Context: an optimization exercise on an open-source flow, tuned for small area, a short achievable clock period and few clock cycles. The choices shown serve that exercise and are no tape-out recipe. In this exercise RTL edits were held to simulation tests only and were not proved equivalent to the original. Not every run is shown, and edits may drop behaviour that the tests do not exercise.

Run 1, gate-type map:
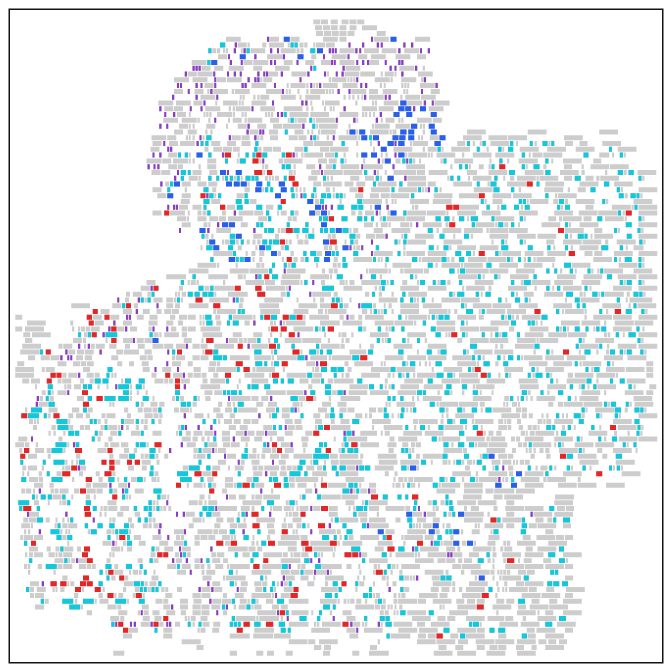
Run 1, routing congestion map:
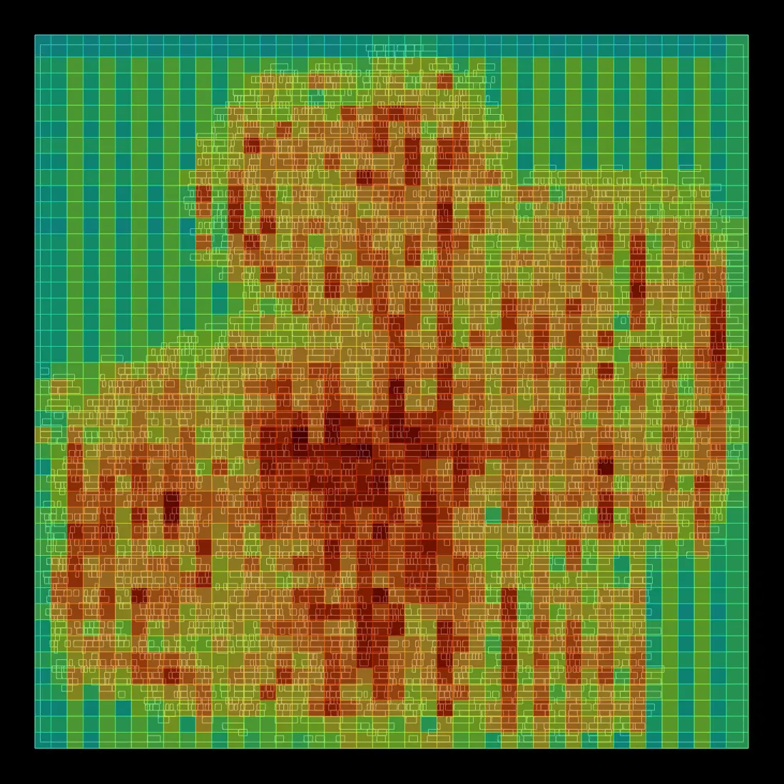
Run 1, zoomed window:
Window x 143 to 163, y 82 to 102 µm. Cells in gray, sequential cells in the stronger gray; small squares are vias.
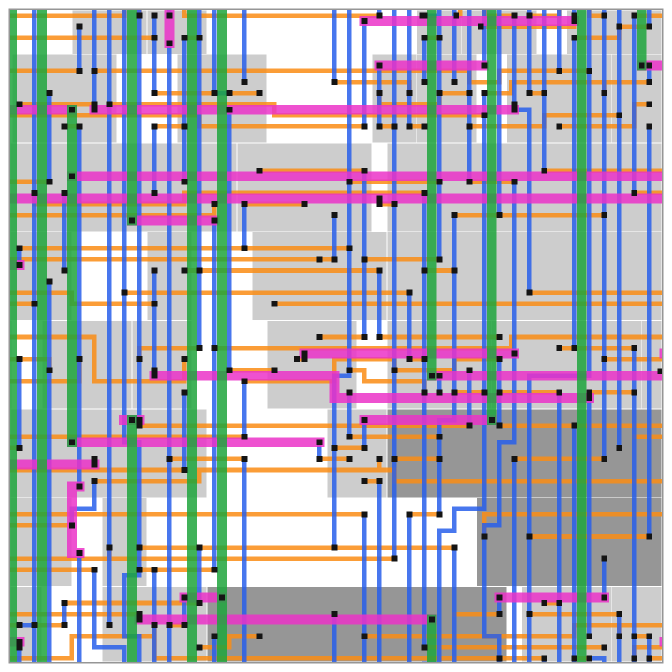
[flow/constraint.sdc]
create_clock -name core_clock -period 15.0 [get_ports {clk}]
set_input_delay 3.0000 -clock core_clock [delete_from_list [all_inputs] [get_ports {clk}]]
set_output_delay 3.0000 -clock core_clock [all_outputs]
set_load 0.01 [all_outputs]
[flow/config.mk]
export PLATFORM = sky130hd
export DESIGN_NAME = PN
export DESIGN_NICKNAME = PN
export VERILOG_FILES = /design/flow/design.v
export SDC_FILE = /design/flow/constraint.sdc
export NUM_CORES = 8
export LEC_CHECK = 0
export CAP_MARGIN = 20
export CORE_MARGIN = 2
export CORE_UTILIZATION = 40
export SLEW_MARGIN = 20
[flow/design.v]
module BE #(
    parameter N = 7
) (
    input  signed [N-1:0] a,
    input  signed [N-1:0] b,
    output signed [N-1:0] min,
    output signed [N-1:0] max
);
    assign {min, max} = (a > b) ? {b, a} : {a, b};
endmodule
module two_stages_bitonic_sorter #(
    parameter N = 7
) (
    rst_n,
    clk,
    a,
    b,
    c,
    d,
    e,
    f,
    g,
    h,
    i,
    j,
    k,
    l,
    m,
    n,
    o,
    p
);
    input rst_n, clk;
    input signed [N-1:0] a, b, c, d, e, f, g, h;
    output signed [N-1:0] i, j, k, l, m, n, o, p;
    reg signed  [N-1:0] bitonic_seq_reg[0:7];
    wire signed [N-1:0] lv1_1_min;
    wire signed [N-1:0] lv1_1_max;
    wire signed [N-1:0] lv1_2_min;
    wire signed [N-1:0] lv1_2_max;
    wire signed [N-1:0] lv1_3_min;
    wire signed [N-1:0] lv1_3_max;
    wire signed [N-1:0] lv1_4_min;
    wire signed [N-1:0] lv1_4_max;
    wire signed [N-1:0] lv2_1_min;
    wire signed [N-1:0] lv2_1_max;
    wire signed [N-1:0] lv2_2_min;
    wire signed [N-1:0] lv2_2_max;
    wire signed [N-1:0] lv2_3_min;
    wire signed [N-1:0] lv2_3_max;
    wire signed [N-1:0] lv2_4_min;
    wire signed [N-1:0] lv2_4_max;
    wire signed [N-1:0] lv3_1_min;
    wire signed [N-1:0] lv3_1_max;
    wire signed [N-1:0] lv3_2_min;
    wire signed [N-1:0] lv3_2_max;
    wire signed [N-1:0] lv3_3_min;
    wire signed [N-1:0] lv3_3_max;
    wire signed [N-1:0] lv3_4_min;
    wire signed [N-1:0] lv3_4_max;
    BE #(
        .N(N)
    ) lv1_1 (
        .a  (a),
        .b  (b),
        .min(lv1_1_min),
        .max(lv1_1_max)
    );
    BE #(
        .N(N)
    ) lv1_2 (
        .a  (c),
        .b  (d),
        .min(lv1_2_min),
        .max(lv1_2_max)
    );
    BE #(
        .N(N)
    ) lv1_3 (
        .a  (e),
        .b  (f),
        .min(lv1_3_min),
        .max(lv1_3_max)
    );
    BE #(
        .N(N)
    ) lv1_4 (
        .a  (g),
        .b  (h),
        .min(lv1_4_min),
        .max(lv1_4_max)
    );
    BE #(
        .N(N)
    ) lv2_1 (
        .a  (lv1_1_min),
        .b  (lv1_2_max),
        .min(lv2_1_min),
        .max(lv2_1_max)
    );
    BE #(
        .N(N)
    ) lv2_2 (
        .a  (lv1_1_max),
        .b  (lv1_2_min),
        .min(lv2_2_min),
        .max(lv2_2_max)
    );
    BE #(
        .N(N)
    ) lv2_3 (
        .a  (lv1_3_min),
        .b  (lv1_4_max),
        .min(lv2_3_min),
        .max(lv2_3_max)
    );
    BE #(
        .N(N)
    ) lv2_4 (
        .a  (lv1_3_max),
        .b  (lv1_4_min),
        .min(lv2_4_min),
        .max(lv2_4_max)
    );
    BE #(
        .N(N)
    ) lv3_1 (
        .a  (lv2_1_min),
        .b  (lv2_2_min),
        .min(lv3_1_min),
        .max(lv3_1_max)
    );
    BE #(
        .N(N)
    ) lv3_2 (
        .a  (lv2_1_max),
        .b  (lv2_2_max),
        .min(lv3_2_min),
        .max(lv3_2_max)
    );
    BE #(
        .N(N)
    ) lv3_3 (
        .a  (lv2_3_max),
        .b  (lv2_4_max),
        .min(lv3_3_min),
        .max(lv3_3_max)
    );
    BE #(
        .N(N)
    ) lv3_4 (
        .a  (lv2_3_min),
        .b  (lv2_4_min),
        .min(lv3_4_min),
        .max(lv3_4_max)
    );
    always @(*) begin
            bitonic_seq_reg[0] = lv3_1_min;
            bitonic_seq_reg[1] = lv3_1_max;
            bitonic_seq_reg[2] = lv3_2_min;
            bitonic_seq_reg[3] = lv3_2_max;
            bitonic_seq_reg[4] = lv3_3_max;
            bitonic_seq_reg[5] = lv3_3_min;
            bitonic_seq_reg[6] = lv3_4_max;
            bitonic_seq_reg[7] = lv3_4_min;
    end
    wire signed [N-1:0] sort_lv1_1_min;
    wire signed [N-1:0] sort_lv1_1_max;
    wire signed [N-1:0] sort_lv1_2_min;
    wire signed [N-1:0] sort_lv1_2_max;
    wire signed [N-1:0] sort_lv1_3_min;
    wire signed [N-1:0] sort_lv1_3_max;
    wire signed [N-1:0] sort_lv1_4_min;
    wire signed [N-1:0] sort_lv1_4_max;
    wire signed [N-1:0] sort_lv2_1_min;
    wire signed [N-1:0] sort_lv2_1_max;
    wire signed [N-1:0] sort_lv2_2_min;
    wire signed [N-1:0] sort_lv2_2_max;
    wire signed [N-1:0] sort_lv2_3_min;
    wire signed [N-1:0] sort_lv2_3_max;
    wire signed [N-1:0] sort_lv2_4_min;
    wire signed [N-1:0] sort_lv2_4_max;
    BE #(
        .N(N)
    ) sort_lv1_1 (
        .a  (bitonic_seq_reg[0]),
        .b  (bitonic_seq_reg[4]),
        .min(sort_lv1_1_min),
        .max(sort_lv1_1_max)
    );
    BE #(
        .N(N)
    ) sort_lv1_2 (
        .a  (bitonic_seq_reg[1]),
        .b  (bitonic_seq_reg[5]),
        .min(sort_lv1_2_min),
        .max(sort_lv1_2_max)
    );
    BE #(
        .N(N)
    ) sort_lv1_3 (
        .a  (bitonic_seq_reg[2]),
        .b  (bitonic_seq_reg[6]),
        .min(sort_lv1_3_min),
        .max(sort_lv1_3_max)
    );
    BE #(
        .N(N)
    ) sort_lv1_4 (
        .a  (bitonic_seq_reg[3]),
        .b  (bitonic_seq_reg[7]),
        .min(sort_lv1_4_min),
        .max(sort_lv1_4_max)
    );
    BE #(
        .N(N)
    ) sort_lv2_1 (
        .a  (sort_lv1_1_min),
        .b  (sort_lv1_3_min),
        .min(sort_lv2_1_min),
        .max(sort_lv2_1_max)
    );
    BE #(
        .N(N)
    ) sort_lv2_2 (
        .a  (sort_lv1_1_max),
        .b  (sort_lv1_3_max),
        .min(sort_lv2_2_min),
        .max(sort_lv2_2_max)
    );
    BE #(
        .N(N)
    ) sort_lv2_3 (
        .a  (sort_lv1_2_min),
        .b  (sort_lv1_4_min),
        .min(sort_lv2_3_min),
        .max(sort_lv2_3_max)
    );
    BE #(
        .N(N)
    ) sort_lv2_4 (
        .a  (sort_lv1_2_max),
        .b  (sort_lv1_4_max),
        .min(sort_lv2_4_min),
        .max(sort_lv2_4_max)
    );
    BE #(
        .N(N)
    ) sort_lv3_1 (
        .a  (sort_lv2_1_min),
        .b  (sort_lv2_3_min),
        .min(i),
        .max(j)
    );
    BE #(
        .N(N)
    ) sort_lv3_2 (
        .a  (sort_lv2_1_max),
        .b  (sort_lv2_3_max),
        .min(k),
        .max(l)
    );
    BE #(
        .N(N)
    ) sort_lv3_3 (
        .a  (sort_lv2_2_min),
        .b  (sort_lv2_4_min),
        .min(m),
        .max(n)
    );
    BE #(
        .N(N)
    ) sort_lv3_4 (
        .a  (sort_lv2_2_max),
        .b  (sort_lv2_4_max),
        .min(o),
        .max(p)
    );
endmodule
module LIFO (
    in,
    full,
    empty,
    clk,
    rst_n,
    wn,
    rn,
    out
);
    parameter DATA_WIDTH = 16;
    parameter STACK_DEPTH = 16;
    input [DATA_WIDTH-1:0] in;
    input clk, rst_n, wn, rn;
    output reg [DATA_WIDTH-1:0] out;
    output full, empty;
    reg [3:0] sp;
    reg [DATA_WIDTH-1:0] memory[0:STACK_DEPTH-1];
    integer i;
    assign full  = (sp == 4'b1111) ? 1 : 0;
    assign empty = (sp == 4'b0000) ? 1 : 0;
    always @(*) begin
            out = memory[sp];
    end
    always @(posedge clk or negedge rst_n) begin
        if (~rst_n) begin
            for (i = 0; i < STACK_DEPTH; i = i + 1) begin
                memory[i] <= 'd0;
            end
            sp <= 1;
        end else if (wn & !full) begin
            memory[sp] <= in;
            sp <= sp + 1;
        end else if (rn & !empty) begin
            sp <= sp - 1;
        end
    end
endmodule
module PN (
    input clk,
    input rst_n,
    input [1:0] mode,
    input operator,
    input [2:0] in,
    input in_valid,
    output reg out_valid,
    output reg signed [31:0] out
);
    integer i;
    parameter WORD = 16;
    parameter BUFFER_LEN = 16;
    localparam CNT_LEN = 4;
    localparam NUM_OF_RESULT = 4;
    localparam IDLE = 'd0;
    localparam RD_DATA = 'd1;
    localparam EVALUATION = 'd2;
    localparam SORT = 'd3;
    localparam DONE = 'd4;
    localparam POSTFIX_BURST = 'd0;
    localparam POSTFIX = 'd1;
    localparam PREFIX_BURST = 'd2;
    localparam PREFIX = 'd3;
    localparam DET_TYPE = 'd0;
    localparam PERFORM_OP_POP1 = 'd1;
    localparam PERFORM_OP_POP2 = 'd2;
    localparam PERFORM_OP_PUSH = 'd3;
    localparam PERFORM_CALCULATION = 'd4;
    localparam PUSH_MID_RESULT = 'd5;
    localparam ADD = 3'b000;
    localparam SUBTRACT = 3'b001;
    localparam MULT = 3'b010;
    localparam ABSOLUTE = 3'b011;
    reg signed [WORD-1:0] alu_out;
    reg signed [WORD-1:0] alu_buf1;
    reg signed [WORD-1:0] alu_buf2;
    reg [WORD-1:0] data_buf[0:BUFFER_LEN-1];
    reg signed [WORD-1:0] result_buf[0:NUM_OF_RESULT-1];   
    reg [CNT_LEN-1:0] strLen_cnt;
    reg [CNT_LEN-1:0] buf_index_cnt;
    reg [CNT_LEN-1:0] done_cnt;
    reg [CNT_LEN-1:0] result_reversed_cnt;
    reg [CNT_LEN-1:0] result_cnt;
    reg [2:0] currentState, nextState;
    reg [2:0] stackCTR, stackCTRnext;
    reg  [     2:0] modeState;
    wire            push;
    wire            pop;
    wire [WORD-1:0] stack_popped_value;
    wire [WORD-1:0] stack_pushed_value;
    wire            wn = push;
    wire            rn = pop;
    wire            state_IDLE = currentState == IDLE;
    wire            state_RD_DATA = currentState == RD_DATA;
    wire            state_EVALUATION = currentState == EVALUATION;
    wire            state_SORT = currentState == SORT;
    wire            state_DONE = currentState == DONE;
    wire            mode_POSTFIX_BURST = modeState == POSTFIX_BURST;
    wire            mode_POSTFIX = modeState == POSTFIX;
    wire            mode_PREFIX_BURST = modeState == PREFIX_BURST;
    wire            mode_PREFIX = modeState == PREFIX;
    wire            stack_DET_TYPE = stackCTR == DET_TYPE;
    wire            stack_POP1 = stackCTR == PERFORM_OP_POP1;
    wire            stack_POP2 = stackCTR == PERFORM_OP_POP2;
    wire            stack_PUSH = stackCTR == PERFORM_OP_PUSH;
    wire            stack_PUSH_MID_RESULT = stackCTR == PUSH_MID_RESULT;
    wire            stack_CALCULATION = stackCTR == PERFORM_CALCULATION;
    wire [WORD-1:0] buf_current_char = data_buf[buf_index_cnt];
    reg             evaluation_done_f;
    always @(*) begin
        if ((mode_POSTFIX || mode_POSTFIX_BURST) && stack_CALCULATION) begin
            evaluation_done_f = buf_index_cnt == strLen_cnt - 1;
        end else if ((mode_PREFIX || mode_PREFIX_BURST) && stack_CALCULATION) begin
            evaluation_done_f = buf_index_cnt == 0;
        end else begin
            evaluation_done_f = 1'b0;
        end
    end
    wire timed_out_f = done_cnt == 'd30;
    wire is_operand_f = buf_current_char[15] == 1'b0;
    wire is_operator_f = buf_current_char[15] == 1'b1;
    wire burst_done_f = stack_CALCULATION;
    always @(posedge clk or negedge rst_n) begin
        if (~rst_n) begin
            currentState <= IDLE;
        end else begin
            currentState <= nextState;
        end
    end
    wire output_done_f = result_cnt == 0;
    always @(*) begin
        case (currentState)
            IDLE: begin
                if (in_valid) begin
                    nextState = RD_DATA;
                end else begin
                    nextState = IDLE;
                end
            end
            RD_DATA: begin
                if (!in_valid) begin
                    nextState = EVALUATION;
                end else begin
                    nextState = RD_DATA;
                end
            end
            EVALUATION: begin
                if (evaluation_done_f && (mode_POSTFIX_BURST || mode_PREFIX_BURST)) begin
                    nextState = SORT;
                end else if (evaluation_done_f && (mode_PREFIX || mode_POSTFIX)) begin
                    nextState = DONE;
                end else begin
                    nextState = EVALUATION;
                end
            end
            SORT: begin
                nextState = DONE;
            end
            DONE: begin
                if (in_valid) begin
                    nextState = IDLE;
                end else if (mode_POSTFIX || mode_PREFIX) begin
                    nextState = IDLE;
                end else if (output_done_f) begin
                    nextState = IDLE;
                end else if (timed_out_f) begin
                    nextState = IDLE;
                end else begin
                    nextState = DONE;
                end
            end
            default: begin
                nextState = IDLE;
            end
        endcase
    end
    always @(posedge clk or negedge rst_n) begin
        if (~rst_n) begin
            modeState <= POSTFIX;
        end else if (state_IDLE && in_valid) begin
            case (mode)
                'd0: modeState <= PREFIX_BURST;
                'd1: modeState <= POSTFIX_BURST;
                'd2: modeState <= PREFIX;
                'd3: modeState <= POSTFIX;
                default: modeState <= PREFIX;
            endcase
        end else begin
            modeState <= modeState;
        end
    end
    always @(posedge clk or negedge rst_n) begin
        if (!rst_n) begin
            strLen_cnt <= 'd0;
            for (i = 0; i < BUFFER_LEN; i = i + 1) begin
                data_buf[i] <= 'd0;
            end
        end else if (state_DONE) begin
            strLen_cnt <= 0;
        end else if ((state_RD_DATA || state_IDLE) && in_valid) begin
            strLen_cnt <= strLen_cnt + 1;
            if (operator) begin
                data_buf[strLen_cnt] <= {1'b1, 12'b0, in};
            end else begin
                data_buf[strLen_cnt] <= {1'b0, 12'b0, in};
            end
        end else begin
            strLen_cnt <= strLen_cnt;
            for (i = 0; i < BUFFER_LEN; i = i + 1) begin
                data_buf[i] <= data_buf[i];
            end
        end
    end
    always @(posedge clk or negedge rst_n) begin
        if (~rst_n) begin
            stackCTR <= DET_TYPE;
        end else begin
            stackCTR <= stackCTRnext;
        end
    end
    always @(*) begin
        if (~rst_n) begin
            stackCTRnext = DET_TYPE;
        end else begin
            case (stackCTR)
                DET_TYPE: begin
                    if (state_EVALUATION) begin
                        case ({
                            is_operand_f, is_operator_f
                        })
                            2'b10: begin
                                stackCTRnext = PERFORM_OP_PUSH;
                            end
                            2'b01: begin
                                stackCTRnext = PERFORM_OP_POP1;
                            end
                            default: begin
                                stackCTRnext = DET_TYPE;
                            end
                        endcase
                    end else begin
                        stackCTRnext = DET_TYPE;
                    end
                end
                PERFORM_OP_PUSH: begin
                    stackCTRnext = DET_TYPE;
                end
                PERFORM_OP_POP1: begin
                    stackCTRnext = PERFORM_OP_POP2;
                end
                PERFORM_OP_POP2: begin
                    stackCTRnext = PERFORM_CALCULATION;
                end
                PUSH_MID_RESULT: begin
                    stackCTRnext = DET_TYPE;
                end
                PERFORM_CALCULATION: begin
                    if (mode_POSTFIX_BURST || mode_PREFIX_BURST) begin
                        stackCTRnext = DET_TYPE;
                    end else if (evaluation_done_f) begin
                        stackCTRnext = DET_TYPE;
                    end else begin
                        stackCTRnext = PUSH_MID_RESULT;  
                    end
                end
                default: begin
                    stackCTRnext = DET_TYPE;
                end
            endcase
        end
    end
    assign pop = stackCTRnext == PERFORM_OP_POP1 || stackCTRnext == PERFORM_OP_POP2;
    assign push = stack_PUSH || stack_PUSH_MID_RESULT;
    assign stack_pushed_value = stack_PUSH_MID_RESULT ? alu_out : buf_current_char;
    always @(posedge clk or negedge rst_n) begin
        if (~rst_n) begin
            buf_index_cnt <= 'd0;
        end else if (state_DONE) begin
            buf_index_cnt <= 0;
        end else if (currentState == RD_DATA && nextState == EVALUATION) begin
            case (modeState)
                PREFIX_BURST, PREFIX: buf_index_cnt <= strLen_cnt - 1;
                POSTFIX_BURST, POSTFIX: buf_index_cnt <= buf_index_cnt;
                default: buf_index_cnt <= buf_index_cnt;
            endcase
        end else if (stack_PUSH || stack_CALCULATION) begin
            case (modeState)
                PREFIX_BURST, PREFIX: buf_index_cnt <= buf_index_cnt - 1;
                POSTFIX_BURST, POSTFIX: buf_index_cnt <= buf_index_cnt + 1;
                default: buf_index_cnt <= buf_index_cnt;
            endcase
        end else begin
            buf_index_cnt <= buf_index_cnt;
        end
    end
    always @(posedge clk or negedge rst_n) begin
        if (~rst_n) begin
            result_reversed_cnt <= 0;
        end else if (state_RD_DATA) begin
            result_reversed_cnt <= 0;
        end else if (state_DONE) begin
            result_reversed_cnt <= result_reversed_cnt + 1;
        end else begin
            result_reversed_cnt <= result_reversed_cnt;
        end
    end
    always @(posedge clk or negedge rst_n) begin
        if (~rst_n) begin
            done_cnt  <= 'd0;
            out_valid <= 'd0;
            out       <= 'd0;
        end else if (timed_out_f) begin
            done_cnt  <= 'd0;
            out_valid <= 'd0;
            out       <= 'd0;
        end else if (state_DONE) begin
            done_cnt  <= done_cnt + 1;
            out_valid <= 1'b1;
            if (mode_PREFIX_BURST) begin
                out <= result_buf[result_cnt];
            end else if (mode_POSTFIX_BURST) begin
                out <= result_buf[result_reversed_cnt];
            end else if (mode_POSTFIX || mode_PREFIX) begin
                out <= alu_out;
            end else begin
                out <= out;
            end
        end else begin
            out_valid <= 'd0;
            out       <= 'd0;
            done_cnt  <= done_cnt;
        end
    end
    always @(posedge clk or negedge rst_n) begin
        if (!rst_n) begin
            alu_buf1 <= 'd0;
            alu_buf2 <= 'd0;
        end else if (stack_POP1) begin
            alu_buf1 <= stack_popped_value;
            alu_buf2 <= alu_buf2;
        end else if (stack_POP2) begin
            alu_buf1 <= alu_buf1;
            alu_buf2 <= stack_popped_value;
        end else begin
            alu_buf1 <= alu_buf1;
            alu_buf2 <= alu_buf2;
        end
    end
    reg signed [WORD-1:0] alu_calc;
    reg signed [WORD-1:0] alu_hold;
    always @(*) begin
        case (buf_current_char[2:0])
            ADD: begin
                alu_calc = alu_buf1 + alu_buf2;
            end
            SUBTRACT: begin
                if (mode_POSTFIX || mode_POSTFIX_BURST) begin
                    alu_calc = alu_buf2 - alu_buf1;
                end else begin
                    alu_calc = alu_buf1 - alu_buf2;
                end
            end
            MULT: begin
                alu_calc = alu_buf1 * alu_buf2;
            end
            ABSOLUTE: begin
                if ($signed(alu_buf1 + alu_buf2) < 0) begin
                    alu_calc = -(alu_buf1 + alu_buf2);
                end else begin
                    alu_calc = alu_buf1 + alu_buf2;
                end
            end
            default: begin
                alu_calc = alu_hold;
            end
        endcase
    end
    always @(posedge clk or negedge rst_n) begin
        if (!rst_n) begin
            alu_hold <= 'd0;
        end else if (stack_CALCULATION) begin
            alu_hold <= alu_calc;
        end
    end
    always @(*) begin
        if (!rst_n) begin
            alu_out = 'd0;
        end else if (stack_CALCULATION) begin
            alu_out = alu_calc;
        end else begin
            alu_out = alu_hold;
        end
    end
    wire signed [WORD-1:0] result_rd[0:3];
    wire signed [WORD-1:0] sorted_result_d[0:7];
    genvar idx;
    generate
        for (idx = 0; idx < 4; idx = idx + 1) begin
            assign result_rd[idx] = result_buf[idx];
        end
    endgenerate
    always @(posedge clk or negedge rst_n) begin
        if (!rst_n) begin
            result_cnt <= 'd0;
            for (i = 0; i < NUM_OF_RESULT; i = i + 1) begin
                result_buf[i] <= 16'h0fff;
            end
        end else if (state_RD_DATA) begin
            result_cnt <= 'd0;
            for (i = 0; i < NUM_OF_RESULT; i = i + 1) begin
                result_buf[i] <= 16'h0fff;
            end
        end else if (stack_CALCULATION && burst_done_f) begin
            result_cnt <= result_cnt + 1;
            result_buf[result_cnt] <= alu_out;
        end else if (state_SORT) begin
            for (i = 0; i < 4; i = i + 1) begin
                result_buf[i] <= sorted_result_d[i];
            end
            result_cnt <= result_cnt - 1;
        end else if (state_DONE) begin
            result_cnt <= result_cnt - 1;
        end else begin
            result_cnt <= result_cnt;
            for (i = 0; i < NUM_OF_RESULT; i = i + 1) begin
                result_buf[i] <= result_buf[i];
            end
        end
    end
    wire full;
    wire empty;
    LIFO stack (
        .in(stack_pushed_value),
        .clk(clk),
        .rst_n(rst_n),
        .wn(wn),
        .rn(rn),
        .out(stack_popped_value),
        .full(full),
        .empty(empty)
    );
    two_stages_bitonic_sorter #(
        .N(WORD)
    ) bitonics_sorter (
        .rst_n(rst_n),
        .clk(clk),
        .a(16'h0fff),
        .b(16'h0fff),
        .c(16'h0fff),
        .d(16'h0fff),
        .e(result_rd[0]),
        .f(result_rd[1]),
        .g(result_rd[2]),
        .h(result_rd[3]),
        .i(sorted_result_d[0]),
        .j(sorted_result_d[1]),
        .k(sorted_result_d[2]),
        .l(sorted_result_d[3]),
        .m(sorted_result_d[4]),
        .n(sorted_result_d[5]),
        .o(sorted_result_d[6]),
        .p(sorted_result_d[7])
    );
endmodule
[flow/run.sh]
#!/bin/bash
# synth_recipe.tcl (not shown) runs the flow's synth.tcl, then flattens the netlist and writes it again
# the make line also repeats each setting of config.mk as NAME=value (left out here)
make -C /OpenROAD-flow-scripts/flow DESIGN_CONFIG=/design/flow/config.mk WORK_HOME=/design/flow/orfs CLKGATE_MAP_FILE= SYNTH_SCRIPT=/design/flow/synth_recipe.tcl finish
==> reports/metrics.yaml, run 1 <==
status: "complete, no violations"
report.final.setup_viol: 0
route.vias.total: 32034
fin_crit_sh_pct: 94.0
netlist.top_cell.by_area: "sky130_fd_sc_hd__dfrtp_1"
seq-cell-share_pct: 29.6
top_level_ports: 42
place_inst: 5223
antenna_left: 0
critical_path_class: "reg -> reg"
cell_type_group_with_the_largest_total_delay_on_the_critical_path: "compound AO/OA/AOI/OAI gates"
drive_gt1_share_pct: 13.0
worst-path-max-fanout: 34
wl_per_cell_um: 24.4
detailed_place_hpwl_mm: 95.9
fin_worst_hold_slack_ns: 0.377
drt-met1-wl_mm: 57.6
n_antenna_cell: 0
synth_edf_count: 0
design.seq.count: 475
final_cell_mix: "497 x sky130_fd_sc_hd__nand2_1, 424 x sky130_fd_sc_hd__dfrtp_1, 336 x sky130_fd_sc_hd__o21ai_0, 326 x sky130_fd_sc_hd__inv_1, 317 x sky130_fd_sc_hd__nor2_1"
cts.repair_timing.setup_buffer_count: 0
dp_slack_ns: 0.870
required_ns: 15.45
setup-tns-final_ns: 0
globalRoute.busiestLayer: "met2"
largest_family_of_logic_cells_by_synthesized_area: "compound AO/OA/AOI/OAI gates"
multi_input_comb_area_mm2: 0.0222
finalWorstSetupSlack_ns: 0.906
worst-path-buf-inv: 13
syn_to_final_growth_pct: 10.7
synth_async_reset_ratio_pct: 100
period_minus_slack_ns: 14.09
timing.clock.skew_ns: 0.0622
synth_top_flop_cell: "sky130_fd_sc_hd__dfrtp_1"
min_path_type: "reg -> reg"
viasPerCell: 6.01
max-clock-path-buffers: 3
worst_ep_arrival_time_ns: 14.55
synth_area_leaders: "sky130_fd_sc_hd__dfrtp_1 29%, sky130_fd_sc_hd__ha_1 10%, sky130_fd_sc_hd__nand2_1 5.1%"
slew_viol_final: 0
synth_seq_cells: 475
n_tap_cell: 1176
register_area_mm2: 0.0120
globalRoute.totalOverflow: 0
antenna_found_initial: 5
setup_repair_after_global_routing_missed_its_margin: "no"
clockBufferCount: 75
synth-compound-area-share_pct: 20.5
start_util_pct: 40.4
critical_path.startpoint_type: "flop"
yosys-mux-area-fraction_pct: 8.85
Testbench counts for the RTL of run 1, summed over its fixed seeds: cycles 118,660.
-- 'gate-type map' (at the start) --
legend:
  purple:
    family: inverters
    cells: 334
    most_used: inv_1
  cyan:
    family: inverting AOI/OAI gates
    cells: 922
    most_used: o21ai_0
  blue:
    family: XOR/XNOR gates
    cells: 85
    most_used: xnor2_1
  red:
    family: AND-OR and OR-AND gates
    cells: 176
    most_used: a21o_1
post-route non-filler standard cell count: 5328
multi-input gate share of total cell area: 55.0%
most common cell after layout, fill and taps aside: sky130_fd_sc_hd__nand2_1

-- 'routing congestion map' (at the start) --
met1 global-route usage: 39.0%
fraction of met2 tracks used by global routing: 41.3%

-- 'zoomed window' (at the start) --
legend:
  orange:
    layer: met1
  green:
    layer: met4
  magenta:
    layer: met3
  blue:
    layer: met2
netlist names of flops here include: result_buf (3)
sequential cells in the window: 3
most frequent: o21ai_0 (3), nand2_1 (3), dfrtp_1 (3)
cells with their middle in the window: 28

-- run 1: worst paths after layout --
kind,from,endpoint,slack [ns],cells after the start
max,result_buf[3][1],result_buf[2][13],0.91,60
min,stack.memory[15][1],stack.memory[15][1],0.38,0
max reg2reg,result_buf[3][1],result_buf[2][13],0.91,60
min reg2reg,stack.memory[15][1],stack.memory[15][1],0.38,0
max in group asynchronous,rst_n,stack.memory[3][4],10.27,3
min in group asynchronous,rst_n,out_valid,2.34,1
-- run 1: worst register-to-register path: cells and delay by family (launching register included) --
family / cells / cell delay [ns]
AOI/OAI and AO/OA: 20 / 4.33
xor gates and xnor gates: 1 / 0.16
adders and majority gates: 6 / 2.11
buffers and inverters: 13 / 1.99
DFF: 1 / 0.58
muxes: 1 / 0.40
and+or+nand+nor: 19 / 4.32
-- run 1: flip-flops by register name, indices dropped and copies added (netlist names), 3 cells and up --
register	cells
stack.sp	4
alu_buf1	16
out	16
stack.memory	256
result_cnt	4
buf_index_cnt	4
strLen_cnt	4
alu_buf2	16
currentState	3
result_buf	64
stackCTR	3
alu_hold	16
data_buf	64
Run 1, register map, names as in the netlist:
Scale bar: 100 µm. Other sequential cells in the stronger gray, the rest of the logic in the fainter gray.
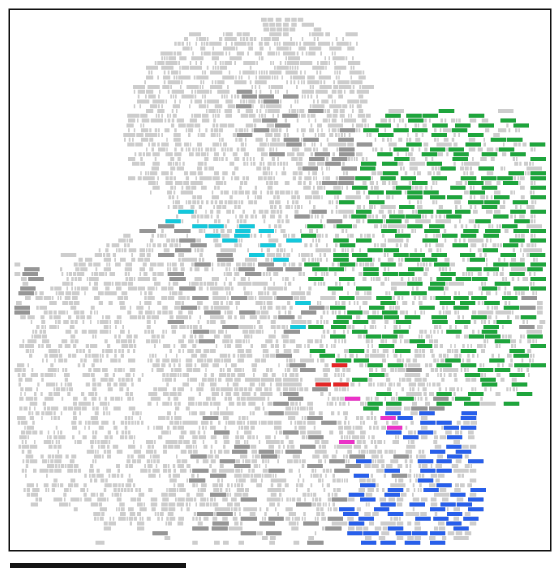

## Run 2: files that changed since run 1, shown whole
==> flow/design.v <==
module BE #(
    parameter N = 7
) (
    input  signed [N-1:0] a,
    input  signed [N-1:0] b,
    output signed [N-1:0] min,
    output signed [N-1:0] max
);
    assign {min, max} = (a > b) ? {b, a} : {a, b};
endmodule
module two_stages_bitonic_sorter #(
    parameter N = 7
) (
    rst_n,
    clk,
    a,
    b,
    c,
    d,
    e,
    f,
    g,
    h,
    i,
    j,
    k,
    l,
    m,
    n,
    o,
    p
);
    input rst_n, clk;
    input signed [N-1:0] a, b, c, d, e, f, g, h;
    output signed [N-1:0] i, j, k, l, m, n, o, p;
    reg signed  [N-1:0] bitonic_seq_reg[0:7];
    wire signed [N-1:0] lv1_1_min;
    wire signed [N-1:0] lv1_1_max;
    wire signed [N-1:0] lv1_2_min;
    wire signed [N-1:0] lv1_2_max;
    wire signed [N-1:0] lv1_3_min;
    wire signed [N-1:0] lv1_3_max;
    wire signed [N-1:0] lv1_4_min;
    wire signed [N-1:0] lv1_4_max;
    wire signed [N-1:0] lv2_1_min;
    wire signed [N-1:0] lv2_1_max;
    wire signed [N-1:0] lv2_2_min;
    wire signed [N-1:0] lv2_2_max;
    wire signed [N-1:0] lv2_3_min;
    wire signed [N-1:0] lv2_3_max;
    wire signed [N-1:0] lv2_4_min;
    wire signed [N-1:0] lv2_4_max;
    wire signed [N-1:0] lv3_1_min;
    wire signed [N-1:0] lv3_1_max;
    wire signed [N-1:0] lv3_2_min;
    wire signed [N-1:0] lv3_2_max;
    wire signed [N-1:0] lv3_3_min;
    wire signed [N-1:0] lv3_3_max;
    wire signed [N-1:0] lv3_4_min;
    wire signed [N-1:0] lv3_4_max;
    BE #(
        .N(N)
    ) lv1_1 (
        .a  (a),
        .b  (b),
        .min(lv1_1_min),
        .max(lv1_1_max)
    );
    BE #(
        .N(N)
    ) lv1_2 (
        .a  (c),
        .b  (d),
        .min(lv1_2_min),
        .max(lv1_2_max)
    );
    BE #(
        .N(N)
    ) lv1_3 (
        .a  (e),
        .b  (f),
        .min(lv1_3_min),
        .max(lv1_3_max)
    );
    BE #(
        .N(N)
    ) lv1_4 (
        .a  (g),
        .b  (h),
        .min(lv1_4_min),
        .max(lv1_4_max)
    );
    BE #(
        .N(N)
    ) lv2_1 (
        .a  (lv1_1_min),
        .b  (lv1_2_max),
        .min(lv2_1_min),
        .max(lv2_1_max)
    );
    BE #(
        .N(N)
    ) lv2_2 (
        .a  (lv1_1_max),
        .b  (lv1_2_min),
        .min(lv2_2_min),
        .max(lv2_2_max)
    );
    BE #(
        .N(N)
    ) lv2_3 (
        .a  (lv1_3_min),
        .b  (lv1_4_max),
        .min(lv2_3_min),
        .max(lv2_3_max)
    );
    BE #(
        .N(N)
    ) lv2_4 (
        .a  (lv1_3_max),
        .b  (lv1_4_min),
        .min(lv2_4_min),
        .max(lv2_4_max)
    );
    BE #(
        .N(N)
    ) lv3_1 (
        .a  (lv2_1_min),
        .b  (lv2_2_min),
        .min(lv3_1_min),
        .max(lv3_1_max)
    );
    BE #(
        .N(N)
    ) lv3_2 (
        .a  (lv2_1_max),
        .b  (lv2_2_max),
        .min(lv3_2_min),
        .max(lv3_2_max)
    );
    BE #(
        .N(N)
    ) lv3_3 (
        .a  (lv2_3_max),
        .b  (lv2_4_max),
        .min(lv3_3_min),
        .max(lv3_3_max)
    );
    BE #(
        .N(N)
    ) lv3_4 (
        .a  (lv2_3_min),
        .b  (lv2_4_min),
        .min(lv3_4_min),
        .max(lv3_4_max)
    );
    always @(*) begin
            bitonic_seq_reg[0] = lv3_1_min;
            bitonic_seq_reg[1] = lv3_1_max;
            bitonic_seq_reg[2] = lv3_2_min;
            bitonic_seq_reg[3] = lv3_2_max;
            bitonic_seq_reg[4] = lv3_3_max;
            bitonic_seq_reg[5] = lv3_3_min;
            bitonic_seq_reg[6] = lv3_4_max;
            bitonic_seq_reg[7] = lv3_4_min;
    end
    wire signed [N-1:0] sort_lv1_1_min;
    wire signed [N-1:0] sort_lv1_1_max;
    wire signed [N-1:0] sort_lv1_2_min;
    wire signed [N-1:0] sort_lv1_2_max;
    wire signed [N-1:0] sort_lv1_3_min;
    wire signed [N-1:0] sort_lv1_3_max;
    wire signed [N-1:0] sort_lv1_4_min;
    wire signed [N-1:0] sort_lv1_4_max;
    wire signed [N-1:0] sort_lv2_1_min;
    wire signed [N-1:0] sort_lv2_1_max;
    wire signed [N-1:0] sort_lv2_2_min;
    wire signed [N-1:0] sort_lv2_2_max;
    wire signed [N-1:0] sort_lv2_3_min;
    wire signed [N-1:0] sort_lv2_3_max;
    wire signed [N-1:0] sort_lv2_4_min;
    wire signed [N-1:0] sort_lv2_4_max;
    BE #(
        .N(N)
    ) sort_lv1_1 (
        .a  (bitonic_seq_reg[0]),
        .b  (bitonic_seq_reg[4]),
        .min(sort_lv1_1_min),
        .max(sort_lv1_1_max)
    );
    BE #(
        .N(N)
    ) sort_lv1_2 (
        .a  (bitonic_seq_reg[1]),
        .b  (bitonic_seq_reg[5]),
        .min(sort_lv1_2_min),
        .max(sort_lv1_2_max)
    );
    BE #(
        .N(N)
    ) sort_lv1_3 (
        .a  (bitonic_seq_reg[2]),
        .b  (bitonic_seq_reg[6]),
        .min(sort_lv1_3_min),
        .max(sort_lv1_3_max)
    );
    BE #(
        .N(N)
    ) sort_lv1_4 (
        .a  (bitonic_seq_reg[3]),
        .b  (bitonic_seq_reg[7]),
        .min(sort_lv1_4_min),
        .max(sort_lv1_4_max)
    );
    BE #(
        .N(N)
    ) sort_lv2_1 (
        .a  (sort_lv1_1_min),
        .b  (sort_lv1_3_min),
        .min(sort_lv2_1_min),
        .max(sort_lv2_1_max)
    );
    BE #(
        .N(N)
    ) sort_lv2_2 (
        .a  (sort_lv1_1_max),
        .b  (sort_lv1_3_max),
        .min(sort_lv2_2_min),
        .max(sort_lv2_2_max)
    );
    BE #(
        .N(N)
    ) sort_lv2_3 (
        .a  (sort_lv1_2_min),
        .b  (sort_lv1_4_min),
        .min(sort_lv2_3_min),
        .max(sort_lv2_3_max)
    );
    BE #(
        .N(N)
    ) sort_lv2_4 (
        .a  (sort_lv1_2_max),
        .b  (sort_lv1_4_max),
        .min(sort_lv2_4_min),
        .max(sort_lv2_4_max)
    );
    BE #(
        .N(N)
    ) sort_lv3_1 (
        .a  (sort_lv2_1_min),
        .b  (sort_lv2_3_min),
        .min(i),
        .max(j)
    );
    BE #(
        .N(N)
    ) sort_lv3_2 (
        .a  (sort_lv2_1_max),
        .b  (sort_lv2_3_max),
        .min(k),
        .max(l)
    );
    BE #(
        .N(N)
    ) sort_lv3_3 (
        .a  (sort_lv2_2_min),
        .b  (sort_lv2_4_min),
        .min(m),
        .max(n)
    );
    BE #(
        .N(N)
    ) sort_lv3_4 (
        .a  (sort_lv2_2_max),
        .b  (sort_lv2_4_max),
        .min(o),
        .max(p)
    );
endmodule
module LIFO (
    in,
    full,
    empty,
    clk,
    rst_n,
    wn,
    rn,
    out
);
    parameter DATA_WIDTH = 16;
    parameter STACK_DEPTH = 16;
    input [DATA_WIDTH-1:0] in;
    input clk, rst_n, wn, rn;
    output reg [DATA_WIDTH-1:0] out;
    output full, empty;
    reg [3:0] sp;
    reg [DATA_WIDTH-1:0] memory[0:STACK_DEPTH-1];
    integer i;
    assign full  = (sp == 4'b1111) ? 1 : 0;
    assign empty = (sp == 4'b0000) ? 1 : 0;
    always @(*) begin
            out = memory[sp];
    end
    always @(posedge clk or negedge rst_n) begin
        if (~rst_n) begin
            for (i = 0; i < STACK_DEPTH; i = i + 1) begin
                memory[i] <= 'd0;
            end
            sp <= 1;
        end else if (wn & !full) begin
            memory[sp] <= in;
            sp <= sp + 1;
        end else if (rn & !empty) begin
            sp <= sp - 1;
        end
    end
endmodule
module PN (
    input clk,
    input rst_n,
    input [1:0] mode,
    input operator,
    input [2:0] in,
    input in_valid,
    output reg out_valid,
    output signed [31:0] out
);
    localparam S_IDLE = 2'd0, S_RUN = 2'd1, S_BOUT = 2'd2;
    reg [15:0] out_r;
    assign out = {{16{out_r[15]}}, out_r};
    reg [1:0] st;
    reg [1:0] md;
    reg [3:0] H;
    reg       hv;
    reg [3:0] Q [0:7];
    reg [2:0] qw, qr;
    wire      qempty = (qw == qr);
    wire      h_op = H[3];
    wire [2:0] h_val = H[2:0];
    wire      last_tok = qempty && !in_valid;
    reg [15:0] acc;
    reg        acc_big;
    reg        hasval;
    reg [6:0]  S [0:6];
    reg [2:0]  sd;
    reg [15:0] B [0:2];
    wire [6:0] S0 = S[0];
    wire [6:0] S1 = S[1];
    wire [6:0] S2 = S[2];
    reg        mulc, absn, absn_b, absn_o, casc, fin;
    reg [12:0] T;
    reg [1:0]  bpos;
    reg [2:0]  s1, s2;
    reg [6:0]  rsav;
    reg        rpend;
    wire busy = mulc | absn;
    wire run = (st == S_RUN);
    wire take = run && !busy && !casc && hv;
    wire single = md[1];
    wire post = md[0];
    wire p_red = take && single && !post && !h_op && S0[4];
    wire p_op  = take && single && !post && h_op;
    wire p_set = take && single && !post && !h_op && !S0[4];
    wire q_op  = take && single && post && h_op;
    wire q_val = take && single && post && !h_op;
    wire c_step = run && !busy && casc;
    wire alu_go = p_red || q_op || c_step;
    wire [1:0] aop = q_op ? h_val[1:0] : S0[6:5];
    wire [15:0] opA = S0[3] ? B[0] : {13'd0, S0[2:0]};
    wire [15:0] opB = p_red ? {13'd0, h_val} : acc;
    wire opB_big = !p_red && acc_big;
    wire swap = !S0[3] && opB_big;          
    wire [15:0] dsrc = swap ? opA : opB;
    wire mulf = alu_go && (aop == 2'd2);
    wire mul = mulf || mulc;
    wire [15:0] mc = mulc ? B[0] : (swap ? opB : opA);
    wire e0 = dsrc[0];
    wire e1 = mulc ? T[0] : dsrc[1];
    wire e2 = mulc ? T[1] : dsrc[2];
    wire inv = (alu_go && aop == 2'd1) || absn;
    wire [15:0] R0 = mulc ? acc : mulf ? (mc & {16{e0}}) : (alu_go ? opA : 16'd0);
    wire [15:0] bsel = (absn || !alu_go) ? acc : opB;
    wire [15:0] R1 = mul ? ((mc << 1) & {16{e1}}) : (bsel ^ {16{inv}});
    wire [15:0] R2 = mul ? ((mc << 2) & {16{e2}}) : 16'd0;
    wire [15:0] cs = R0 ^ R1 ^ R2;
    wire [15:0] cc = (R0 & R1) | (R0 & R2) | (R1 & R2);
    wire [15:0] res = cs + {cc[14:0], 1'b0} + {15'd0, inv};
    wire mul_more0 = (dsrc[15:3] != 13'd0);
    wire mul_more1 = (T[12:2] != 11'd0);
    wire start_mulc = mulf && mul_more0;
    wire abs_neg = alu_go && (aop == 2'd3) && res[15];
    wire op_done = (alu_go && !start_mulc) || (mulc && !mul_more1);
    wire c_pre = op_done && !post;
    wire c_post = op_done && post;
    wire c_last = (sd == 3'd1);
    wire c_casc = c_pre && !c_last && S1[4];
    wire c_setl = c_pre && !c_last && !S1[4];
    wire fin_now = q_op && last_tok;
    wire final_done = (c_pre && c_last) || (c_post && (fin_now || fin));
    wire s_emit = (final_done && !abs_neg) || (absn && absn_o);
    wire b_take = take && !single;
    wire b_third = b_take && (bpos == 2'd2);
    wire [1:0] b_op = md[0] ? h_val[1:0] : s1[1:0];
    wire [2:0] b_a = md[0] ? s1 : s2;
    wire [2:0] b_b = md[0] ? s2 : h_val;
    wire [6:0] b_sum = {4'd0, b_a} + {4'd0, b_b};
    wire [6:0] b_dif = {4'd0, b_a} - {4'd0, b_b};
    wire [6:0] b_mul = {4'd0, b_a} * {4'd0, b_b};
    wire [6:0] r = (b_op == 2'd1) ? b_dif : (b_op == 2'd2) ? b_mul : b_sum;
    wire desc = !md[0];
    function bef;
        input [6:0] x, y;
        input d;
        bef = d ? ($signed(x) > $signed(y)) : ($signed(x) < $signed(y));
    endfunction
    wire b_final = b_third && last_tok;
    wire b_push = b_third && !last_tok;
    wire bub0 = b_take && (bpos == 2'd0) && (sd >= 3'd2) && bef(S1, S0, desc);
    wire bub1 = b_take && (bpos == 2'd1) && (sd >= 3'd3) && bef(S2, S1, desc);
    wire bout = (st == S_BOUT);
    wire [6:0] X = b_third ? r : rsav;
    wire xpend = b_third || rpend;
    wire xwin = xpend && ((sd == 3'd0) || bef(X, S0, desc));
    wire b_emit = b_final || bout;
    wire b_spop = b_emit && !xwin;
    wire [6:0] bval = xwin ? X : S0;
    wire s_push = p_op || (q_val && hasval) || b_push;
    wire [6:0] s_new = b_push ? r : p_op ? {h_val[1:0], 5'd0} : {3'd0, acc_big, acc[2:0]};
    wire s_pop = (c_pre && !c_setl) || c_post || b_spop;
    wire b_pushv = (q_val && hasval && acc_big) || c_setl;
    wire b_popv = (c_pre || c_post) && S0[3];
    wire b_shift = start_mulc || (mulc && mul_more1);
    integer i;
    wire h_free = !hv || take;
    always @(posedge clk or negedge rst_n) begin
        if (!rst_n) begin
            st <= S_IDLE;
            hv <= 1'b0;
            qw <= 3'd0;
            qr <= 3'd0;
            hasval <= 1'b0;
            sd <= 3'd0;
            mulc <= 1'b0;
            absn <= 1'b0;
            casc <= 1'b0;
            fin <= 1'b0;
            bpos <= 2'd0;
            rpend <= 1'b0;
            out_valid <= 1'b0;
        end else begin
            if (st == S_IDLE) begin
                if (in_valid) st <= S_RUN;
            end else if (st == S_RUN) begin
                if (final_done) st <= S_IDLE;
                else if (b_final) st <= (sd == 3'd0) ? S_IDLE : S_BOUT;
            end else if (st == S_BOUT) begin
                if ({1'b0, sd} + {3'd0, rpend} == 4'd1) st <= S_IDLE;
            end
            if (h_free) begin
                if (!qempty) begin
                    hv <= 1'b1;
                    qr <= qr + 3'd1;
                end else begin
                    hv <= in_valid;
                end
            end
            if (in_valid && !(h_free && qempty)) qw <= qw + 3'd1;
            if (s_push) sd <= sd + 3'd1;
            else if (s_pop || c_setl) sd <= sd - 3'd1;
            if (q_val) hasval <= 1'b1;
            else if (final_done) hasval <= 1'b0;
            if (start_mulc) mulc <= 1'b1;
            else if (mulc && !mul_more1) mulc <= 1'b0;
            absn <= abs_neg;
            if (c_pre) casc <= c_casc;
            if (final_done) fin <= 1'b0;
            else if (fin_now) fin <= 1'b1;
            if (b_take) bpos <= (bpos == 2'd2) ? 2'd0 : bpos + 2'd1;
            if (b_final) rpend <= !xwin;
            else if (bout && xwin) rpend <= 1'b0;
            out_valid <= s_emit || b_emit;
        end
    end
    always @(posedge clk) begin
        if (h_free) H <= qempty ? {operator, in} : Q[qr];
        if (in_valid && !(h_free && qempty)) Q[qw] <= {operator, in};
        if (st == S_IDLE && in_valid) md <= mode;
        if (alu_go || mulc || absn) begin
            acc <= res;
            acc_big <= 1'b1;
        end else if (q_val) begin
            acc <= {13'd0, h_val};
            acc_big <= 1'b0;
        end
        absn_b <= abs_neg && c_setl;
        absn_o <= abs_neg && final_done;
        if (s_push) begin
            for (i = 6; i > 0; i = i - 1) S[i] <= S[i-1];
            S[0] <= s_new;
        end else if (s_pop || c_setl) begin
            for (i = 0; i < 6; i = i + 1) S[i] <= S[i+1];
            if (c_setl) S[0] <= {S1[6:5], 2'b11, S1[2:0]};
        end else if (p_set) begin
            S[0] <= {S0[6:5], 2'b10, h_val};
        end else if (bub0) begin
            S[0] <= S1;
            S[1] <= S0;
        end else if (bub1) begin
            S[1] <= S2;
            S[2] <= S1;
        end
        if (b_pushv && b_popv) begin
            B[0] <= res;
        end else if (b_pushv) begin
            B[2] <= B[1];
            B[1] <= B[0];
            B[0] <= res;
        end else if (b_popv) begin
            B[0] <= B[1];
            B[1] <= B[2];
        end else if (b_shift) begin
            B[0] <= B[0] << 2;
        end else if (absn && absn_b) begin
            B[0] <= res;
        end
        if (start_mulc) T <= dsrc[15:3];
        else if (mulc) T <= {2'd0, T[12:2]};
        if (b_take && bpos == 2'd0) s1 <= h_val;
        if (b_take && bpos == 2'd1) s2 <= h_val;
        if (b_final) rsav <= r;
        if (s_emit) out_r <= res;
        else if (b_emit) out_r <= {{9{bval[6]}}, bval};
        else out_r <= 16'd0;
    end
endmodule
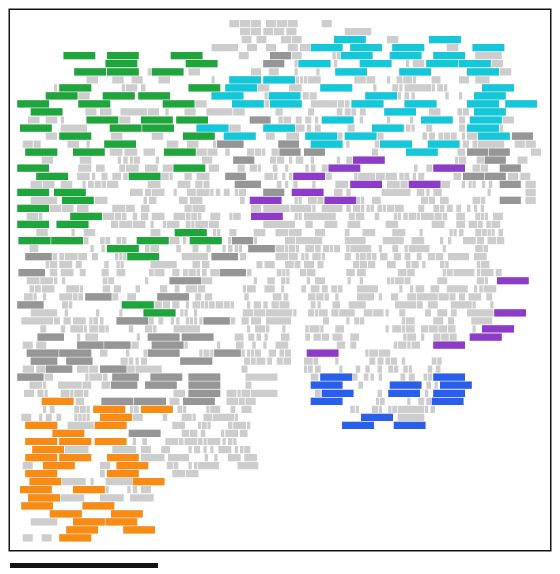
Run 2: register map, names as in the netlist
Scale bar: 50 µm. Other sequential cells in the stronger gray, the rest of the logic in the fainter gray.
legend:
  blue:
    netlist_name: T
    flops: 13
  cyan:
    netlist_name: B
    flops: 48
  purple:
    netlist_name: acc
    flops: 16
  green:
    netlist_name: S
    flops: 49
    where: north-west
  orange:
    netlist_name: Q
    flops: 32
    where: south-west
not colored: 59

==> reports/metrics.yaml, run 2 <==
cts.repair_timing.setup_buffer_count: 0  # unchanged
place_inst: 1546  # was 5223
top_reg_by_flops: "S"  # was stack.memory
synth_top_flop_cell: "sky130_fd_sc_hd__edfxtp_1"  # was sky130_fd_sc_hd__dfrtp_1
cell_type_group_with_the_largest_total_delay_on_the_critical_path: "simple AND/OR/NAND/NOR gates"  # was compound AO/OA/AOI/OAI gates
yosys-mux-area-fraction_pct: 8.19  # was 8.85%
finalWorstSetupSlack_ns: 7.72  # was 0.906 ns
wl_per_cell_um: 20.0  # was 24.4 µm
n_antenna_cell: 0  # unchanged
synth_area_leaders: "sky130_fd_sc_hd__edfxtp_1 42%, sky130_fd_sc_hd__ha_1 6.4%, sky130_fd_sc_hd__mux2_2 4.7%"  # was sky130_fd_sc_hd__dfrtp_1 29%, sky130_fd_sc_hd__ha_1 10%, sky130_fd_sc_hd__nand2_1 5.1%
slew_headroom_pct: 31.4  # was 26.5%
worst_ep_arrival_time_ns: 7.65  # was 14.55 ns
max-clock-path-buffers: 3  # unchanged
synth-compound-area-share_pct: 14.2  # was 20.5%
globalRoute.totalOverflow: 0  # unchanged
top_regs: "S x49, B x48, Q x32"  # was stack.memory x256, data_buf x64, result_buf x64
drive_gt1_share_pct: 10.9  # was 13.0%
setup-tns-final_ns: 0  # unchanged
antenna_found_initial: 0  # was 5
grt_first_pass_wirelength_mm: 50.3  # was 196 mm
final_cell_mix: "177 x sky130_fd_sc_hd__edfxtp_1, 103 x sky130_fd_sc_hd__nand2_1, 83 x sky130_fd_sc_hd__inv_1, 76 x sky130_fd_sc_hd__nor2_1, 65 x sky130_fd_sc_hd__ha_1"  # was 497 x sky130_fd_sc_hd__nand2_1, 424 x sky130_fd_sc_hd__dfrtp_1, 336 x sky130_fd_sc_hd__o21ai_0, 326 x sky130_fd_sc_hd__inv_1, 317 x sky130_fd_sc_hd__nor2_1
viasPerCell: 5.68  # was 6.01
reg2reg_depth: 18  # was 60
start_util_pct: 40.6  # was 40.4%
status: "complete, no violations"  # unchanged
slew_viol_final: 0  # unchanged
min_path_type: "reg -> reg"  # unchanged
setup_repair_after_global_routing_missed_its_margin: "no"  # unchanged
antenna_left: 0  # unchanged
critical_path.startpoint_type: "flop"  # unchanged
synth_seq_cells: 217  # was 475
hold-path-cell-count: 0  # unchanged
flip_flop_count_of_the_largest_register_after_layout: 49  # was 256
fin_worst_hold_slack_ns: 0.448  # was 0.377 ns
report.final.setup_viol: 0  # unchanged
top_level_ports: 42  # unchanged
critical_path_class: "reg -> reg"  # unchanged
required_ns: 15.38  # was 15.45 ns
syn_to_final_growth_pct: 11.9  # was 10.7%
final_cell_count_no_fill: 1590  # was 5328
synth_edf_count: 177  # was 0
layout_commonest_cell: "sky130_fd_sc_hd__edfxtp_1"  # was sky130_fd_sc_hd__nand2_1
route.vias.total: 9029  # was 32034
grt.total_usage_pct: 19.1  # was 27.3%
worst-path-max-fanout: 27  # was 34
netlist.top_cell.by_area: "sky130_fd_sc_hd__edfxtp_1"  # was sky130_fd_sc_hd__dfrtp_1
worst-path-buf-inv: 0  # was 13
Testbench counts for the RTL of run 2, summed over its fixed seeds: cycles 36,846.
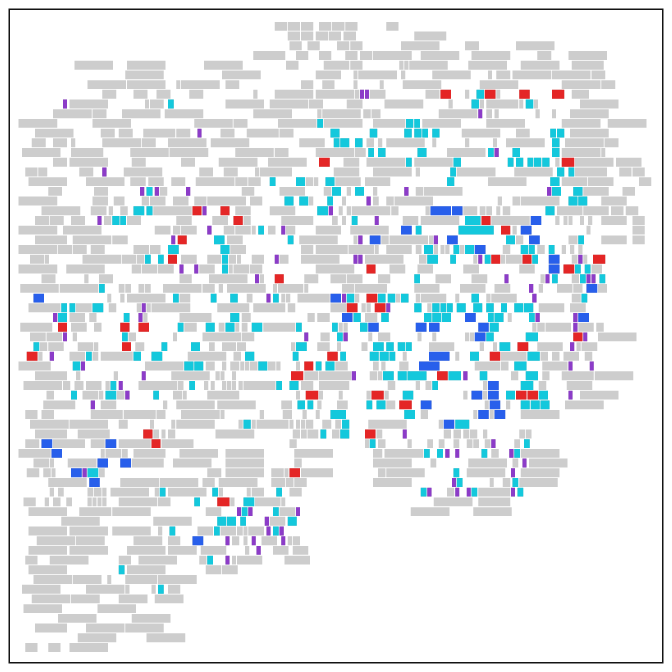
Run 2: gate-type map
legend:
  red:
    family: AND-OR and OR-AND gates
    cells: 44
    most_used: a21o_1
  cyan:
    family: inverting AOI/OAI gates
    cells: 223
    most_used: o21ai_0
  purple:
    family: inverters
    cells: 85
    most_used: inv_1
  blue:
    family: XOR/XNOR gates
    cells: 40
    most_used: xnor2_1

[run 2: cell types whose count changed after synthesis, sizes merged, moves of 86 or more]
cell | before | now
dfrtp | 425 | 21
edfxtp | 0 | 177
mux2i | 128 | 27
o21ai | 361 | 53
mux2 | 139 | 53
a21oi | 161 | 46
inv | 327 | 83
nor2 | 321 | 78
clkbuf | 226 | 33
nand2 | 497 | 103
ha | 291 | 65
[run 2: final cells by class]
class / count / area (µm²)
clock inverter: 14 / 173
inverter: 85 / 319
multi-input combinational: 789 / 5930
sequential: 217 / 6220
clock buffer: 30 / 654
timing repair buffer: 53 / 500
fill: 2917 / 17200
tap: 402 / 503
[run 2: routing by layer]
layer / global-route usage, % / up-vias
met5: 0 / -
met4: 6.35 / 0
met3: 2.08 / 68
met2: 31.5 / 286
met1: 26.4 / 4387
li1: - / 4288
[run 2: worst paths after layout]
path                       startpoint        end  slack, ns
setup / recovery                 mulc  out_r[13]       7.72
hold / removal               B[1][14]   B[2][14]       0.45
setup reg to reg                 mulc  out_r[13]       7.72
hold reg to reg              B[1][14]   B[2][14]       0.45
max in group asynchronous       rst_n       mulc      11.92
min in group asynchronous       rst_n  out_valid       2.82
Run 2, zoomed window:
Window x 81 to 101, y 45 to 65 µm. Cells in gray, sequential cells in the stronger gray; small squares are vias.
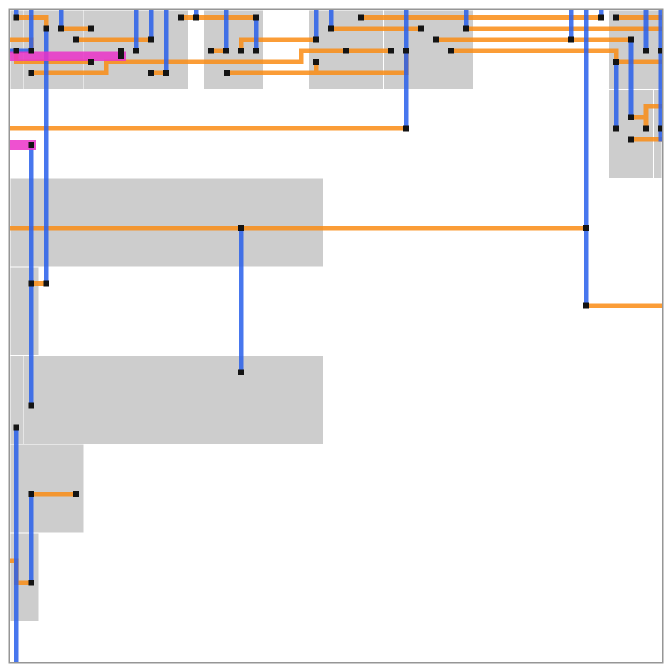

==> run 3: a larger rewrite; changed files in full <==
removed: flow/run.sh
==> flow/design.v <==
module BE #(
    parameter N = 7
) (
    input  signed [N-1:0] a,
    input  signed [N-1:0] b,
    output signed [N-1:0] min,
    output signed [N-1:0] max
);
    assign {min, max} = (a > b) ? {b, a} : {a, b};
endmodule
module two_stages_bitonic_sorter #(
    parameter N = 7
) (
    rst_n,
    clk,
    a,
    b,
    c,
    d,
    e,
    f,
    g,
    h,
    i,
    j,
    k,
    l,
    m,
    n,
    o,
    p
);
    input rst_n, clk;
    input signed [N-1:0] a, b, c, d, e, f, g, h;
    output signed [N-1:0] i, j, k, l, m, n, o, p;
    reg signed  [N-1:0] bitonic_seq_reg[0:7];
    wire signed [N-1:0] lv1_1_min;
    wire signed [N-1:0] lv1_1_max;
    wire signed [N-1:0] lv1_2_min;
    wire signed [N-1:0] lv1_2_max;
    wire signed [N-1:0] lv1_3_min;
    wire signed [N-1:0] lv1_3_max;
    wire signed [N-1:0] lv1_4_min;
    wire signed [N-1:0] lv1_4_max;
    wire signed [N-1:0] lv2_1_min;
    wire signed [N-1:0] lv2_1_max;
    wire signed [N-1:0] lv2_2_min;
    wire signed [N-1:0] lv2_2_max;
    wire signed [N-1:0] lv2_3_min;
    wire signed [N-1:0] lv2_3_max;
    wire signed [N-1:0] lv2_4_min;
    wire signed [N-1:0] lv2_4_max;
    wire signed [N-1:0] lv3_1_min;
    wire signed [N-1:0] lv3_1_max;
    wire signed [N-1:0] lv3_2_min;
    wire signed [N-1:0] lv3_2_max;
    wire signed [N-1:0] lv3_3_min;
    wire signed [N-1:0] lv3_3_max;
    wire signed [N-1:0] lv3_4_min;
    wire signed [N-1:0] lv3_4_max;
    BE #(
        .N(N)
    ) lv1_1 (
        .a  (a),
        .b  (b),
        .min(lv1_1_min),
        .max(lv1_1_max)
    );
    BE #(
        .N(N)
    ) lv1_2 (
        .a  (c),
        .b  (d),
        .min(lv1_2_min),
        .max(lv1_2_max)
    );
    BE #(
        .N(N)
    ) lv1_3 (
        .a  (e),
        .b  (f),
        .min(lv1_3_min),
        .max(lv1_3_max)
    );
    BE #(
        .N(N)
    ) lv1_4 (
        .a  (g),
        .b  (h),
        .min(lv1_4_min),
        .max(lv1_4_max)
    );
    BE #(
        .N(N)
    ) lv2_1 (
        .a  (lv1_1_min),
        .b  (lv1_2_max),
        .min(lv2_1_min),
        .max(lv2_1_max)
    );
    BE #(
        .N(N)
    ) lv2_2 (
        .a  (lv1_1_max),
        .b  (lv1_2_min),
        .min(lv2_2_min),
        .max(lv2_2_max)
    );
    BE #(
        .N(N)
    ) lv2_3 (
        .a  (lv1_3_min),
        .b  (lv1_4_max),
        .min(lv2_3_min),
        .max(lv2_3_max)
    );
    BE #(
        .N(N)
    ) lv2_4 (
        .a  (lv1_3_max),
        .b  (lv1_4_min),
        .min(lv2_4_min),
        .max(lv2_4_max)
    );
    BE #(
        .N(N)
    ) lv3_1 (
        .a  (lv2_1_min),
        .b  (lv2_2_min),
        .min(lv3_1_min),
        .max(lv3_1_max)
    );
    BE #(
        .N(N)
    ) lv3_2 (
        .a  (lv2_1_max),
        .b  (lv2_2_max),
        .min(lv3_2_min),
        .max(lv3_2_max)
    );
    BE #(
        .N(N)
    ) lv3_3 (
        .a  (lv2_3_max),
        .b  (lv2_4_max),
        .min(lv3_3_min),
        .max(lv3_3_max)
    );
    BE #(
        .N(N)
    ) lv3_4 (
        .a  (lv2_3_min),
        .b  (lv2_4_min),
        .min(lv3_4_min),
        .max(lv3_4_max)
    );
    always @(*) begin
            bitonic_seq_reg[0] = lv3_1_min;
            bitonic_seq_reg[1] = lv3_1_max;
            bitonic_seq_reg[2] = lv3_2_min;
            bitonic_seq_reg[3] = lv3_2_max;
            bitonic_seq_reg[4] = lv3_3_max;
            bitonic_seq_reg[5] = lv3_3_min;
            bitonic_seq_reg[6] = lv3_4_max;
            bitonic_seq_reg[7] = lv3_4_min;
    end
    wire signed [N-1:0] sort_lv1_1_min;
    wire signed [N-1:0] sort_lv1_1_max;
    wire signed [N-1:0] sort_lv1_2_min;
    wire signed [N-1:0] sort_lv1_2_max;
    wire signed [N-1:0] sort_lv1_3_min;
    wire signed [N-1:0] sort_lv1_3_max;
    wire signed [N-1:0] sort_lv1_4_min;
    wire signed [N-1:0] sort_lv1_4_max;
    wire signed [N-1:0] sort_lv2_1_min;
    wire signed [N-1:0] sort_lv2_1_max;
    wire signed [N-1:0] sort_lv2_2_min;
    wire signed [N-1:0] sort_lv2_2_max;
    wire signed [N-1:0] sort_lv2_3_min;
    wire signed [N-1:0] sort_lv2_3_max;
    wire signed [N-1:0] sort_lv2_4_min;
    wire signed [N-1:0] sort_lv2_4_max;
    BE #(
        .N(N)
    ) sort_lv1_1 (
        .a  (bitonic_seq_reg[0]),
        .b  (bitonic_seq_reg[4]),
        .min(sort_lv1_1_min),
        .max(sort_lv1_1_max)
    );
    BE #(
        .N(N)
    ) sort_lv1_2 (
        .a  (bitonic_seq_reg[1]),
        .b  (bitonic_seq_reg[5]),
        .min(sort_lv1_2_min),
        .max(sort_lv1_2_max)
    );
    BE #(
        .N(N)
    ) sort_lv1_3 (
        .a  (bitonic_seq_reg[2]),
        .b  (bitonic_seq_reg[6]),
        .min(sort_lv1_3_min),
        .max(sort_lv1_3_max)
    );
    BE #(
        .N(N)
    ) sort_lv1_4 (
        .a  (bitonic_seq_reg[3]),
        .b  (bitonic_seq_reg[7]),
        .min(sort_lv1_4_min),
        .max(sort_lv1_4_max)
    );
    BE #(
        .N(N)
    ) sort_lv2_1 (
        .a  (sort_lv1_1_min),
        .b  (sort_lv1_3_min),
        .min(sort_lv2_1_min),
        .max(sort_lv2_1_max)
    );
    BE #(
        .N(N)
    ) sort_lv2_2 (
        .a  (sort_lv1_1_max),
        .b  (sort_lv1_3_max),
        .min(sort_lv2_2_min),
        .max(sort_lv2_2_max)
    );
    BE #(
        .N(N)
    ) sort_lv2_3 (
        .a  (sort_lv1_2_min),
        .b  (sort_lv1_4_min),
        .min(sort_lv2_3_min),
        .max(sort_lv2_3_max)
    );
    BE #(
        .N(N)
    ) sort_lv2_4 (
        .a  (sort_lv1_2_max),
        .b  (sort_lv1_4_max),
        .min(sort_lv2_4_min),
        .max(sort_lv2_4_max)
    );
    BE #(
        .N(N)
    ) sort_lv3_1 (
        .a  (sort_lv2_1_min),
        .b  (sort_lv2_3_min),
        .min(i),
        .max(j)
    );
    BE #(
        .N(N)
    ) sort_lv3_2 (
        .a  (sort_lv2_1_max),
        .b  (sort_lv2_3_max),
        .min(k),
        .max(l)
    );
    BE #(
        .N(N)
    ) sort_lv3_3 (
        .a  (sort_lv2_2_min),
        .b  (sort_lv2_4_min),
        .min(m),
        .max(n)
    );
    BE #(
        .N(N)
    ) sort_lv3_4 (
        .a  (sort_lv2_2_max),
        .b  (sort_lv2_4_max),
        .min(o),
        .max(p)
    );
endmodule
module LIFO (
    in,
    full,
    empty,
    clk,
    rst_n,
    wn,
    rn,
    out
);
    parameter DATA_WIDTH = 16;
    parameter STACK_DEPTH = 16;
    input [DATA_WIDTH-1:0] in;
    input clk, rst_n, wn, rn;
    output reg [DATA_WIDTH-1:0] out;
    output full, empty;
    reg [3:0] sp;
    reg [DATA_WIDTH-1:0] memory[0:STACK_DEPTH-1];
    integer i;
    assign full  = (sp == 4'b1111) ? 1 : 0;
    assign empty = (sp == 4'b0000) ? 1 : 0;
    always @(*) begin
            out = memory[sp];
    end
    always @(posedge clk or negedge rst_n) begin
        if (~rst_n) begin
            for (i = 0; i < STACK_DEPTH; i = i + 1) begin
                memory[i] <= 'd0;
            end
            sp <= 1;
        end else if (wn & !full) begin
            memory[sp] <= in;
            sp <= sp + 1;
        end else if (rn & !empty) begin
            sp <= sp - 1;
        end
    end
endmodule
module PN (
    input clk,
    input rst_n,
    input [1:0] mode,
    input operator,
    input [2:0] in,
    input in_valid,
    output reg out_valid,
    output signed [31:0] out
);
    localparam S_IDLE = 2'd0, S_RUN = 2'd1, S_BOUT = 2'd2;
    reg [15:0] out_r;
    assign out = {{16{out_r[15]}}, out_r};
    reg [1:0] st;
    reg [1:0] md;
    reg [3:0] H;
    reg       hv;
    reg [3:0] Q [0:7];      
    reg [3:0] bl;
    wire      qempty = (bl == 4'd0);
    wire      h_op = H[3];
    wire [2:0] h_val = H[2:0];
    wire      last_tok = qempty && !in_valid;
    reg [15:0] acc;
    reg        acc_big;
    reg        hasval;
    reg [6:0]  S [0:6];
    reg [2:0]  sd;
    reg [15:0] B [0:2];
    wire [6:0] S0 = S[0];
    wire [6:0] S1 = S[1];
    reg        mulc, absn, absn_b, absn_o, casc, fin;
    reg [12:0] T;
    reg [1:0]  bpos;        
    reg [1:0]  nb;          
    reg        rpend, hc;
    reg [1:0]  aop;         
    reg        opB_v;       
    reg        dm_mul;      
    reg        inv;         
    reg        mrow;        
    reg        swap;        
    wire busy = mulc | absn;
    wire run = (st == S_RUN);
    wire take = run && !busy && !casc && hv;
    wire single = md[1];
    wire post = md[0];
    wire p_red = take && !post && !h_op && S0[4];
    wire p_op  = take && !post && h_op;
    wire p_set = take && !post && !h_op && !S0[4];
    wire q_op  = take && post && h_op;
    wire q_val = take && post && !h_op;
    wire c_step = run && !busy && casc;
    wire alu_go = p_red || q_op || c_step;
    wire [15:0] opA = S0[3] ? B[0] : {13'd0, S0[2:0]};
    wire [15:0] opB = opB_v ? {13'd0, h_val} : acc;
    wire [15:0] mc = swap ? acc : opA;
    wire e0 = swap ? S0[0] : opB[0];
    wire e1 = mulc ? T[0] : (swap ? S0[1] : opB[1]);
    wire e2 = mulc ? T[1] : (swap ? S0[2] : opB[2]);
    wire [15:0] R0 = mulc ? acc : dm_mul ? (mc & {16{e0}}) : (absn ? 16'd0 : opA);
    wire [15:0] bsel = absn ? acc : opB;
    wire [15:0] R1 = mrow ? ((mc << 1) & {16{e1}}) : (bsel ^ {16{inv}});
    wire [15:0] R2 = mrow ? ((mc << 2) & {16{e2}}) : 16'd0;
    wire [15:0] cs = R0 ^ R1 ^ R2;
    wire [15:0] cc = (R0 & R1) | (R0 & R2) | (R1 & R2);
    wire [15:0] res = cs + {cc[14:0], inv};
    wire mul_more0 = !swap && !opB_v && (acc[15:3] != 13'd0);
    wire mul_more1 = (T[12:2] != 11'd0);
    wire start_mulc = alu_go && dm_mul && mul_more0;
    wire abs_neg = alu_go && (aop == 2'd3) && res[15];
    wire op_done = (alu_go && !start_mulc) || (mulc && !mul_more1);
    wire c_pre = op_done && !post;
    wire c_post = op_done && post;
    wire c_last = (sd == 3'd1);
    wire c_casc = c_pre && !c_last && S1[4];
    wire c_setl = c_pre && !c_last && !S1[4];
    wire fin_now = q_op && last_tok && single;
    wire final_done = single && ((c_pre && c_last) || (c_post && (fin_now || fin)));
    wire s_emit = (final_done && !abs_neg) || (absn && absn_o);
    wire desc = !md[0];
    function bef;
        input [6:0] x, y;
        input d;
        reg [6:0] a, b;
        reg lt;
        integer k;
        begin
            a = {~x[6], x[5:0]};
            b = {~y[6], y[5:0]};
            lt = 1'b0;
            for (k = 0; k < 7; k = k + 1)
                lt = (!a[k] && b[k]) || (!(a[k] && !b[k]) && lt);
            bef = lt ^ d;
        end
    endfunction
    wire b_take = take && !single;
    wire b_third = b_take && (bpos == 2'd2);
    wire b_final = b_third && last_tok;
    wire b_ins = b_take && (bpos == 2'd0) && hasval;
    wire bub0 = b_take && (bpos == 2'd1) && (nb >= 2'd2) && bef(B[1][6:0], B[0][6:0], desc);
    wire bub1 = b_take && (bpos == 2'd2) && (nb == 2'd3) && bef(B[2][6:0], B[1][6:0], desc);
    wire bout = (st == S_BOUT);
    wire [6:0] bhead = hc ? B[1][6:0] : B[0][6:0];
    wire [1:0] hn = nb - {1'b0, hc};
    wire [6:0] cy = {cc[5:0], inv};
    wire [6:0] nb0 = ~B[0][6:0];
    wire [6:0] ds = cs[6:0] ^ cy ^ nb0;
    wire [6:0] dc = (cs[6:0] & cy) | (cs[6:0] & nb0) | (cy & nb0);
    wire [6:0] dif = ds + {dc[5:0], 1'b1};
    wire fwin = (nb == 2'd0) || (dif[6] ^ desc);
    wire owin = rpend && ((hn == 2'd0) || bef(acc[6:0], bhead, desc));
    wire [6:0] oval = owin ? acc[6:0] : bhead;
    wire bdone = bout && ({1'b0, hn} + {2'd0, rpend} == 3'd1);
    wire s_push = p_op || (q_val && hasval && !b_ins);
    wire [6:0] s_new = p_op ? {h_val[1:0], 5'd0} : {3'd0, acc_big, acc[2:0]};
    wire s_pop = (c_pre && !c_setl && single) || (c_pre && !single) || c_post;
    wire s_popset = c_setl && single;
    wire b_pushv = (q_val && hasval && acc_big && single) || s_popset || b_ins;
    wire b_popv = (c_pre || c_post) && S0[3];
    wire b_shift = start_mulc || (mulc && mul_more1);
    wire h_free = !hv || take;
    wire [3:0] H_n = h_free ? (qempty ? {operator, in} : Q[bl[2:0] - 3'd1]) : H;
    wire casc_n = c_pre ? (c_casc && single) : casc;
    wire mulc_n = start_mulc || (mulc && mul_more1);
    wire absn_n = abs_neg;
    wire accbig_n = (alu_go || mulc || absn) ? 1'b1 : q_val ? 1'b0 : acc_big;
    wire [6:0] S0_n = s_push ? s_new
                    : s_popset ? {S1[6:5], 2'b11, S1[2:0]}
                    : s_pop ? S1
                    : p_set ? {S0[6:5], 2'b10, h_val}
                    : S0;
    wire [1:0] aop_n = post ? H_n[1:0] : S0_n[6:5];
    wire opBv_n = !post && !casc_n;
    integer i;
    always @(posedge clk or negedge rst_n) begin
        if (!rst_n) begin
            st <= S_IDLE;
            hv <= 1'b0;
            bl <= 4'd0;
            hasval <= 1'b0;
            sd <= 3'd0;
            mulc <= 1'b0;
            absn <= 1'b0;
            casc <= 1'b0;
            fin <= 1'b0;
            bpos <= 2'd0;
            nb <= 2'd0;
            rpend <= 1'b0;
            hc <= 1'b0;
            out_valid <= 1'b0;
        end else begin
            if (st == S_IDLE) begin
                if (in_valid) st <= S_RUN;
            end else if (st == S_RUN) begin
                if (final_done) st <= S_IDLE;
                else if (b_final) st <= (nb == 2'd0) ? S_IDLE : S_BOUT;
            end else if (st == S_BOUT) begin
                if (bdone) st <= S_IDLE;
            end
            if (h_free) hv <= !qempty || in_valid;
            bl <= bl + {3'd0, in_valid && !(h_free && qempty)} - {3'd0, h_free && !qempty};
            if (s_push) sd <= sd + 3'd1;
            else if (s_pop || s_popset) sd <= sd - 3'd1;
            if (final_done || bdone || (b_final && nb == 2'd0) || (p_op && !single)) hasval <= 1'b0;
            else if (q_val || (c_pre && !single)) hasval <= 1'b1;
            if (start_mulc) mulc <= 1'b1;
            else if (mulc && !mul_more1) mulc <= 1'b0;
            absn <= abs_neg;
            casc <= casc_n;
            if (final_done) fin <= 1'b0;
            else if (fin_now) fin <= 1'b1;
            if (b_take) bpos <= (bpos == 2'd2) ? 2'd0 : bpos + 2'd1;
            if (bdone || (b_final && nb == 2'd0)) nb <= 2'd0;
            else if (b_ins) nb <= nb + 2'd1;
            else if (bout && hc) nb <= nb - 2'd1;
            if (b_final) begin
                rpend <= !fwin;
                hc <= !fwin;
            end else if (bout) begin
                rpend <= rpend && !owin;
                hc <= !owin;
            end
            out_valid <= s_emit || b_final || bout;
        end
    end
    always @(posedge clk) begin
        H <= H_n;
        aop <= aop_n;
        opB_v <= opBv_n;
        dm_mul <= !mulc_n && !absn_n && (aop_n == 2'd2);
        inv <= (!mulc_n && !absn_n && (aop_n == 2'd1)) || absn_n;
        mrow <= mulc_n || (!absn_n && (aop_n == 2'd2));
        swap <= !S0_n[3] && !opBv_n && accbig_n;
        if (in_valid) begin
            for (i = 7; i > 0; i = i - 1) Q[i] <= Q[i-1];
            Q[0] <= {operator, in};
        end
        if (st == S_IDLE && in_valid) md <= mode;
        if (alu_go || mulc || absn) begin
            acc <= res;
            acc_big <= 1'b1;
        end else if (q_val) begin
            acc <= {13'd0, h_val};
            acc_big <= 1'b0;
        end
        absn_b <= abs_neg && s_popset;
        absn_o <= abs_neg && final_done;
        if (s_push) begin
            for (i = 6; i > 0; i = i - 1) S[i] <= S[i-1];
        end else if (s_pop || s_popset) begin
            for (i = 1; i < 6; i = i + 1) S[i] <= S[i+1];
        end
        S[0] <= S0_n;
        if (b_pushv && b_popv) begin
            B[0] <= res;
        end else if (b_pushv) begin
            B[2] <= B[1];
            B[1] <= B[0];
            B[0] <= s_popset ? res : acc;
        end else if (b_popv || (bout && hc)) begin
            B[0] <= B[1];
            B[1] <= B[2];
        end else if (b_shift) begin
            B[0] <= B[0] << 2;
        end else if (absn && absn_b) begin
            B[0] <= res;
        end else if (bub0) begin
            B[0] <= B[1];
            B[1] <= B[0];
        end else if (bub1) begin
            B[1] <= B[2];
            B[2] <= B[1];
        end
        if (start_mulc) T <= acc[15:3];
        else if (mulc) T <= {2'd0, T[12:2]};
        if (bout || out_valid || (st == S_IDLE) || final_done || b_final)
            out_r <= bout ? {{9{oval[6]}}, oval}
                   : (out_valid || abs_neg || ((st == S_IDLE) && !absn)) ? 16'd0
                   : (b_third && !fwin) ? B[0] : res;
    end
endmodule
==> flow/flow/run.sh <==
#!/bin/bash
set -euo pipefail
cd "$(dirname "${BASH_SOURCE[0]}")/.."
bash standard.sh SETUP_SLACK_MARGIN=10.5 finish > run_standard.log 2>&1
==> flow/standard.sh <==
#!/bin/bash
# synth_recipe.tcl (not shown) runs the flow's synth.tcl, then flattens the netlist and writes it again
# the make line also repeats each setting of config.mk as NAME=value (left out here)
make -C /OpenROAD-flow-scripts/flow DESIGN_CONFIG=/design/flow/config.mk WORK_HOME=/design/flow/orfs CLKGATE_MAP_FILE= SYNTH_SCRIPT=/design/flow/synth_recipe.tcl "${@:-finish}"
==> flow/config.mk <==
export PLATFORM = sky130hd
export DESIGN_NAME = PN
export DESIGN_NICKNAME = PN
export VERILOG_FILES = /design/flow/design.v
export SDC_FILE = /design/flow/constraint.sdc
export NUM_CORES = 8
export LEC_CHECK = 0
export CAP_MARGIN = 20
export CORE_MARGIN = 2
export CORE_UTILIZATION = 55
export SLEW_MARGIN = 20
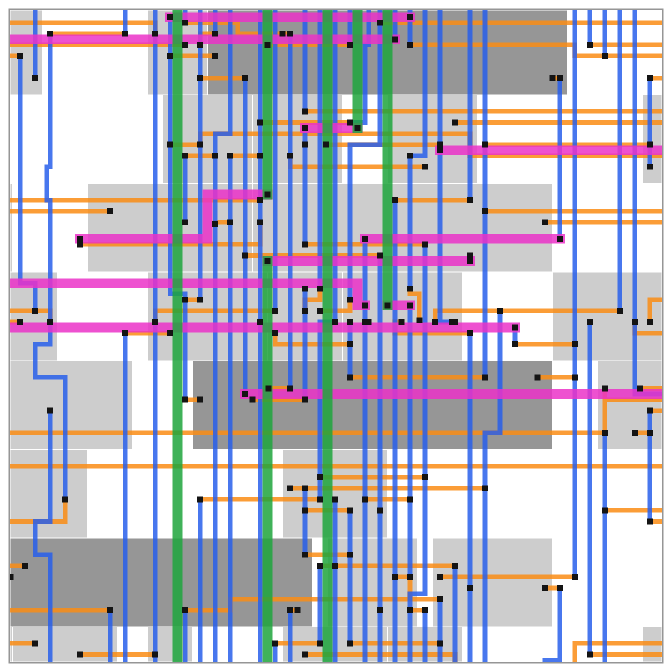
Run 3: zoomed window
Window x 68 to 88, y 37 to 57 µm. Cells in gray, sequential cells in the stronger gray; small squares are vias.
legend:
  green:
    layer: met4
  blue:
    layer: met2
  magenta:
    layer: met3
  orange:
    layer: met1
netlist names of flops here include: B (2), out_r (1)
most frequent: edfxtp_1 (3), mux2i_1 (2)
cells with their middle in the window: 18
sequential cells in the window: 3

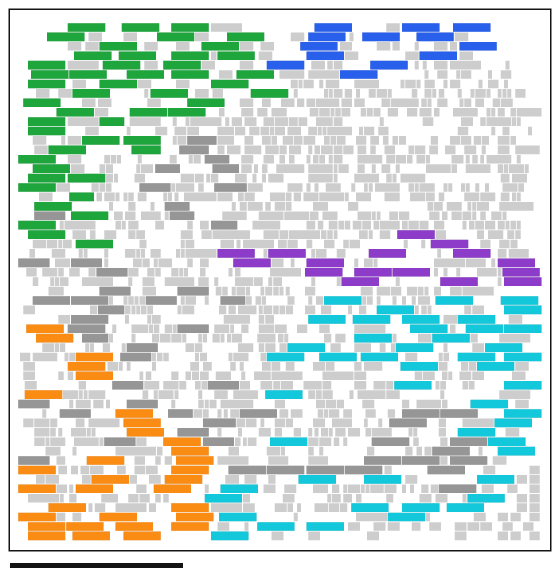
Run 3: register map, names as in the netlist
Scale bar: 50 µm. Other sequential cells in the stronger gray, the rest of the logic in the fainter gray.
legend:
  cyan:
    netlist_name: B
    flops: 48
  orange:
    netlist_name: Q
    flops: 32
    where: south-west
  purple:
    netlist_name: acc
    flops: 16
  blue:
    netlist_name: T
    flops: 13
  green:
    netlist_name: S
    flops: 49
    where: north-west
not colored: 54
flip-flop and latch area: 0.00612 mm²
share of the final layout cell area in sequential cells: 42.3%
post-layout utilization of the core: 63.9%

==> reports/metrics.yaml, run 3 <==
status: "complete, no violations"  # unchanged
worst-path-buf-inv: 1  # was 0
largest_family_of_logic_cells_by_synthesized_area: "compound AO/OA/AOI/OAI gates"  # unchanged
yosys-mux-area-fraction_pct: 8.29  # was 8.19%
fin_crit_sh_pct: 29.6  # was 48.5%
synth_seq_cells: 212  # was 217
wl_per_cell_um: 21.9  # was 20.0 µm
cts.repair_timing.setup_buffer_count: 16  # was 0
dp_slack_ns: 9.09  # was 7.93 ns
regToRegEndpoint: "out_r[14]"  # was out_r[13]
final_cell_count_no_fill: 1481  # was 1590
use_met3_pct: 3.72  # was 2.08%
worst-path-max-fanout: 1  # was 27
hold_end: "Q[7][3]"  # was B[2][14]
global_route.usage.met1_pct: 36.2  # was 26.4%
report.final.setup_viol: 0  # unchanged
place_inst: 1398  # was 1546
timing.clock.skew_ns: 0.00655  # was 0.0250 ns
detailed_place_hpwl_mm: 22.2  # was 23.2 mm
hold_path_startpoint: "Q[6][3]"  # was B[1][14]
synth_top_flop_cell: "sky130_fd_sc_hd__edfxtp_1"  # unchanged
num-fill-cells: 1848  # was 2917
multi_input_comb_area_mm2: 0.00610  # was 0.00593 mm²
required_ns: 12.00  # was 15.38 ns
top_level_ports: 42  # unchanged
synth_area_leaders: "sky130_fd_sc_hd__edfxtp_1 41%, sky130_fd_sc_hd__mux2_2 5.6%, sky130_fd_sc_hd__dfrtp_1 4.3%"  # was sky130_fd_sc_hd__edfxtp_1 42%, sky130_fd_sc_hd__ha_1 6.4%, sky130_fd_sc_hd__mux2_2 4.7%
top_regs: "S x49, B x48, Q x32"  # unchanged
synth-compound-area-share_pct: 16.1  # was 14.2%
antenna_left: 0  # unchanged
drt-met1-wl_mm: 13.9  # was 14.4 mm
flip_flop_count_of_the_largest_register_after_layout: 49  # unchanged
grt_first_pass_wirelength_mm: 50.1  # was 50.3 mm
grt.met2_usage_pct: 43.7  # was 31.5%
r2r-start: "H[2]"  # was mulc
setup_repair_after_global_routing_missed_its_margin: "yes"  # was no
slew_viol_final: 0  # unchanged
max-clock-path-buffers: 3  # unchanged
final_cell_mix: "175 x sky130_fd_sc_hd__edfxtp_1, 95 x sky130_fd_sc_hd__nor2_1, 84 x sky130_fd_sc_hd__nand2_1, 69 x sky130_fd_sc_hd__inv_1, 62 x sky130_fd_sc_hd__mux2_2"  # was 177 x sky130_fd_sc_hd__edfxtp_1, 103 x sky130_fd_sc_hd__nand2_1, 83 x sky130_fd_sc_hd__inv_1, 76 x sky130_fd_sc_hd__nor2_1, 65 x sky130_fd_sc_hd__ha_1
n_antenna_cell: 0  # unchanged
cell_type_group_with_the_largest_total_delay_on_the_critical_path: "buffers and inverters"  # was simple AND/OR/NAND/NOR gates
critical_path_class: "reg -> out"  # was reg -> reg
min_path_type: "reg -> reg"  # unchanged
Testbench counts for the RTL of run 3, summed over its fixed seeds: cycles 36,846.
## run 3: cell count changes after synthesis, sizes merged, moves of 10 or more
cell	change
a21oi	-13
and2	+10
buf	+15
ha	-27
inv	-13
mux2	+16
nand2	-19
nor2	+18
nor2b	-10
o22ai	-10
o31ai	-14
xor2	+12
## run 3: worst max path at each step
stage | from | to | slack (ns) | cells past startpoint
6_report | out_r[5] | out[5] | 10.56 | 1
5_1_grt | H[2] | out_r[14] | 10.48 | 15
4_1_cts | mulc | out_r[13] | 10.53 | 14
3_5_place_dp | in_valid | out_r[10] | 9.09 | 7
3_3_place_gp | in_valid | out_r[11] | 9.20 | 7
2_1_floorplan | in_valid | out_r[0] | 10.54 | 5
## run 3: layout make-up
class	count	area share, %
sequential	212	42.3
multi-input combinational	781	42.2
timing repair buffer	86	5.59
clock buffer	35	4.94
tap	285	2.46
inverter	71	1.87
clock inverter	11	0.640
## run 3: cells by family after synthesis
family                     count (synthesis)
and+or+nand+nor                          299
DFF                                      212
xor gates and xnor gates                  45
adders and majority gates                 65
buffers and inverters                    149
muxes                                     95
AOI/OAI and AO/OA                        276
Run 3, routing congestion map:
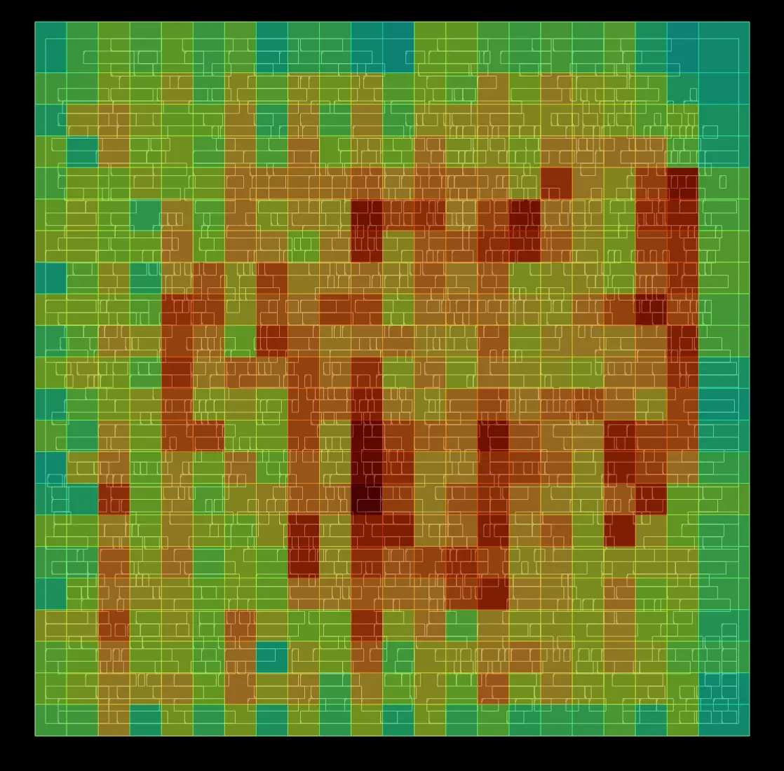

==> inputs of run 4 (changes only) <==
--- a/flow/design.v
+++ b/flow/design.v
@@ -332,9 +332,9 @@
     reg [1:0] md;
     reg [3:0] H;
     reg       hv;
-    reg [3:0] Q [0:7];      
-    reg [3:0] bl;
-    wire      qempty = (bl == 4'd0);
+    reg [3:0] Q [0:6];      
+    reg [2:0] bl;           
+    wire      qempty = (bl == 3'd0);
     wire      h_op = H[3];
     wire [2:0] h_val = H[2:0];
     wire      last_tok = qempty && !in_valid;
@@ -393,7 +393,11 @@
     wire c_casc = c_pre && !c_last && S1[4];
     wire c_setl = c_pre && !c_last && !S1[4];
     wire fin_now = q_op && last_tok && single;
+    wire fin_cand = (single && ((c_pre && c_last) || (c_post && (fin || (q_op && qempty)))))
+                  || (absn && absn_o) || (b_third && qempty);
     wire final_done = single && ((c_pre && c_last) || (c_post && (fin_now || fin)));
+    wire final_done_l = single && ((c_pre && c_last) || (c_post && ((q_op && qempty) || fin)));
+    wire final_done_n = single && ((c_pre && c_last) || (c_post && fin));
     wire s_emit = (final_done && !abs_neg) || (absn && absn_o);
     wire desc = !md[0];
     function bef;
@@ -437,7 +441,10 @@
     wire b_popv = (c_pre || c_post) && S0[3];
     wire b_shift = start_mulc || (mulc && mul_more1);
     wire h_free = !hv || take;
-    wire [3:0] H_n = h_free ? (qempty ? {operator, in} : Q[bl[2:0] - 3'd1]) : H;
+    wire [3:0] H_n = h_free ? (qempty ? {operator, in} : Q[bl - 3'd1]) : H;
+    wire q_pop = h_free && !qempty;
+    wire [2:0] bl_up = q_pop ? bl : bl + 3'd1;      
+    wire [2:0] bl_st = q_pop ? bl - 3'd1 : bl;      
     wire casc_n = c_pre ? (c_casc && single) : casc;
     wire mulc_n = start_mulc || (mulc && mul_more1);
     wire absn_n = abs_neg;
@@ -449,12 +456,30 @@
                     : S0;
     wire [1:0] aop_n = post ? H_n[1:0] : S0_n[6:5];
     wire opBv_n = !post && !casc_n;
+    reg [1:0] st_tok, st_end;
+    always @(*) begin
+        st_tok = st;
+        st_end = st;
+        case (st)
+            S_IDLE: st_tok = S_RUN;
+            S_RUN: begin
+                if (final_done_n) st_tok = S_IDLE;
+                if (final_done_l) st_end = S_IDLE;
+                else if (b_third && qempty) st_end = (nb == 2'd0) ? S_IDLE : S_BOUT;
+            end
+            S_BOUT: if (bdone) begin
+                st_tok = S_IDLE;
+                st_end = S_IDLE;
+            end
+            default: ;
+        endcase
+    end
     integer i;
     always @(posedge clk or negedge rst_n) begin
         if (!rst_n) begin
             st <= S_IDLE;
             hv <= 1'b0;
-            bl <= 4'd0;
+            bl <= 3'd0;
             hasval <= 1'b0;
             sd <= 3'd0;
             mulc <= 1'b0;
@@ -467,16 +492,9 @@
             hc <= 1'b0;
             out_valid <= 1'b0;
         end else begin
-            if (st == S_IDLE) begin
-                if (in_valid) st <= S_RUN;
-            end else if (st == S_RUN) begin
-                if (final_done) st <= S_IDLE;
-                else if (b_final) st <= (nb == 2'd0) ? S_IDLE : S_BOUT;
-            end else if (st == S_BOUT) begin
-                if (bdone) st <= S_IDLE;
-            end
+            st <= in_valid ? st_tok : st_end;
             if (h_free) hv <= !qempty || in_valid;
-            bl <= bl + {3'd0, in_valid && !(h_free && qempty)} - {3'd0, h_free && !qempty};
+            bl <= (in_valid && !(h_free && qempty)) ? bl_up : bl_st;
             if (s_push) sd <= sd + 3'd1;
             else if (s_pop || s_popset) sd <= sd - 3'd1;
             if (final_done || bdone || (b_final && nb == 2'd0) || (p_op && !single)) hasval <= 1'b0;
@@ -498,7 +516,8 @@
                 rpend <= rpend && !owin;
                 hc <= !owin;
             end
-            out_valid <= s_emit || b_final || bout;
+            out_valid <= in_valid ? (((final_done_n && !abs_neg) || (absn && absn_o)) || bout)
+                                  : (((final_done_l && !abs_neg) || (absn && absn_o)) || (b_third && qempty) || bout);
         end
     end
     always @(posedge clk) begin
@@ -510,7 +529,7 @@
         mrow <= mulc_n || (!absn_n && (aop_n == 2'd2));
         swap <= !S0_n[3] && !opBv_n && accbig_n;
         if (in_valid) begin
-            for (i = 7; i > 0; i = i - 1) Q[i] <= Q[i-1];
+            for (i = 6; i > 0; i = i - 1) Q[i] <= Q[i-1];
             Q[0] <= {operator, in};
         end
         if (st == S_IDLE && in_valid) md <= mode;
@@ -551,9 +570,9 @@
         end
         if (start_mulc) T <= acc[15:3];
         else if (mulc) T <= {2'd0, T[12:2]};
-        if (bout || out_valid || (st == S_IDLE) || final_done || b_final)
+        if (!in_valid || bout || out_valid || (st == S_IDLE))
             out_r <= bout ? {{9{oval[6]}}, oval}
-                   : (out_valid || abs_neg || ((st == S_IDLE) && !absn)) ? 16'd0
+                   : (out_valid || abs_neg || ((st == S_IDLE) && !absn) || !fin_cand) ? 16'd0
                    : (b_third && !fwin) ? B[0] : res;
     end
 endmodule
==> flow/flow/run.sh (replaced) <==
#!/bin/bash
# Own layout flow: the standard ORFS flow (standard.sh, unchanged synthesis),
# with two layout settings beyond the standard ones: ORFS's timing repair aims
# for a larger setup margin, and the port buffers are buf_4 cells. The clock
# period and constraints are the design's.
set -euo pipefail
cd "$(dirname "${BASH_SOURCE[0]}")/.."
bash standard.sh SETUP_SLACK_MARGIN=10.6 \
    "BUFFER_PORTS_ARGS=-buffer_cell sky130_fd_sc_hd__buf_4" finish > run_standard.log 2>&1
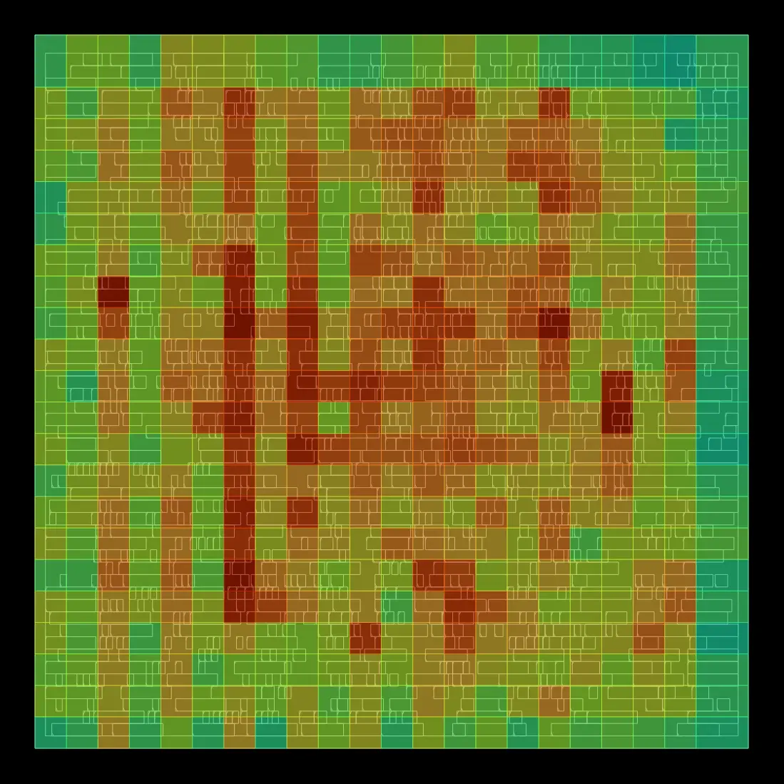
Run 4: routing congestion map
fraction of met2 tracks used by global routing: 41.4%
GRT Max-Usage Layer: met1

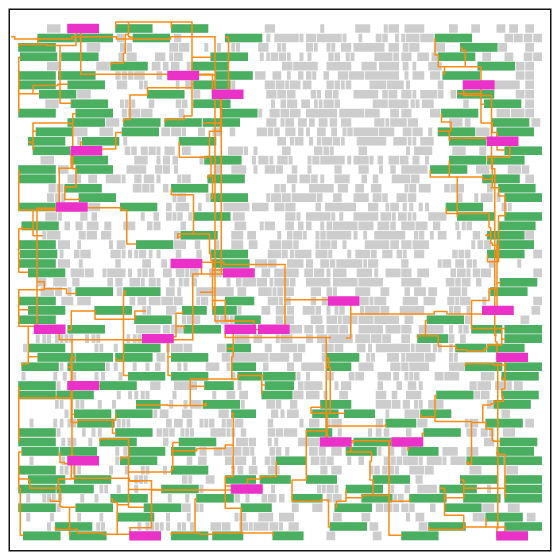
Run 4: routed clock nets over the placement
legend:
  orange:
    item: clock wires
    length: 2770 µm
  magenta:
    item: cells driving clock nets
    count: 23
  green:
    item: flip-flops
    count: 207
flops lie: spread over the die
routed clock nets: 24

==> reports/metrics.yaml, run 4 <==
antenna_left: 0  # unchanged
final_cell_mix: "210 x sky130_fd_sc_hd__nand2_1, 171 x sky130_fd_sc_hd__edfxtp_1, 87 x sky130_fd_sc_hd__buf_4, 71 x sky130_fd_sc_hd__nor2_1, 66 x sky130_fd_sc_hd__inv_1"  # was 175 x sky130_fd_sc_hd__edfxtp_1, 95 x sky130_fd_sc_hd__nor2_1, 84 x sky130_fd_sc_hd__nand2_1, 69 x sky130_fd_sc_hd__inv_1, 62 x sky130_fd_sc_hd__mux2_2
use_met3_pct: 4.62  # was 3.72%
drive_gt1_share_pct: 18.1  # was 17.8%
slew_viol_final: 0  # unchanged
synth_top_flop_cell: "sky130_fd_sc_hd__edfxtp_1"  # unchanged
syn_to_final_growth_pct: 13.7  # was 13.9%
critical_path.startpoint_type: "flop"  # unchanged
viasPerCell: 6.23  # was 6.25
num-fill-cells: 1932  # was 1848
globalRoute.totalOverflow: 0  # unchanged
slew_headroom_pct: 30.1  # was 28.2%
multi_input_comb_area_mm2: 0.00637  # was 0.00610 mm²
cts.repair_timing.setup_buffer_count: 21  # was 16
synth_async_reset_ratio_pct: 10.1  # was 10.4%
dp_slack_ns: 9.02  # was 9.09 ns
regToRegEndpoint: "out_r[14]"  # unchanged
start_util_pct: 56.2  # was 56.1%
register_area_mm2: 0.00598  # was 0.00612 mm²
finalWorstSetupSlack_ns: 10.64  # was 10.56 ns
detailed_place_hpwl_mm: 25.1  # was 22.2 mm
final_cell_count_no_fill: 1595  # was 1481
top_reg_by_flops: "S"  # unchanged
layout_commonest_cell: "sky130_fd_sc_hd__nand2_1"  # was sky130_fd_sc_hd__edfxtp_1
place_inst: 1514  # was 1398
critical_path_class: "reg -> reg"  # was reg -> out
top_regs: "S x49, B x48, Q x28"  # was S x49, B x48, Q x32
max-clock-path-buffers: 3  # unchanged
global_route.usage.met1_pct: 45.0  # was 36.2%
worst-path-max-fanout: 7  # was 1
grt.total_usage_pct: 28.6  # was 26.6%
timing.clock.skew_ns: 0.00945  # was 0.00655 ns
crit_cells: 19  # was 1
cp-startpoint: "mulc"  # was out_r[5]
netlist.top_cell.by_area: "sky130_fd_sc_hd__edfxtp_1"  # unchanged
status: "complete, no violations"  # unchanged
synth_seq_cells: 207  # was 212
top_level_ports: 42  # unchanged
synth_edf_count: 171  # was 175
n_antenna_cell: 0  # unchanged
wl_per_cell_um: 22.1  # was 21.9 µm
final_core_util_pct: 63.9  # about the same
regToRegSetupSlack_ns: 10.64  # was 10.57 ns
report.final.setup_viol: 0  # unchanged
setup_repair_after_global_routing_missed_its_margin: "yes"  # unchanged
cell_type_group_with_the_largest_total_delay_on_the_critical_path: "adder cells"  # was buffers and inverters
fin_worst_hold_slack_ns: 0.452  # was 0.445 ns
worst_ep_arrival_time_ns: 4.60  # was 1.44 ns
Testbench counts for the RTL of run 4, summed over its fixed seeds: cycles 36,846.
==> run 4: worst min path at each step <==
stage	end	start	cells past startpoint	slack (ns)
finish	Q[2][3]	Q[1][3]	0	0.45
global route	Q[2][3]	Q[1][3]	0	0.45
CTS	Q[2][3]	Q[1][3]	0	0.45
detailed placement	Q[6][3]	Q[5][3]	0	0.43
global placement	S[6][4]	S[5][4]	0	0.43
floorplan	Q[6][3]	Q[5][3]	0	0.42
==> run 4: area by class of cell <==
class,count,area share (%)
Clock buffer,28,4.10
Clock inverter,12,0.871
Inverter,71,1.84
Multi-Input combinational cell,895,43.9
Sequential cell,207,41.2
Tap cell,285,2.46
Timing Repair Buffer,97,5.59
==> run 4: kinds of logic (layout without fill, tap and decap cells) <==
logic type                 Yosys count  in the layout  share of synthesized area, %
and+or+nand+nor                    417            417                          15.1
buffers and inverters              153            208                          5.49
AOI/OAI and AO/OA                  302            302                          16.5
DFF                                207            207                          46.7
muxes                               67             67                          5.59
adders and majority gates           62             62                          7.17
xor gates and xnor gates            47             47                          3.40
==> run 4: metal layers <==
metal	routed length (µm)	share of wire [%]	up-vias
met3	3060	8.7	55
met5	0	0	-
met4	684	1.9	0
met1	16600	47	4753
li1	-	-	4640
met2	14900	42	481
Run 4, zoomed window:
Window x 68 to 88, y 37 to 57 µm. Cells in gray, sequential cells in the stronger gray; small squares are vias.
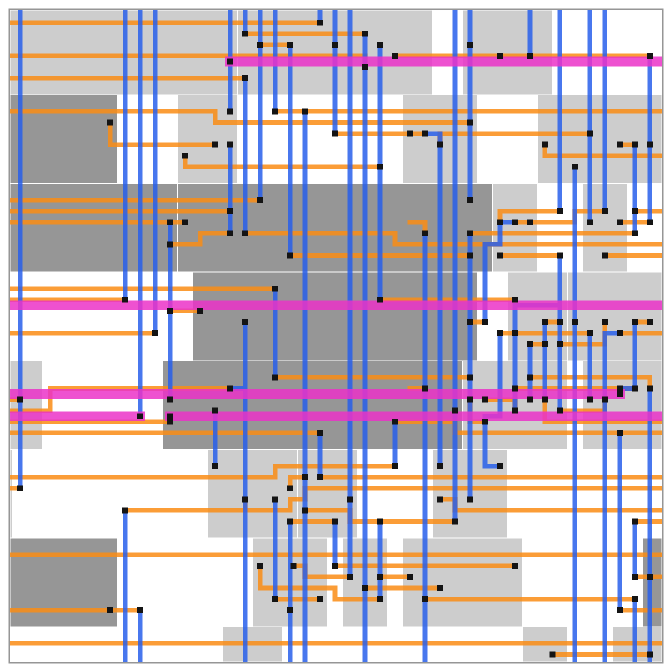

==> inputs of run 5 (changes only) <==
--- a/flow/flow/run.sh
+++ b/flow/flow/run.sh
@@ -5,5 +5,5 @@
 # period and constraints are the design's.
 set -euo pipefail
 cd "$(dirname "${BASH_SOURCE[0]}")/.."
-bash standard.sh SETUP_SLACK_MARGIN=10.6 \
+bash standard.sh SETUP_SLACK_MARGIN=11.0 \
     "BUFFER_PORTS_ARGS=-buffer_cell sky130_fd_sc_hd__buf_4" finish > run_standard.log 2>&1
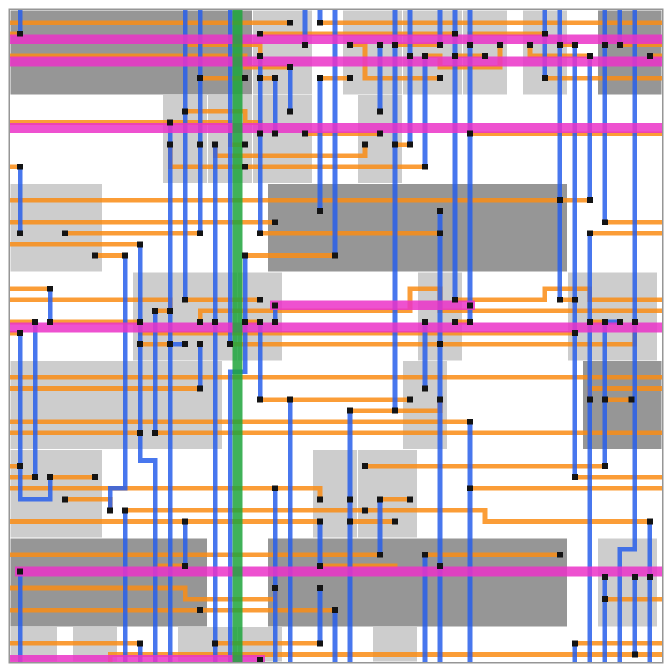
Run 5: zoomed window
Window x 68 to 88, y 37 to 57 µm. Cells in gray, sequential cells in the stronger gray; small squares are vias.
legend:
  orange:
    layer: met1
  green:
    layer: met4
  magenta:
    layer: met3
  blue:
    layer: met2
cells with their middle in the window: 24
netlist names of flops here include: bpos (2)
most frequent: nand2_1 (8), a21oi_1 (4), dfrtp_1 (4)
sequential cells in the window: 4

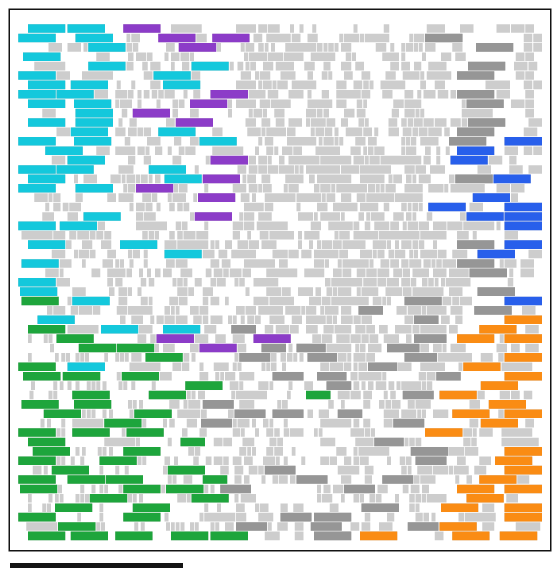
Run 5: register map, names as in the netlist
Scale bar: 50 µm. Other sequential cells in the stronger gray, the rest of the logic in the fainter gray.
legend:
  orange:
    netlist_name: Q
    flops: 28
    where: south-east
  cyan:
    netlist_name: B
    flops: 48
  blue:
    netlist_name: T
    flops: 13
  purple:
    netlist_name: acc
    flops: 16
  green:
    netlist_name: S
    flops: 49
    where: south-west
not colored: 53

==> reports/metrics.yaml, run 5 <==
status: "complete, no violations"  # unchanged
layout_commonest_cell: "sky130_fd_sc_hd__nand2_1"  # unchanged
synth_edf_count: 171  # unchanged
report.final.setup_viol: 0  # unchanged
viasPerCell: 6.32  # was 6.23
finalWorstSetupSlack_ns: 10.68  # was 10.64 ns
synth_seq_cells: 207  # unchanged
yosys.area_share.xor_xnor_pct: 3.40  # unchanged
grt_first_pass_wirelength_mm: 57.5  # was 53.5 mm
detailroute.wirelength.met3_mm: 4.28  # was 3.06 mm
global_route.usage.met1_pct: 46.0  # was 45.0%
met2_length_mm: 15.3  # was 14.9 mm
max-clock-path-buffers: 3  # unchanged
fin_crit_sh_pct: 28.8  # was 29.1%
cp-startpoint: "mulc"  # unchanged
dp_slack_ns: 9.84  # was 9.02 ns
synth_area_leaders: "sky130_fd_sc_hd__edfxtp_1 40%, sky130_fd_sc_hd__nand2_1 6.2%, sky130_fd_sc_hd__dfrtp_1 4.1%"  # unchanged
grt.total_usage_pct: 30.8  # was 28.6%
yosys-mux-area-fraction_pct: 5.59  # unchanged
synth-compound-area-share_pct: 16.5  # unchanged
antenna_left: 0  # unchanged
slew_headroom_pct: 33.8  # was 30.1%
period_minus_slack_ns: 4.32  # was 4.36 ns
drive_gt1_share_pct: 24.2  # was 18.1%
cts.repair_timing.setup_buffer_count: 56  # was 21
synth_async_reset_ratio_pct: 10.1  # unchanged
required_ns: 15.27  # was 15.24 ns
setup_repair_after_global_routing_missed_its_margin: "yes"  # unchanged
final_core_util_pct: 67.5  # was 63.9%
final_cell_count_no_fill: 1639  # was 1595
drt-met1-wl_mm: 16.5  # was 16.6 mm
## run 5: worst max-delay path, delay by kind of cell, from the launching register on
family / cells / cell delay, ns
AOI/OAI and AO/OA: 6 / 1.08
xor gates and xnor gates: 1 / 0.34
adders and majority gates: 2 / 0.88
DFF: 1 / 0.42
and+or+nand+nor: 5 / 0.71
buffers and inverters: 4 / 0.65
## run 5: area by class of cell
cell class,count,area (µm²)
clock buffers,26,608
clock inverters,17,136
fillers,1781,7390
inverters,71,269
multi-input cells,895,6670
flip-flops and latches,207,5980
well taps,285,357
repair buffers,138,1300
## run 5: path summary, 6_finish.rpt
path / end / slack (ns) / cells after the start
max reg2reg: out_r[5] / 10.68 / 18
max in group asynchronous: absn / 12.38 / 1
min reg2reg: S[6][4] / 0.44 / 0
min: S[6][4] / 0.44 / 0
min in group asynchronous: sd[0] / 2.34 / 1
max: out_r[5] / 10.68 / 18
Run 5, routed clock nets over the placement:
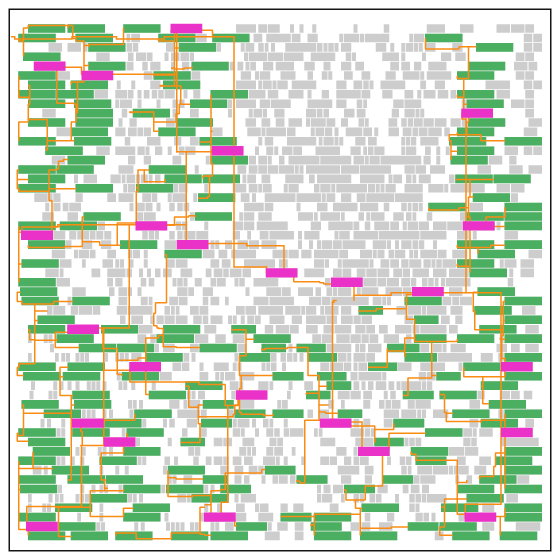

==> inputs of run 6 (changes only) <==
--- a/flow/flow/run.sh
+++ b/flow/flow/run.sh
@@ -5,5 +5,5 @@
 # period and constraints are the design's.
 set -euo pipefail
 cd "$(dirname "${BASH_SOURCE[0]}")/.."
-bash standard.sh SETUP_SLACK_MARGIN=11.0 \
+bash standard.sh SETUP_SLACK_MARGIN=10.8 \
     "BUFFER_PORTS_ARGS=-buffer_cell sky130_fd_sc_hd__buf_4" finish > run_standard.log 2>&1
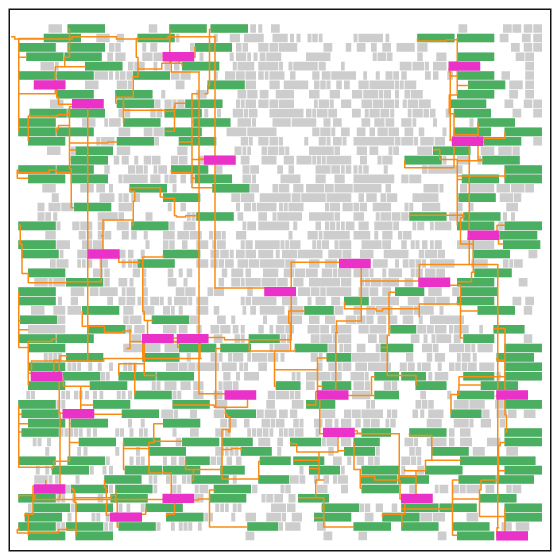
Run 6: routed clock nets over the placement
legend:
  orange:
    item: clock wires
    length: 2730 µm
  magenta:
    item: cells driving clock nets
    count: 24
  green:
    item: flip-flops
    count: 207
flops lie: spread over the die

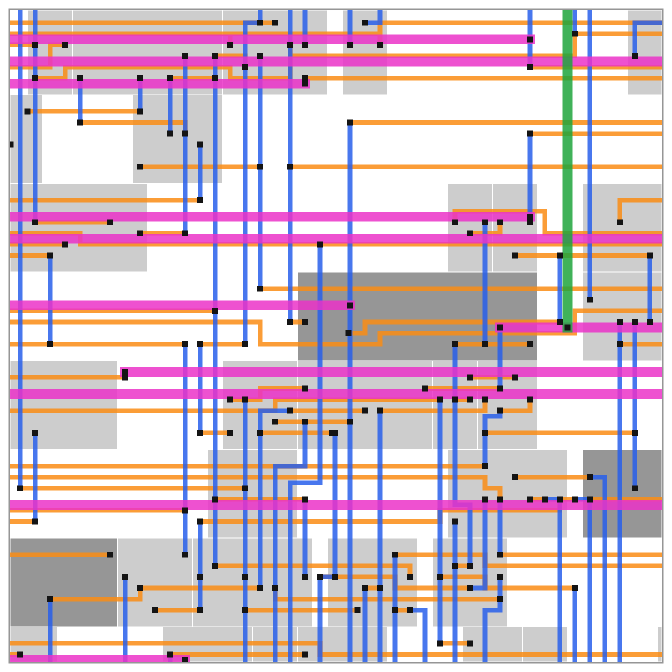
Run 6: zoomed window
Window x 68 to 88, y 37 to 57 µm. Cells in gray, sequential cells in the stronger gray; small squares are vias.
legend:
  blue:
    layer: met2
  orange:
    layer: met1
  green:
    layer: met4
  magenta:
    layer: met3
netlist names of flops here include: acc_big (1)
most frequent: nand2_1 (3)
sequential cells in the window: 1
cells with their middle in the window: 21

==> reports/metrics.yaml, run 6 <==
regToRegSetupSlack_ns: 10.73  # was 10.68 ns
synth-simple-area-share_pct: 15.1  # unchanged
worst-path-max-fanout: 7  # was 8
grt.met2_usage_pct: 41.9  # was 43.7%
status: "complete, no violations"  # unchanged
yosys.area_share.xor_xnor_pct: 3.40  # unchanged
max-clock-path-buffers: 3  # unchanged
globalRoute.totalOverflow: 0  # unchanged
timing.clock.skew_ns: 0.0189  # was 0.0337 ns
antenna_found_initial: 0  # unchanged
place_inst: 1514  # was 1517
report.final.setup_viol: 0  # unchanged
setup-tns-final_ns: 0  # unchanged
top_reg_by_flops: "S"  # unchanged
top_level_ports: 42  # unchanged
yosys-mux-area-fraction_pct: 5.59  # unchanged
adder_and_majority_cell_fraction_of_the_synthesized_area_pct: 7.17  # unchanged
fin_crit_sh_pct: 28.5  # was 28.8%
syn_to_final_growth_pct: 16.1  # was 20.0%
top_regs: "S x49, B x48, Q x28"  # unchanged
synth_seq_cells: 207  # unchanged
r2r-start: "acc[0]"  # was mulc
reg2reg_depth: 19  # was 18
detailed_place_hpwl_mm: 25.4  # was 25.8 mm
synth-compound-area-share_pct: 16.5  # unchanged
final_core_util_pct: 65.3  # was 67.5%
netlist.top_cell.by_area: "sky130_fd_sc_hd__edfxtp_1"  # unchanged
largest_family_of_logic_cells_by_synthesized_area: "compound AO/OA/AOI/OAI gates"  # unchanged
hold_end: "Q[3][1]"  # was S[6][4]
flip_flop_count_of_the_largest_register_after_layout: 49  # unchanged
cp-startpoint: "acc[0]"  # was mulc
min_path_type: "reg -> reg"  # unchanged
slew_viol_final: 0  # unchanged
final_cell_mix: "209 x sky130_fd_sc_hd__nand2_1, 171 x sky130_fd_sc_hd__edfxtp_1, 92 x sky130_fd_sc_hd__buf_4, 68 x sky130_fd_sc_hd__nor2_1, 66 x sky130_fd_sc_hd__inv_1"  # was 209 x sky130_fd_sc_hd__nand2_1, 171 x sky130_fd_sc_hd__edfxtp_1, 101 x sky130_fd_sc_hd__buf_4, 69 x sky130_fd_sc_hd__nor2_1, 66 x sky130_fd_sc_hd__inv_1
regToRegEndpoint: "out_r[7]"  # was out_r[5]
grt_first_pass_wirelength_mm: 56.7  # was 57.5 mm
synth_top_flop_cell: "sky130_fd_sc_hd__edfxtp_1"  # unchanged
dp_slack_ns: 9.77  # was 9.84 ns
worst_setup_path_endpoint: "out_r[7]"  # was out_r[5]
synth_async_reset_ratio_pct: 10.1  # unchanged
globalRoute.busiestLayer: "met1"  # unchanged
run 6: layout make-up:
| type | count | area (µm²) | area share (%) |
|---|---|---|---|
| Multi-Input combinational cell | 895 | 6460 | 43.6 |
| Clock buffer | 29 | 619 | 4.18 |
| Tap cell | 285 | 357 | 2.41 |
| Antenna cell | 1 | 2.50 | 0.0169 |
| Inverter | 71 | 267 | 1.80 |
| Timing Repair Buffer | 106 | 955 | 6.44 |
| Clock inverter | 15 | 169 | 1.14 |
| Sequential cell | 207 | 5980 | 40.4 |
run 6: worst max-delay path, delay by kind of cell (launching register included):
family / cells / cell delay (ns)
multiplexers: 1 / 0.20
AND/OR/NAND/NOR: 2 / 0.26
adder cells (fa/ha/maj): 2 / 0.77
flip-flops: 1 / 0.49
buffers and inverters: 4 / 0.47
XOR/XNOR: 1 / 0.37
AO/OA/AOI/OAI: 9 / 1.36
run 6: repair_timing:
item / CTS / global route
pin swaps: 22 / 31
resized for setup: 55 / 66
endpoints found under the setup margin: 96 / 69
cloned: 4 / 0
setup buffers: 34 / 12
run 6: routing by layer:
layer  share of wire [%]  wire length [µm]
met5                   0                 0
met2                  41             15200
met4                 3.2              1200
met1                  44             16300
met3                  11              4170
Run 6, register map, names as in the netlist:
Scale bar: 50 µm. Other sequential cells in the stronger gray, the rest of the logic in the fainter gray.
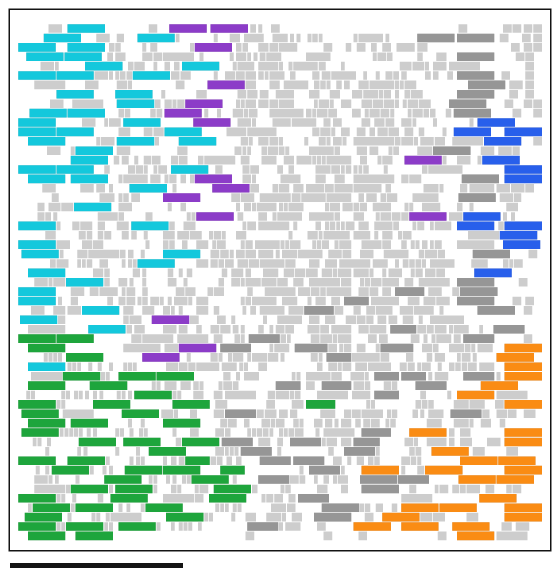

==> inputs of run 7 (changes only) <==
--- a/flow/design.v
+++ b/flow/design.v
@@ -348,6 +348,7 @@
     wire [6:0] S1 = S[1];
     reg        mulc, absn, absn_b, absn_o, casc, fin;
     reg [12:0] T;
+    reg [2:0]  dg;          
     reg [1:0]  bpos;        
     reg [1:0]  nb;          
     reg        rpend, hc;
@@ -357,6 +358,10 @@
     reg        inv;         
     reg        mrow;        
     reg        swap;        
+    reg        mc_b0;       
+    reg        mc_sm;       
+    reg        r0_pass;     
+    reg        b_acc;       
     wire busy = mulc | absn;
     wire run = (st == S_RUN);
     wire take = run && !busy && !casc && hv;
@@ -371,12 +376,12 @@
     wire alu_go = p_red || q_op || c_step;
     wire [15:0] opA = S0[3] ? B[0] : {13'd0, S0[2:0]};
     wire [15:0] opB = opB_v ? {13'd0, h_val} : acc;
-    wire [15:0] mc = swap ? acc : opA;
-    wire e0 = swap ? S0[0] : opB[0];
-    wire e1 = mulc ? T[0] : (swap ? S0[1] : opB[1]);
-    wire e2 = mulc ? T[1] : (swap ? S0[2] : opB[2]);
-    wire [15:0] R0 = mulc ? acc : dm_mul ? (mc & {16{e0}}) : (absn ? 16'd0 : opA);
-    wire [15:0] bsel = absn ? acc : opB;
+    wire [15:0] mc = ({16{swap}} & acc) | ({16{mc_b0}} & B[0]) | ({13'd0, {3{mc_sm}} & S0[2:0]});
+    wire e0 = dg[0];
+    wire e1 = dg[1];
+    wire e2 = dg[2];
+    wire [15:0] R0 = ({16{mulc}} & acc) | ({16{dm_mul && e0}} & mc) | ({16{r0_pass}} & opA);
+    wire [15:0] bsel = b_acc ? acc : {13'd0, h_val};
     wire [15:0] R1 = mrow ? ((mc << 1) & {16{e1}}) : (bsel ^ {16{inv}});
     wire [15:0] R2 = mrow ? ((mc << 2) & {16{e2}}) : 16'd0;
     wire [15:0] cs = R0 ^ R1 ^ R2;
@@ -456,6 +461,10 @@
                     : S0;
     wire [1:0] aop_n = post ? H_n[1:0] : S0_n[6:5];
     wire opBv_n = !post && !casc_n;
+    wire swap_n = !S0_n[3] && !opBv_n && accbig_n;
+    wire [2:0] acc_n = (alu_go || mulc || absn) ? res[2:0] : q_val ? h_val : acc[2:0];
+    wire [2:0] opB_n = opBv_n ? H_n[2:0] : acc_n;
+    wire [12:0] T_n = start_mulc ? acc[15:3] : mulc ? {2'd0, T[12:2]} : T;
     reg [1:0] st_tok, st_end;
     always @(*) begin
         st_tok = st;
@@ -527,7 +536,11 @@
         dm_mul <= !mulc_n && !absn_n && (aop_n == 2'd2);
         inv <= (!mulc_n && !absn_n && (aop_n == 2'd1)) || absn_n;
         mrow <= mulc_n || (!absn_n && (aop_n == 2'd2));
-        swap <= !S0_n[3] && !opBv_n && accbig_n;
+        swap <= swap_n;
+        mc_b0 <= !swap_n && S0_n[3];
+        mc_sm <= !swap_n && !S0_n[3];
+        r0_pass <= !mulc_n && !absn_n && (aop_n != 2'd2);
+        b_acc <= absn_n || !opBv_n;
         if (in_valid) begin
             for (i = 6; i > 0; i = i - 1) Q[i] <= Q[i-1];
             Q[0] <= {operator, in};
@@ -568,8 +581,10 @@
             B[1] <= B[2];
             B[2] <= B[1];
         end
-        if (start_mulc) T <= acc[15:3];
-        else if (mulc) T <= {2'd0, T[12:2]};
+        T <= T_n;
+        dg <= {mulc_n ? T_n[1] : (swap_n ? S0_n[2] : opB_n[2]),
+               mulc_n ? T_n[0] : (swap_n ? S0_n[1] : opB_n[1]),
+               swap_n ? S0_n[0] : opB_n[0]};
         if (!in_valid || bout || out_valid || (st == S_IDLE))
             out_r <= bout ? {{9{oval[6]}}, oval}
                    : (out_valid || abs_neg || ((st == S_IDLE) && !absn) || !fin_cand) ? 16'd0
--- a/flow/flow/run.sh
+++ b/flow/flow/run.sh
@@ -5,5 +5,5 @@
 # period and constraints are the design's.
 set -euo pipefail
 cd "$(dirname "${BASH_SOURCE[0]}")/.."
-bash standard.sh SETUP_SLACK_MARGIN=10.8 \
+bash standard.sh SETUP_SLACK_MARGIN=10.9 \
     "BUFFER_PORTS_ARGS=-buffer_cell sky130_fd_sc_hd__buf_4" finish > run_standard.log 2>&1
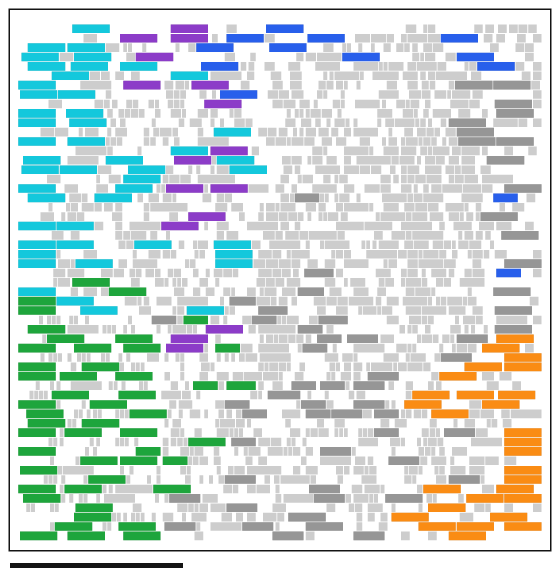
Run 7: register map, names as in the netlist
Scale bar: 50 µm. Other sequential cells in the stronger gray, the rest of the logic in the fainter gray.
legend:
  orange:
    netlist_name: Q
    flops: 28
    where: south-east
  blue:
    netlist_name: T
    flops: 13
  green:
    netlist_name: S
    flops: 49
  purple:
    netlist_name: acc
    flops: 16
  cyan:
    netlist_name: B
    flops: 48

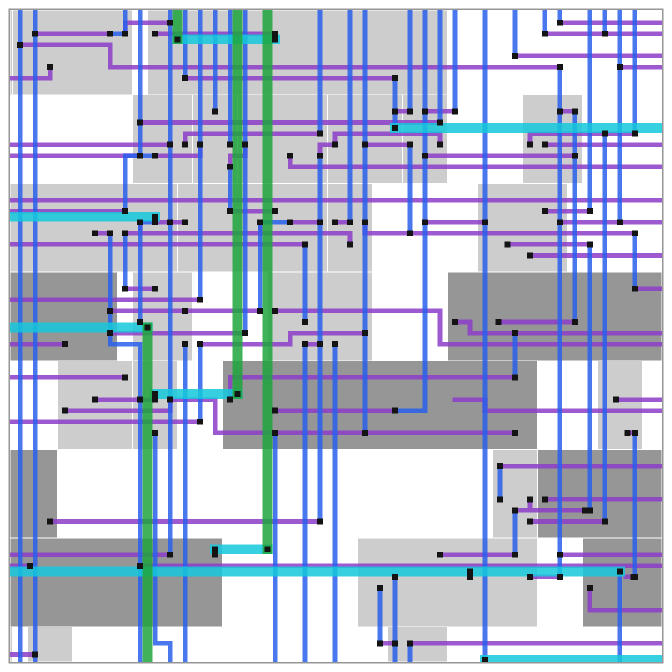
Run 7: zoomed window
Window x 68 to 88, y 37 to 57 µm. Cells in gray, sequential cells in the stronger gray; small squares are vias.
legend:
  cyan:
    layer: met3
  purple:
    layer: met1
  green:
    layer: met4
  blue:
    layer: met2
most frequent: nand2_1 (5), dfxtp_1 (3), and2_1 (2)
cells with their middle in the window: 23
sequential cells in the window: 4

==> reports/metrics.yaml, run 7 <==
slew_headroom_pct: 27.3  # was 35.1%
top_level_ports: 42  # unchanged
grt.met2_usage_pct: 42.4  # was 41.9%
dp_slack_ns: 9.75  # was 9.77 ns
n_antenna_cell: 0  # was 1
top_regs: "S x49, B x48, Q x28"  # unchanged
use_met3_pct: 7.23  # was 6.84%
fin_crit_sh_pct: 28.2  # was 28.5%
viasPerCell: 6.27  # was 6.38
fin_worst_hold_slack_ns: 0.444  # was 0.451 ns
final_cell_count_no_fill: 1606  # was 1609
globalRoute.busiestLayer: "met1"  # unchanged
setup_repair_after_global_routing_missed_its_margin: "yes"  # unchanged
wl_per_cell_um: 22.4  # was 22.9 µm
status: "complete, no violations"  # unchanged
worst-path-max-fanout: 17  # was 7
yosys-mux-area-fraction_pct: 5.40  # was 5.59%
slew_viol_final: 0  # unchanged
antenna_left: 0  # unchanged
min_path_type: "reg -> reg"  # unchanged
synth_async_reset_ratio_pct: 9.81  # was 10.1%
final_cell_mix: "196 x sky130_fd_sc_hd__nand2_1, 165 x sky130_fd_sc_hd__edfxtp_1, 87 x sky130_fd_sc_hd__buf_4, 77 x sky130_fd_sc_hd__nor2_1, 62 x sky130_fd_sc_hd__inv_1"  # was 209 x sky130_fd_sc_hd__nand2_1, 171 x sky130_fd_sc_hd__edfxtp_1, 92 x sky130_fd_sc_hd__buf_4, 68 x sky130_fd_sc_hd__nor2_1, 66 x sky130_fd_sc_hd__inv_1
report.final.setup_viol: 0  # unchanged
synth_top_flop_cell: "sky130_fd_sc_hd__edfxtp_1"  # unchanged
syn_to_final_growth_pct: 15.0  # was 16.1%
detailroute.wirelength.met3_mm: 3.62  # was 4.17 mm
multi_input_comb_area_mm2: 0.00643  # was 0.00646 mm²
global_route.usage.met1_pct: 45.0  # was 46.9%
synth-simple-area-share_pct: 15.1  # about the same
globalRoute.totalOverflow: 0  # unchanged
yosys.area_share.xor_xnor_pct: 3.22  # was 3.40%
critical_path.startpoint_type: "flop"  # unchanged
worst_ep_arrival_time_ns: 1.23  # was 4.48 ns
cell_type_group_with_the_largest_total_delay_on_the_critical_path: "flip-flops"  # was compound AO/OA/AOI/OAI gates
layout_commonest_cell: "sky130_fd_sc_hd__nand2_1"  # unchanged
timing.clock.skew_ns: 0.0132  # was 0.0189 ns
Testbench counts for the RTL of run 7, summed over its fixed seeds: cycles 36,846.
-- run 7: area by class of cell --
class / count / area share (%)
multi-input combinational: 898 / 43.7
sequential: 214 / 41.2
timing repair buffer: 96 / 5.25
clock buffer: 26 / 4.21
tap: 285 / 2.43
inverter: 69 / 1.76
clock inverter: 18 / 1.37
-- run 7: repair_timing --
action / 4_1_cts / 5_1_grt
setup endpoints to repair: 57 / 71
resized for setup: 50 / 42
cloned: 1 / 0
buffers inserted: 36 / 6
pin swaps: 18 / 11
-- run 7: logic make-up after synthesis --
group                      after synthesis
AOI/OAI and AO/OA                      307
xor gates and xnor gates                47
adders and majority gates               62
buffers and inverters                  150
DFF                                    214
muxes                                   65
and+or+nand+nor                        416
-- run 7: path summary, 6_finish.rpt --
path	start	slack, ns	cells past startpoint	endpoint
setup / recovery	out_r[15]	10.77	2	out[27]
hold / removal	Q[0][2]	0.44	0	Q[1][2]
setup reg to reg	B[0][5]	10.83	14	out_r[8]
hold reg to reg	Q[0][2]	0.44	0	Q[1][2]
max in group asynchronous	rst_n	12.38	1	mulc
min in group asynchronous	rst_n	2.36	1	sd[1]

==> gallery <==
Routing congestion map.
shot_01.png
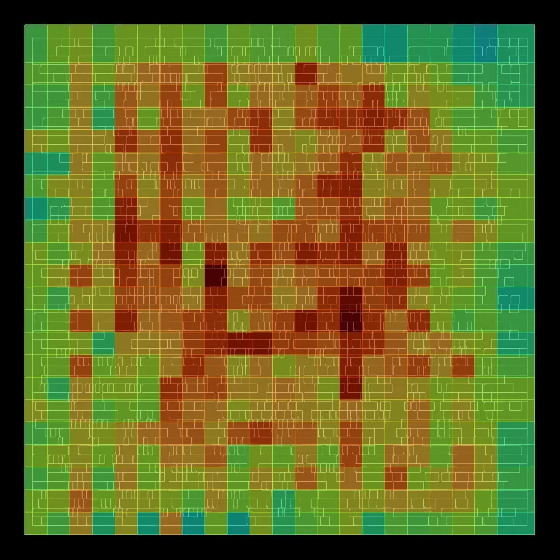
shot_02.png
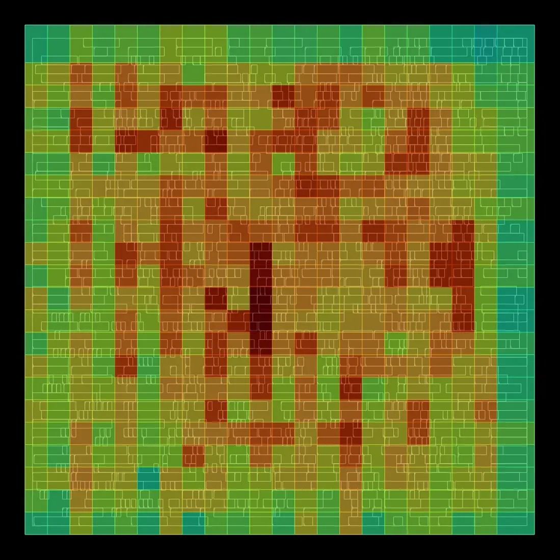
shot_03.png
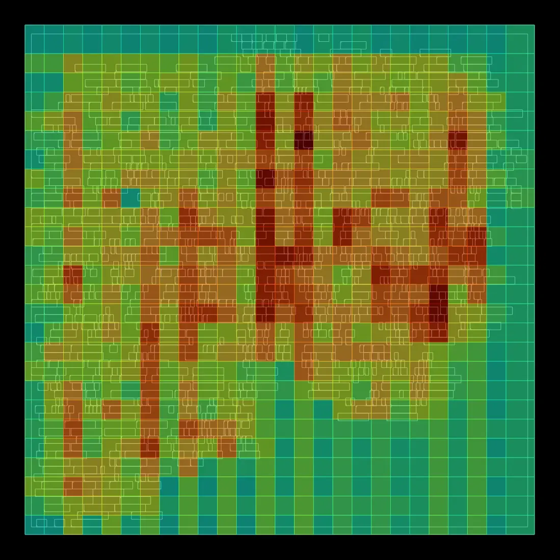
shot_03.png -> run 2
shot_02.png -> run 7
shot_01.png -> run 6


==> layout pictures side by side <==
Routed clock nets over the placement.
Plate I
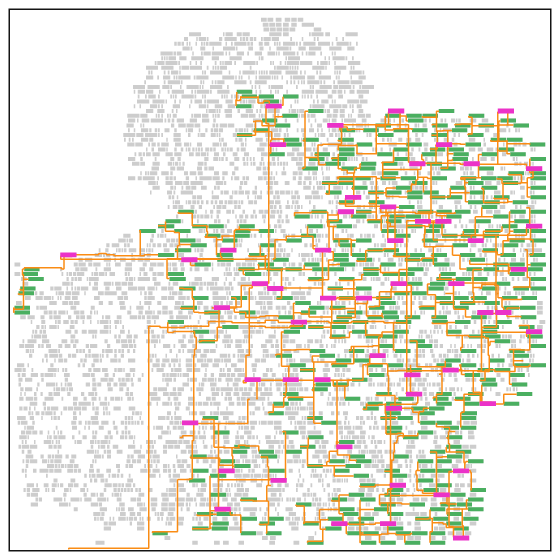
Plate II
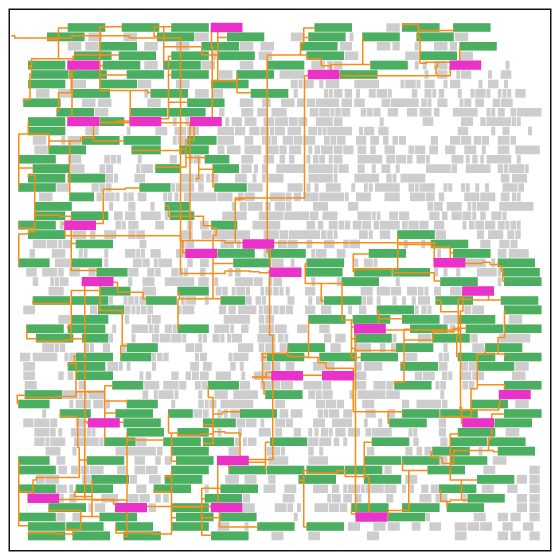
Plate III
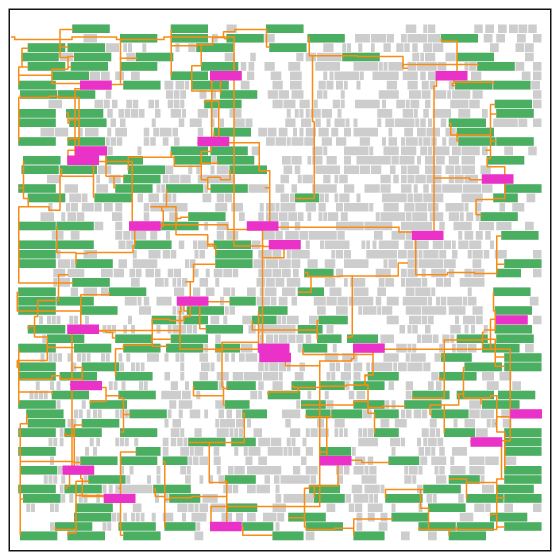
Plate IV
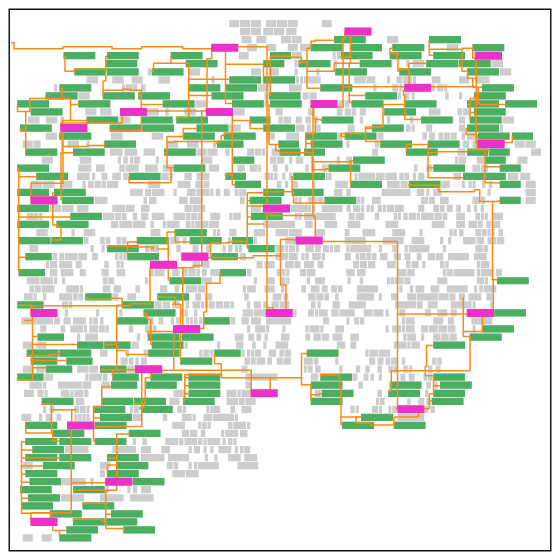
- run 7 = Plate III
- run 2 = Plate IV
- run 3 = Plate II
- run 1 = Plate I

Key to Plate I:
legend:
  green:
    item: flip-flops
    count: 475
  magenta:
    item: cells driving clock nets
    count: 53
  orange:
    item: clock wires
    length: 6780 µm
routed clock nets: 54

separate check: timing with driven ports:
The flow's constraints put no driver on any port. The routed layouts listed below were extracted and timed again, unchanged, in two steps. Step 1 (the two cells are an assumption about what drives the block):
set clk [get_ports {clk}]
set_driving_cell -lib_cell sky130_fd_sc_hd__clkbuf_16 $clk
set_driving_cell -lib_cell sky130_fd_sc_hd__buf_2 [delete_from_list [all_inputs] $clk]
Step 2 moves the port delays by t, midway between the first and last clock arrival at a register: inputs arrive t later, outputs are due t later. That takes back most of the time a late clock gives input paths. a / b / c = ideal / step 1 / step 2; a / b = the first two.
run	t, ns	setup slack, ns	clock arrival spread, ns	worst data-port slew with drivers (ns)	cell pins on the clock port's net
run 1	0.676	0.906 / 0.906 / 0.906	0.062 / 0.062	0.07	1
run 2	0.591	7.724 / 7.724 / 7.724	0.025 / 0.025	0.04	1
run 3	0.571	10.564 / 10.516 / 10.192	0.008 / 0.007	0.03	1
run 4	0.577	10.636 / 10.636 / 10.320	0.011 / 0.010	0.03	1
run 5	0.578	10.680 / 10.680 / 10.564	0.034 / 0.034	0.06	1
run 6	0.575	10.731 / 10.699 / 10.514	0.019 / 0.019	0.04	1
run 7	0.568	10.768 / 10.721 / 10.509	0.014 / 0.013	0.04	1
After both steps every run listed still meets setup and hold. The setup slack of run 3, which loses most, moves by -0.048 ns with the drivers and by -0.372 ns with both steps.
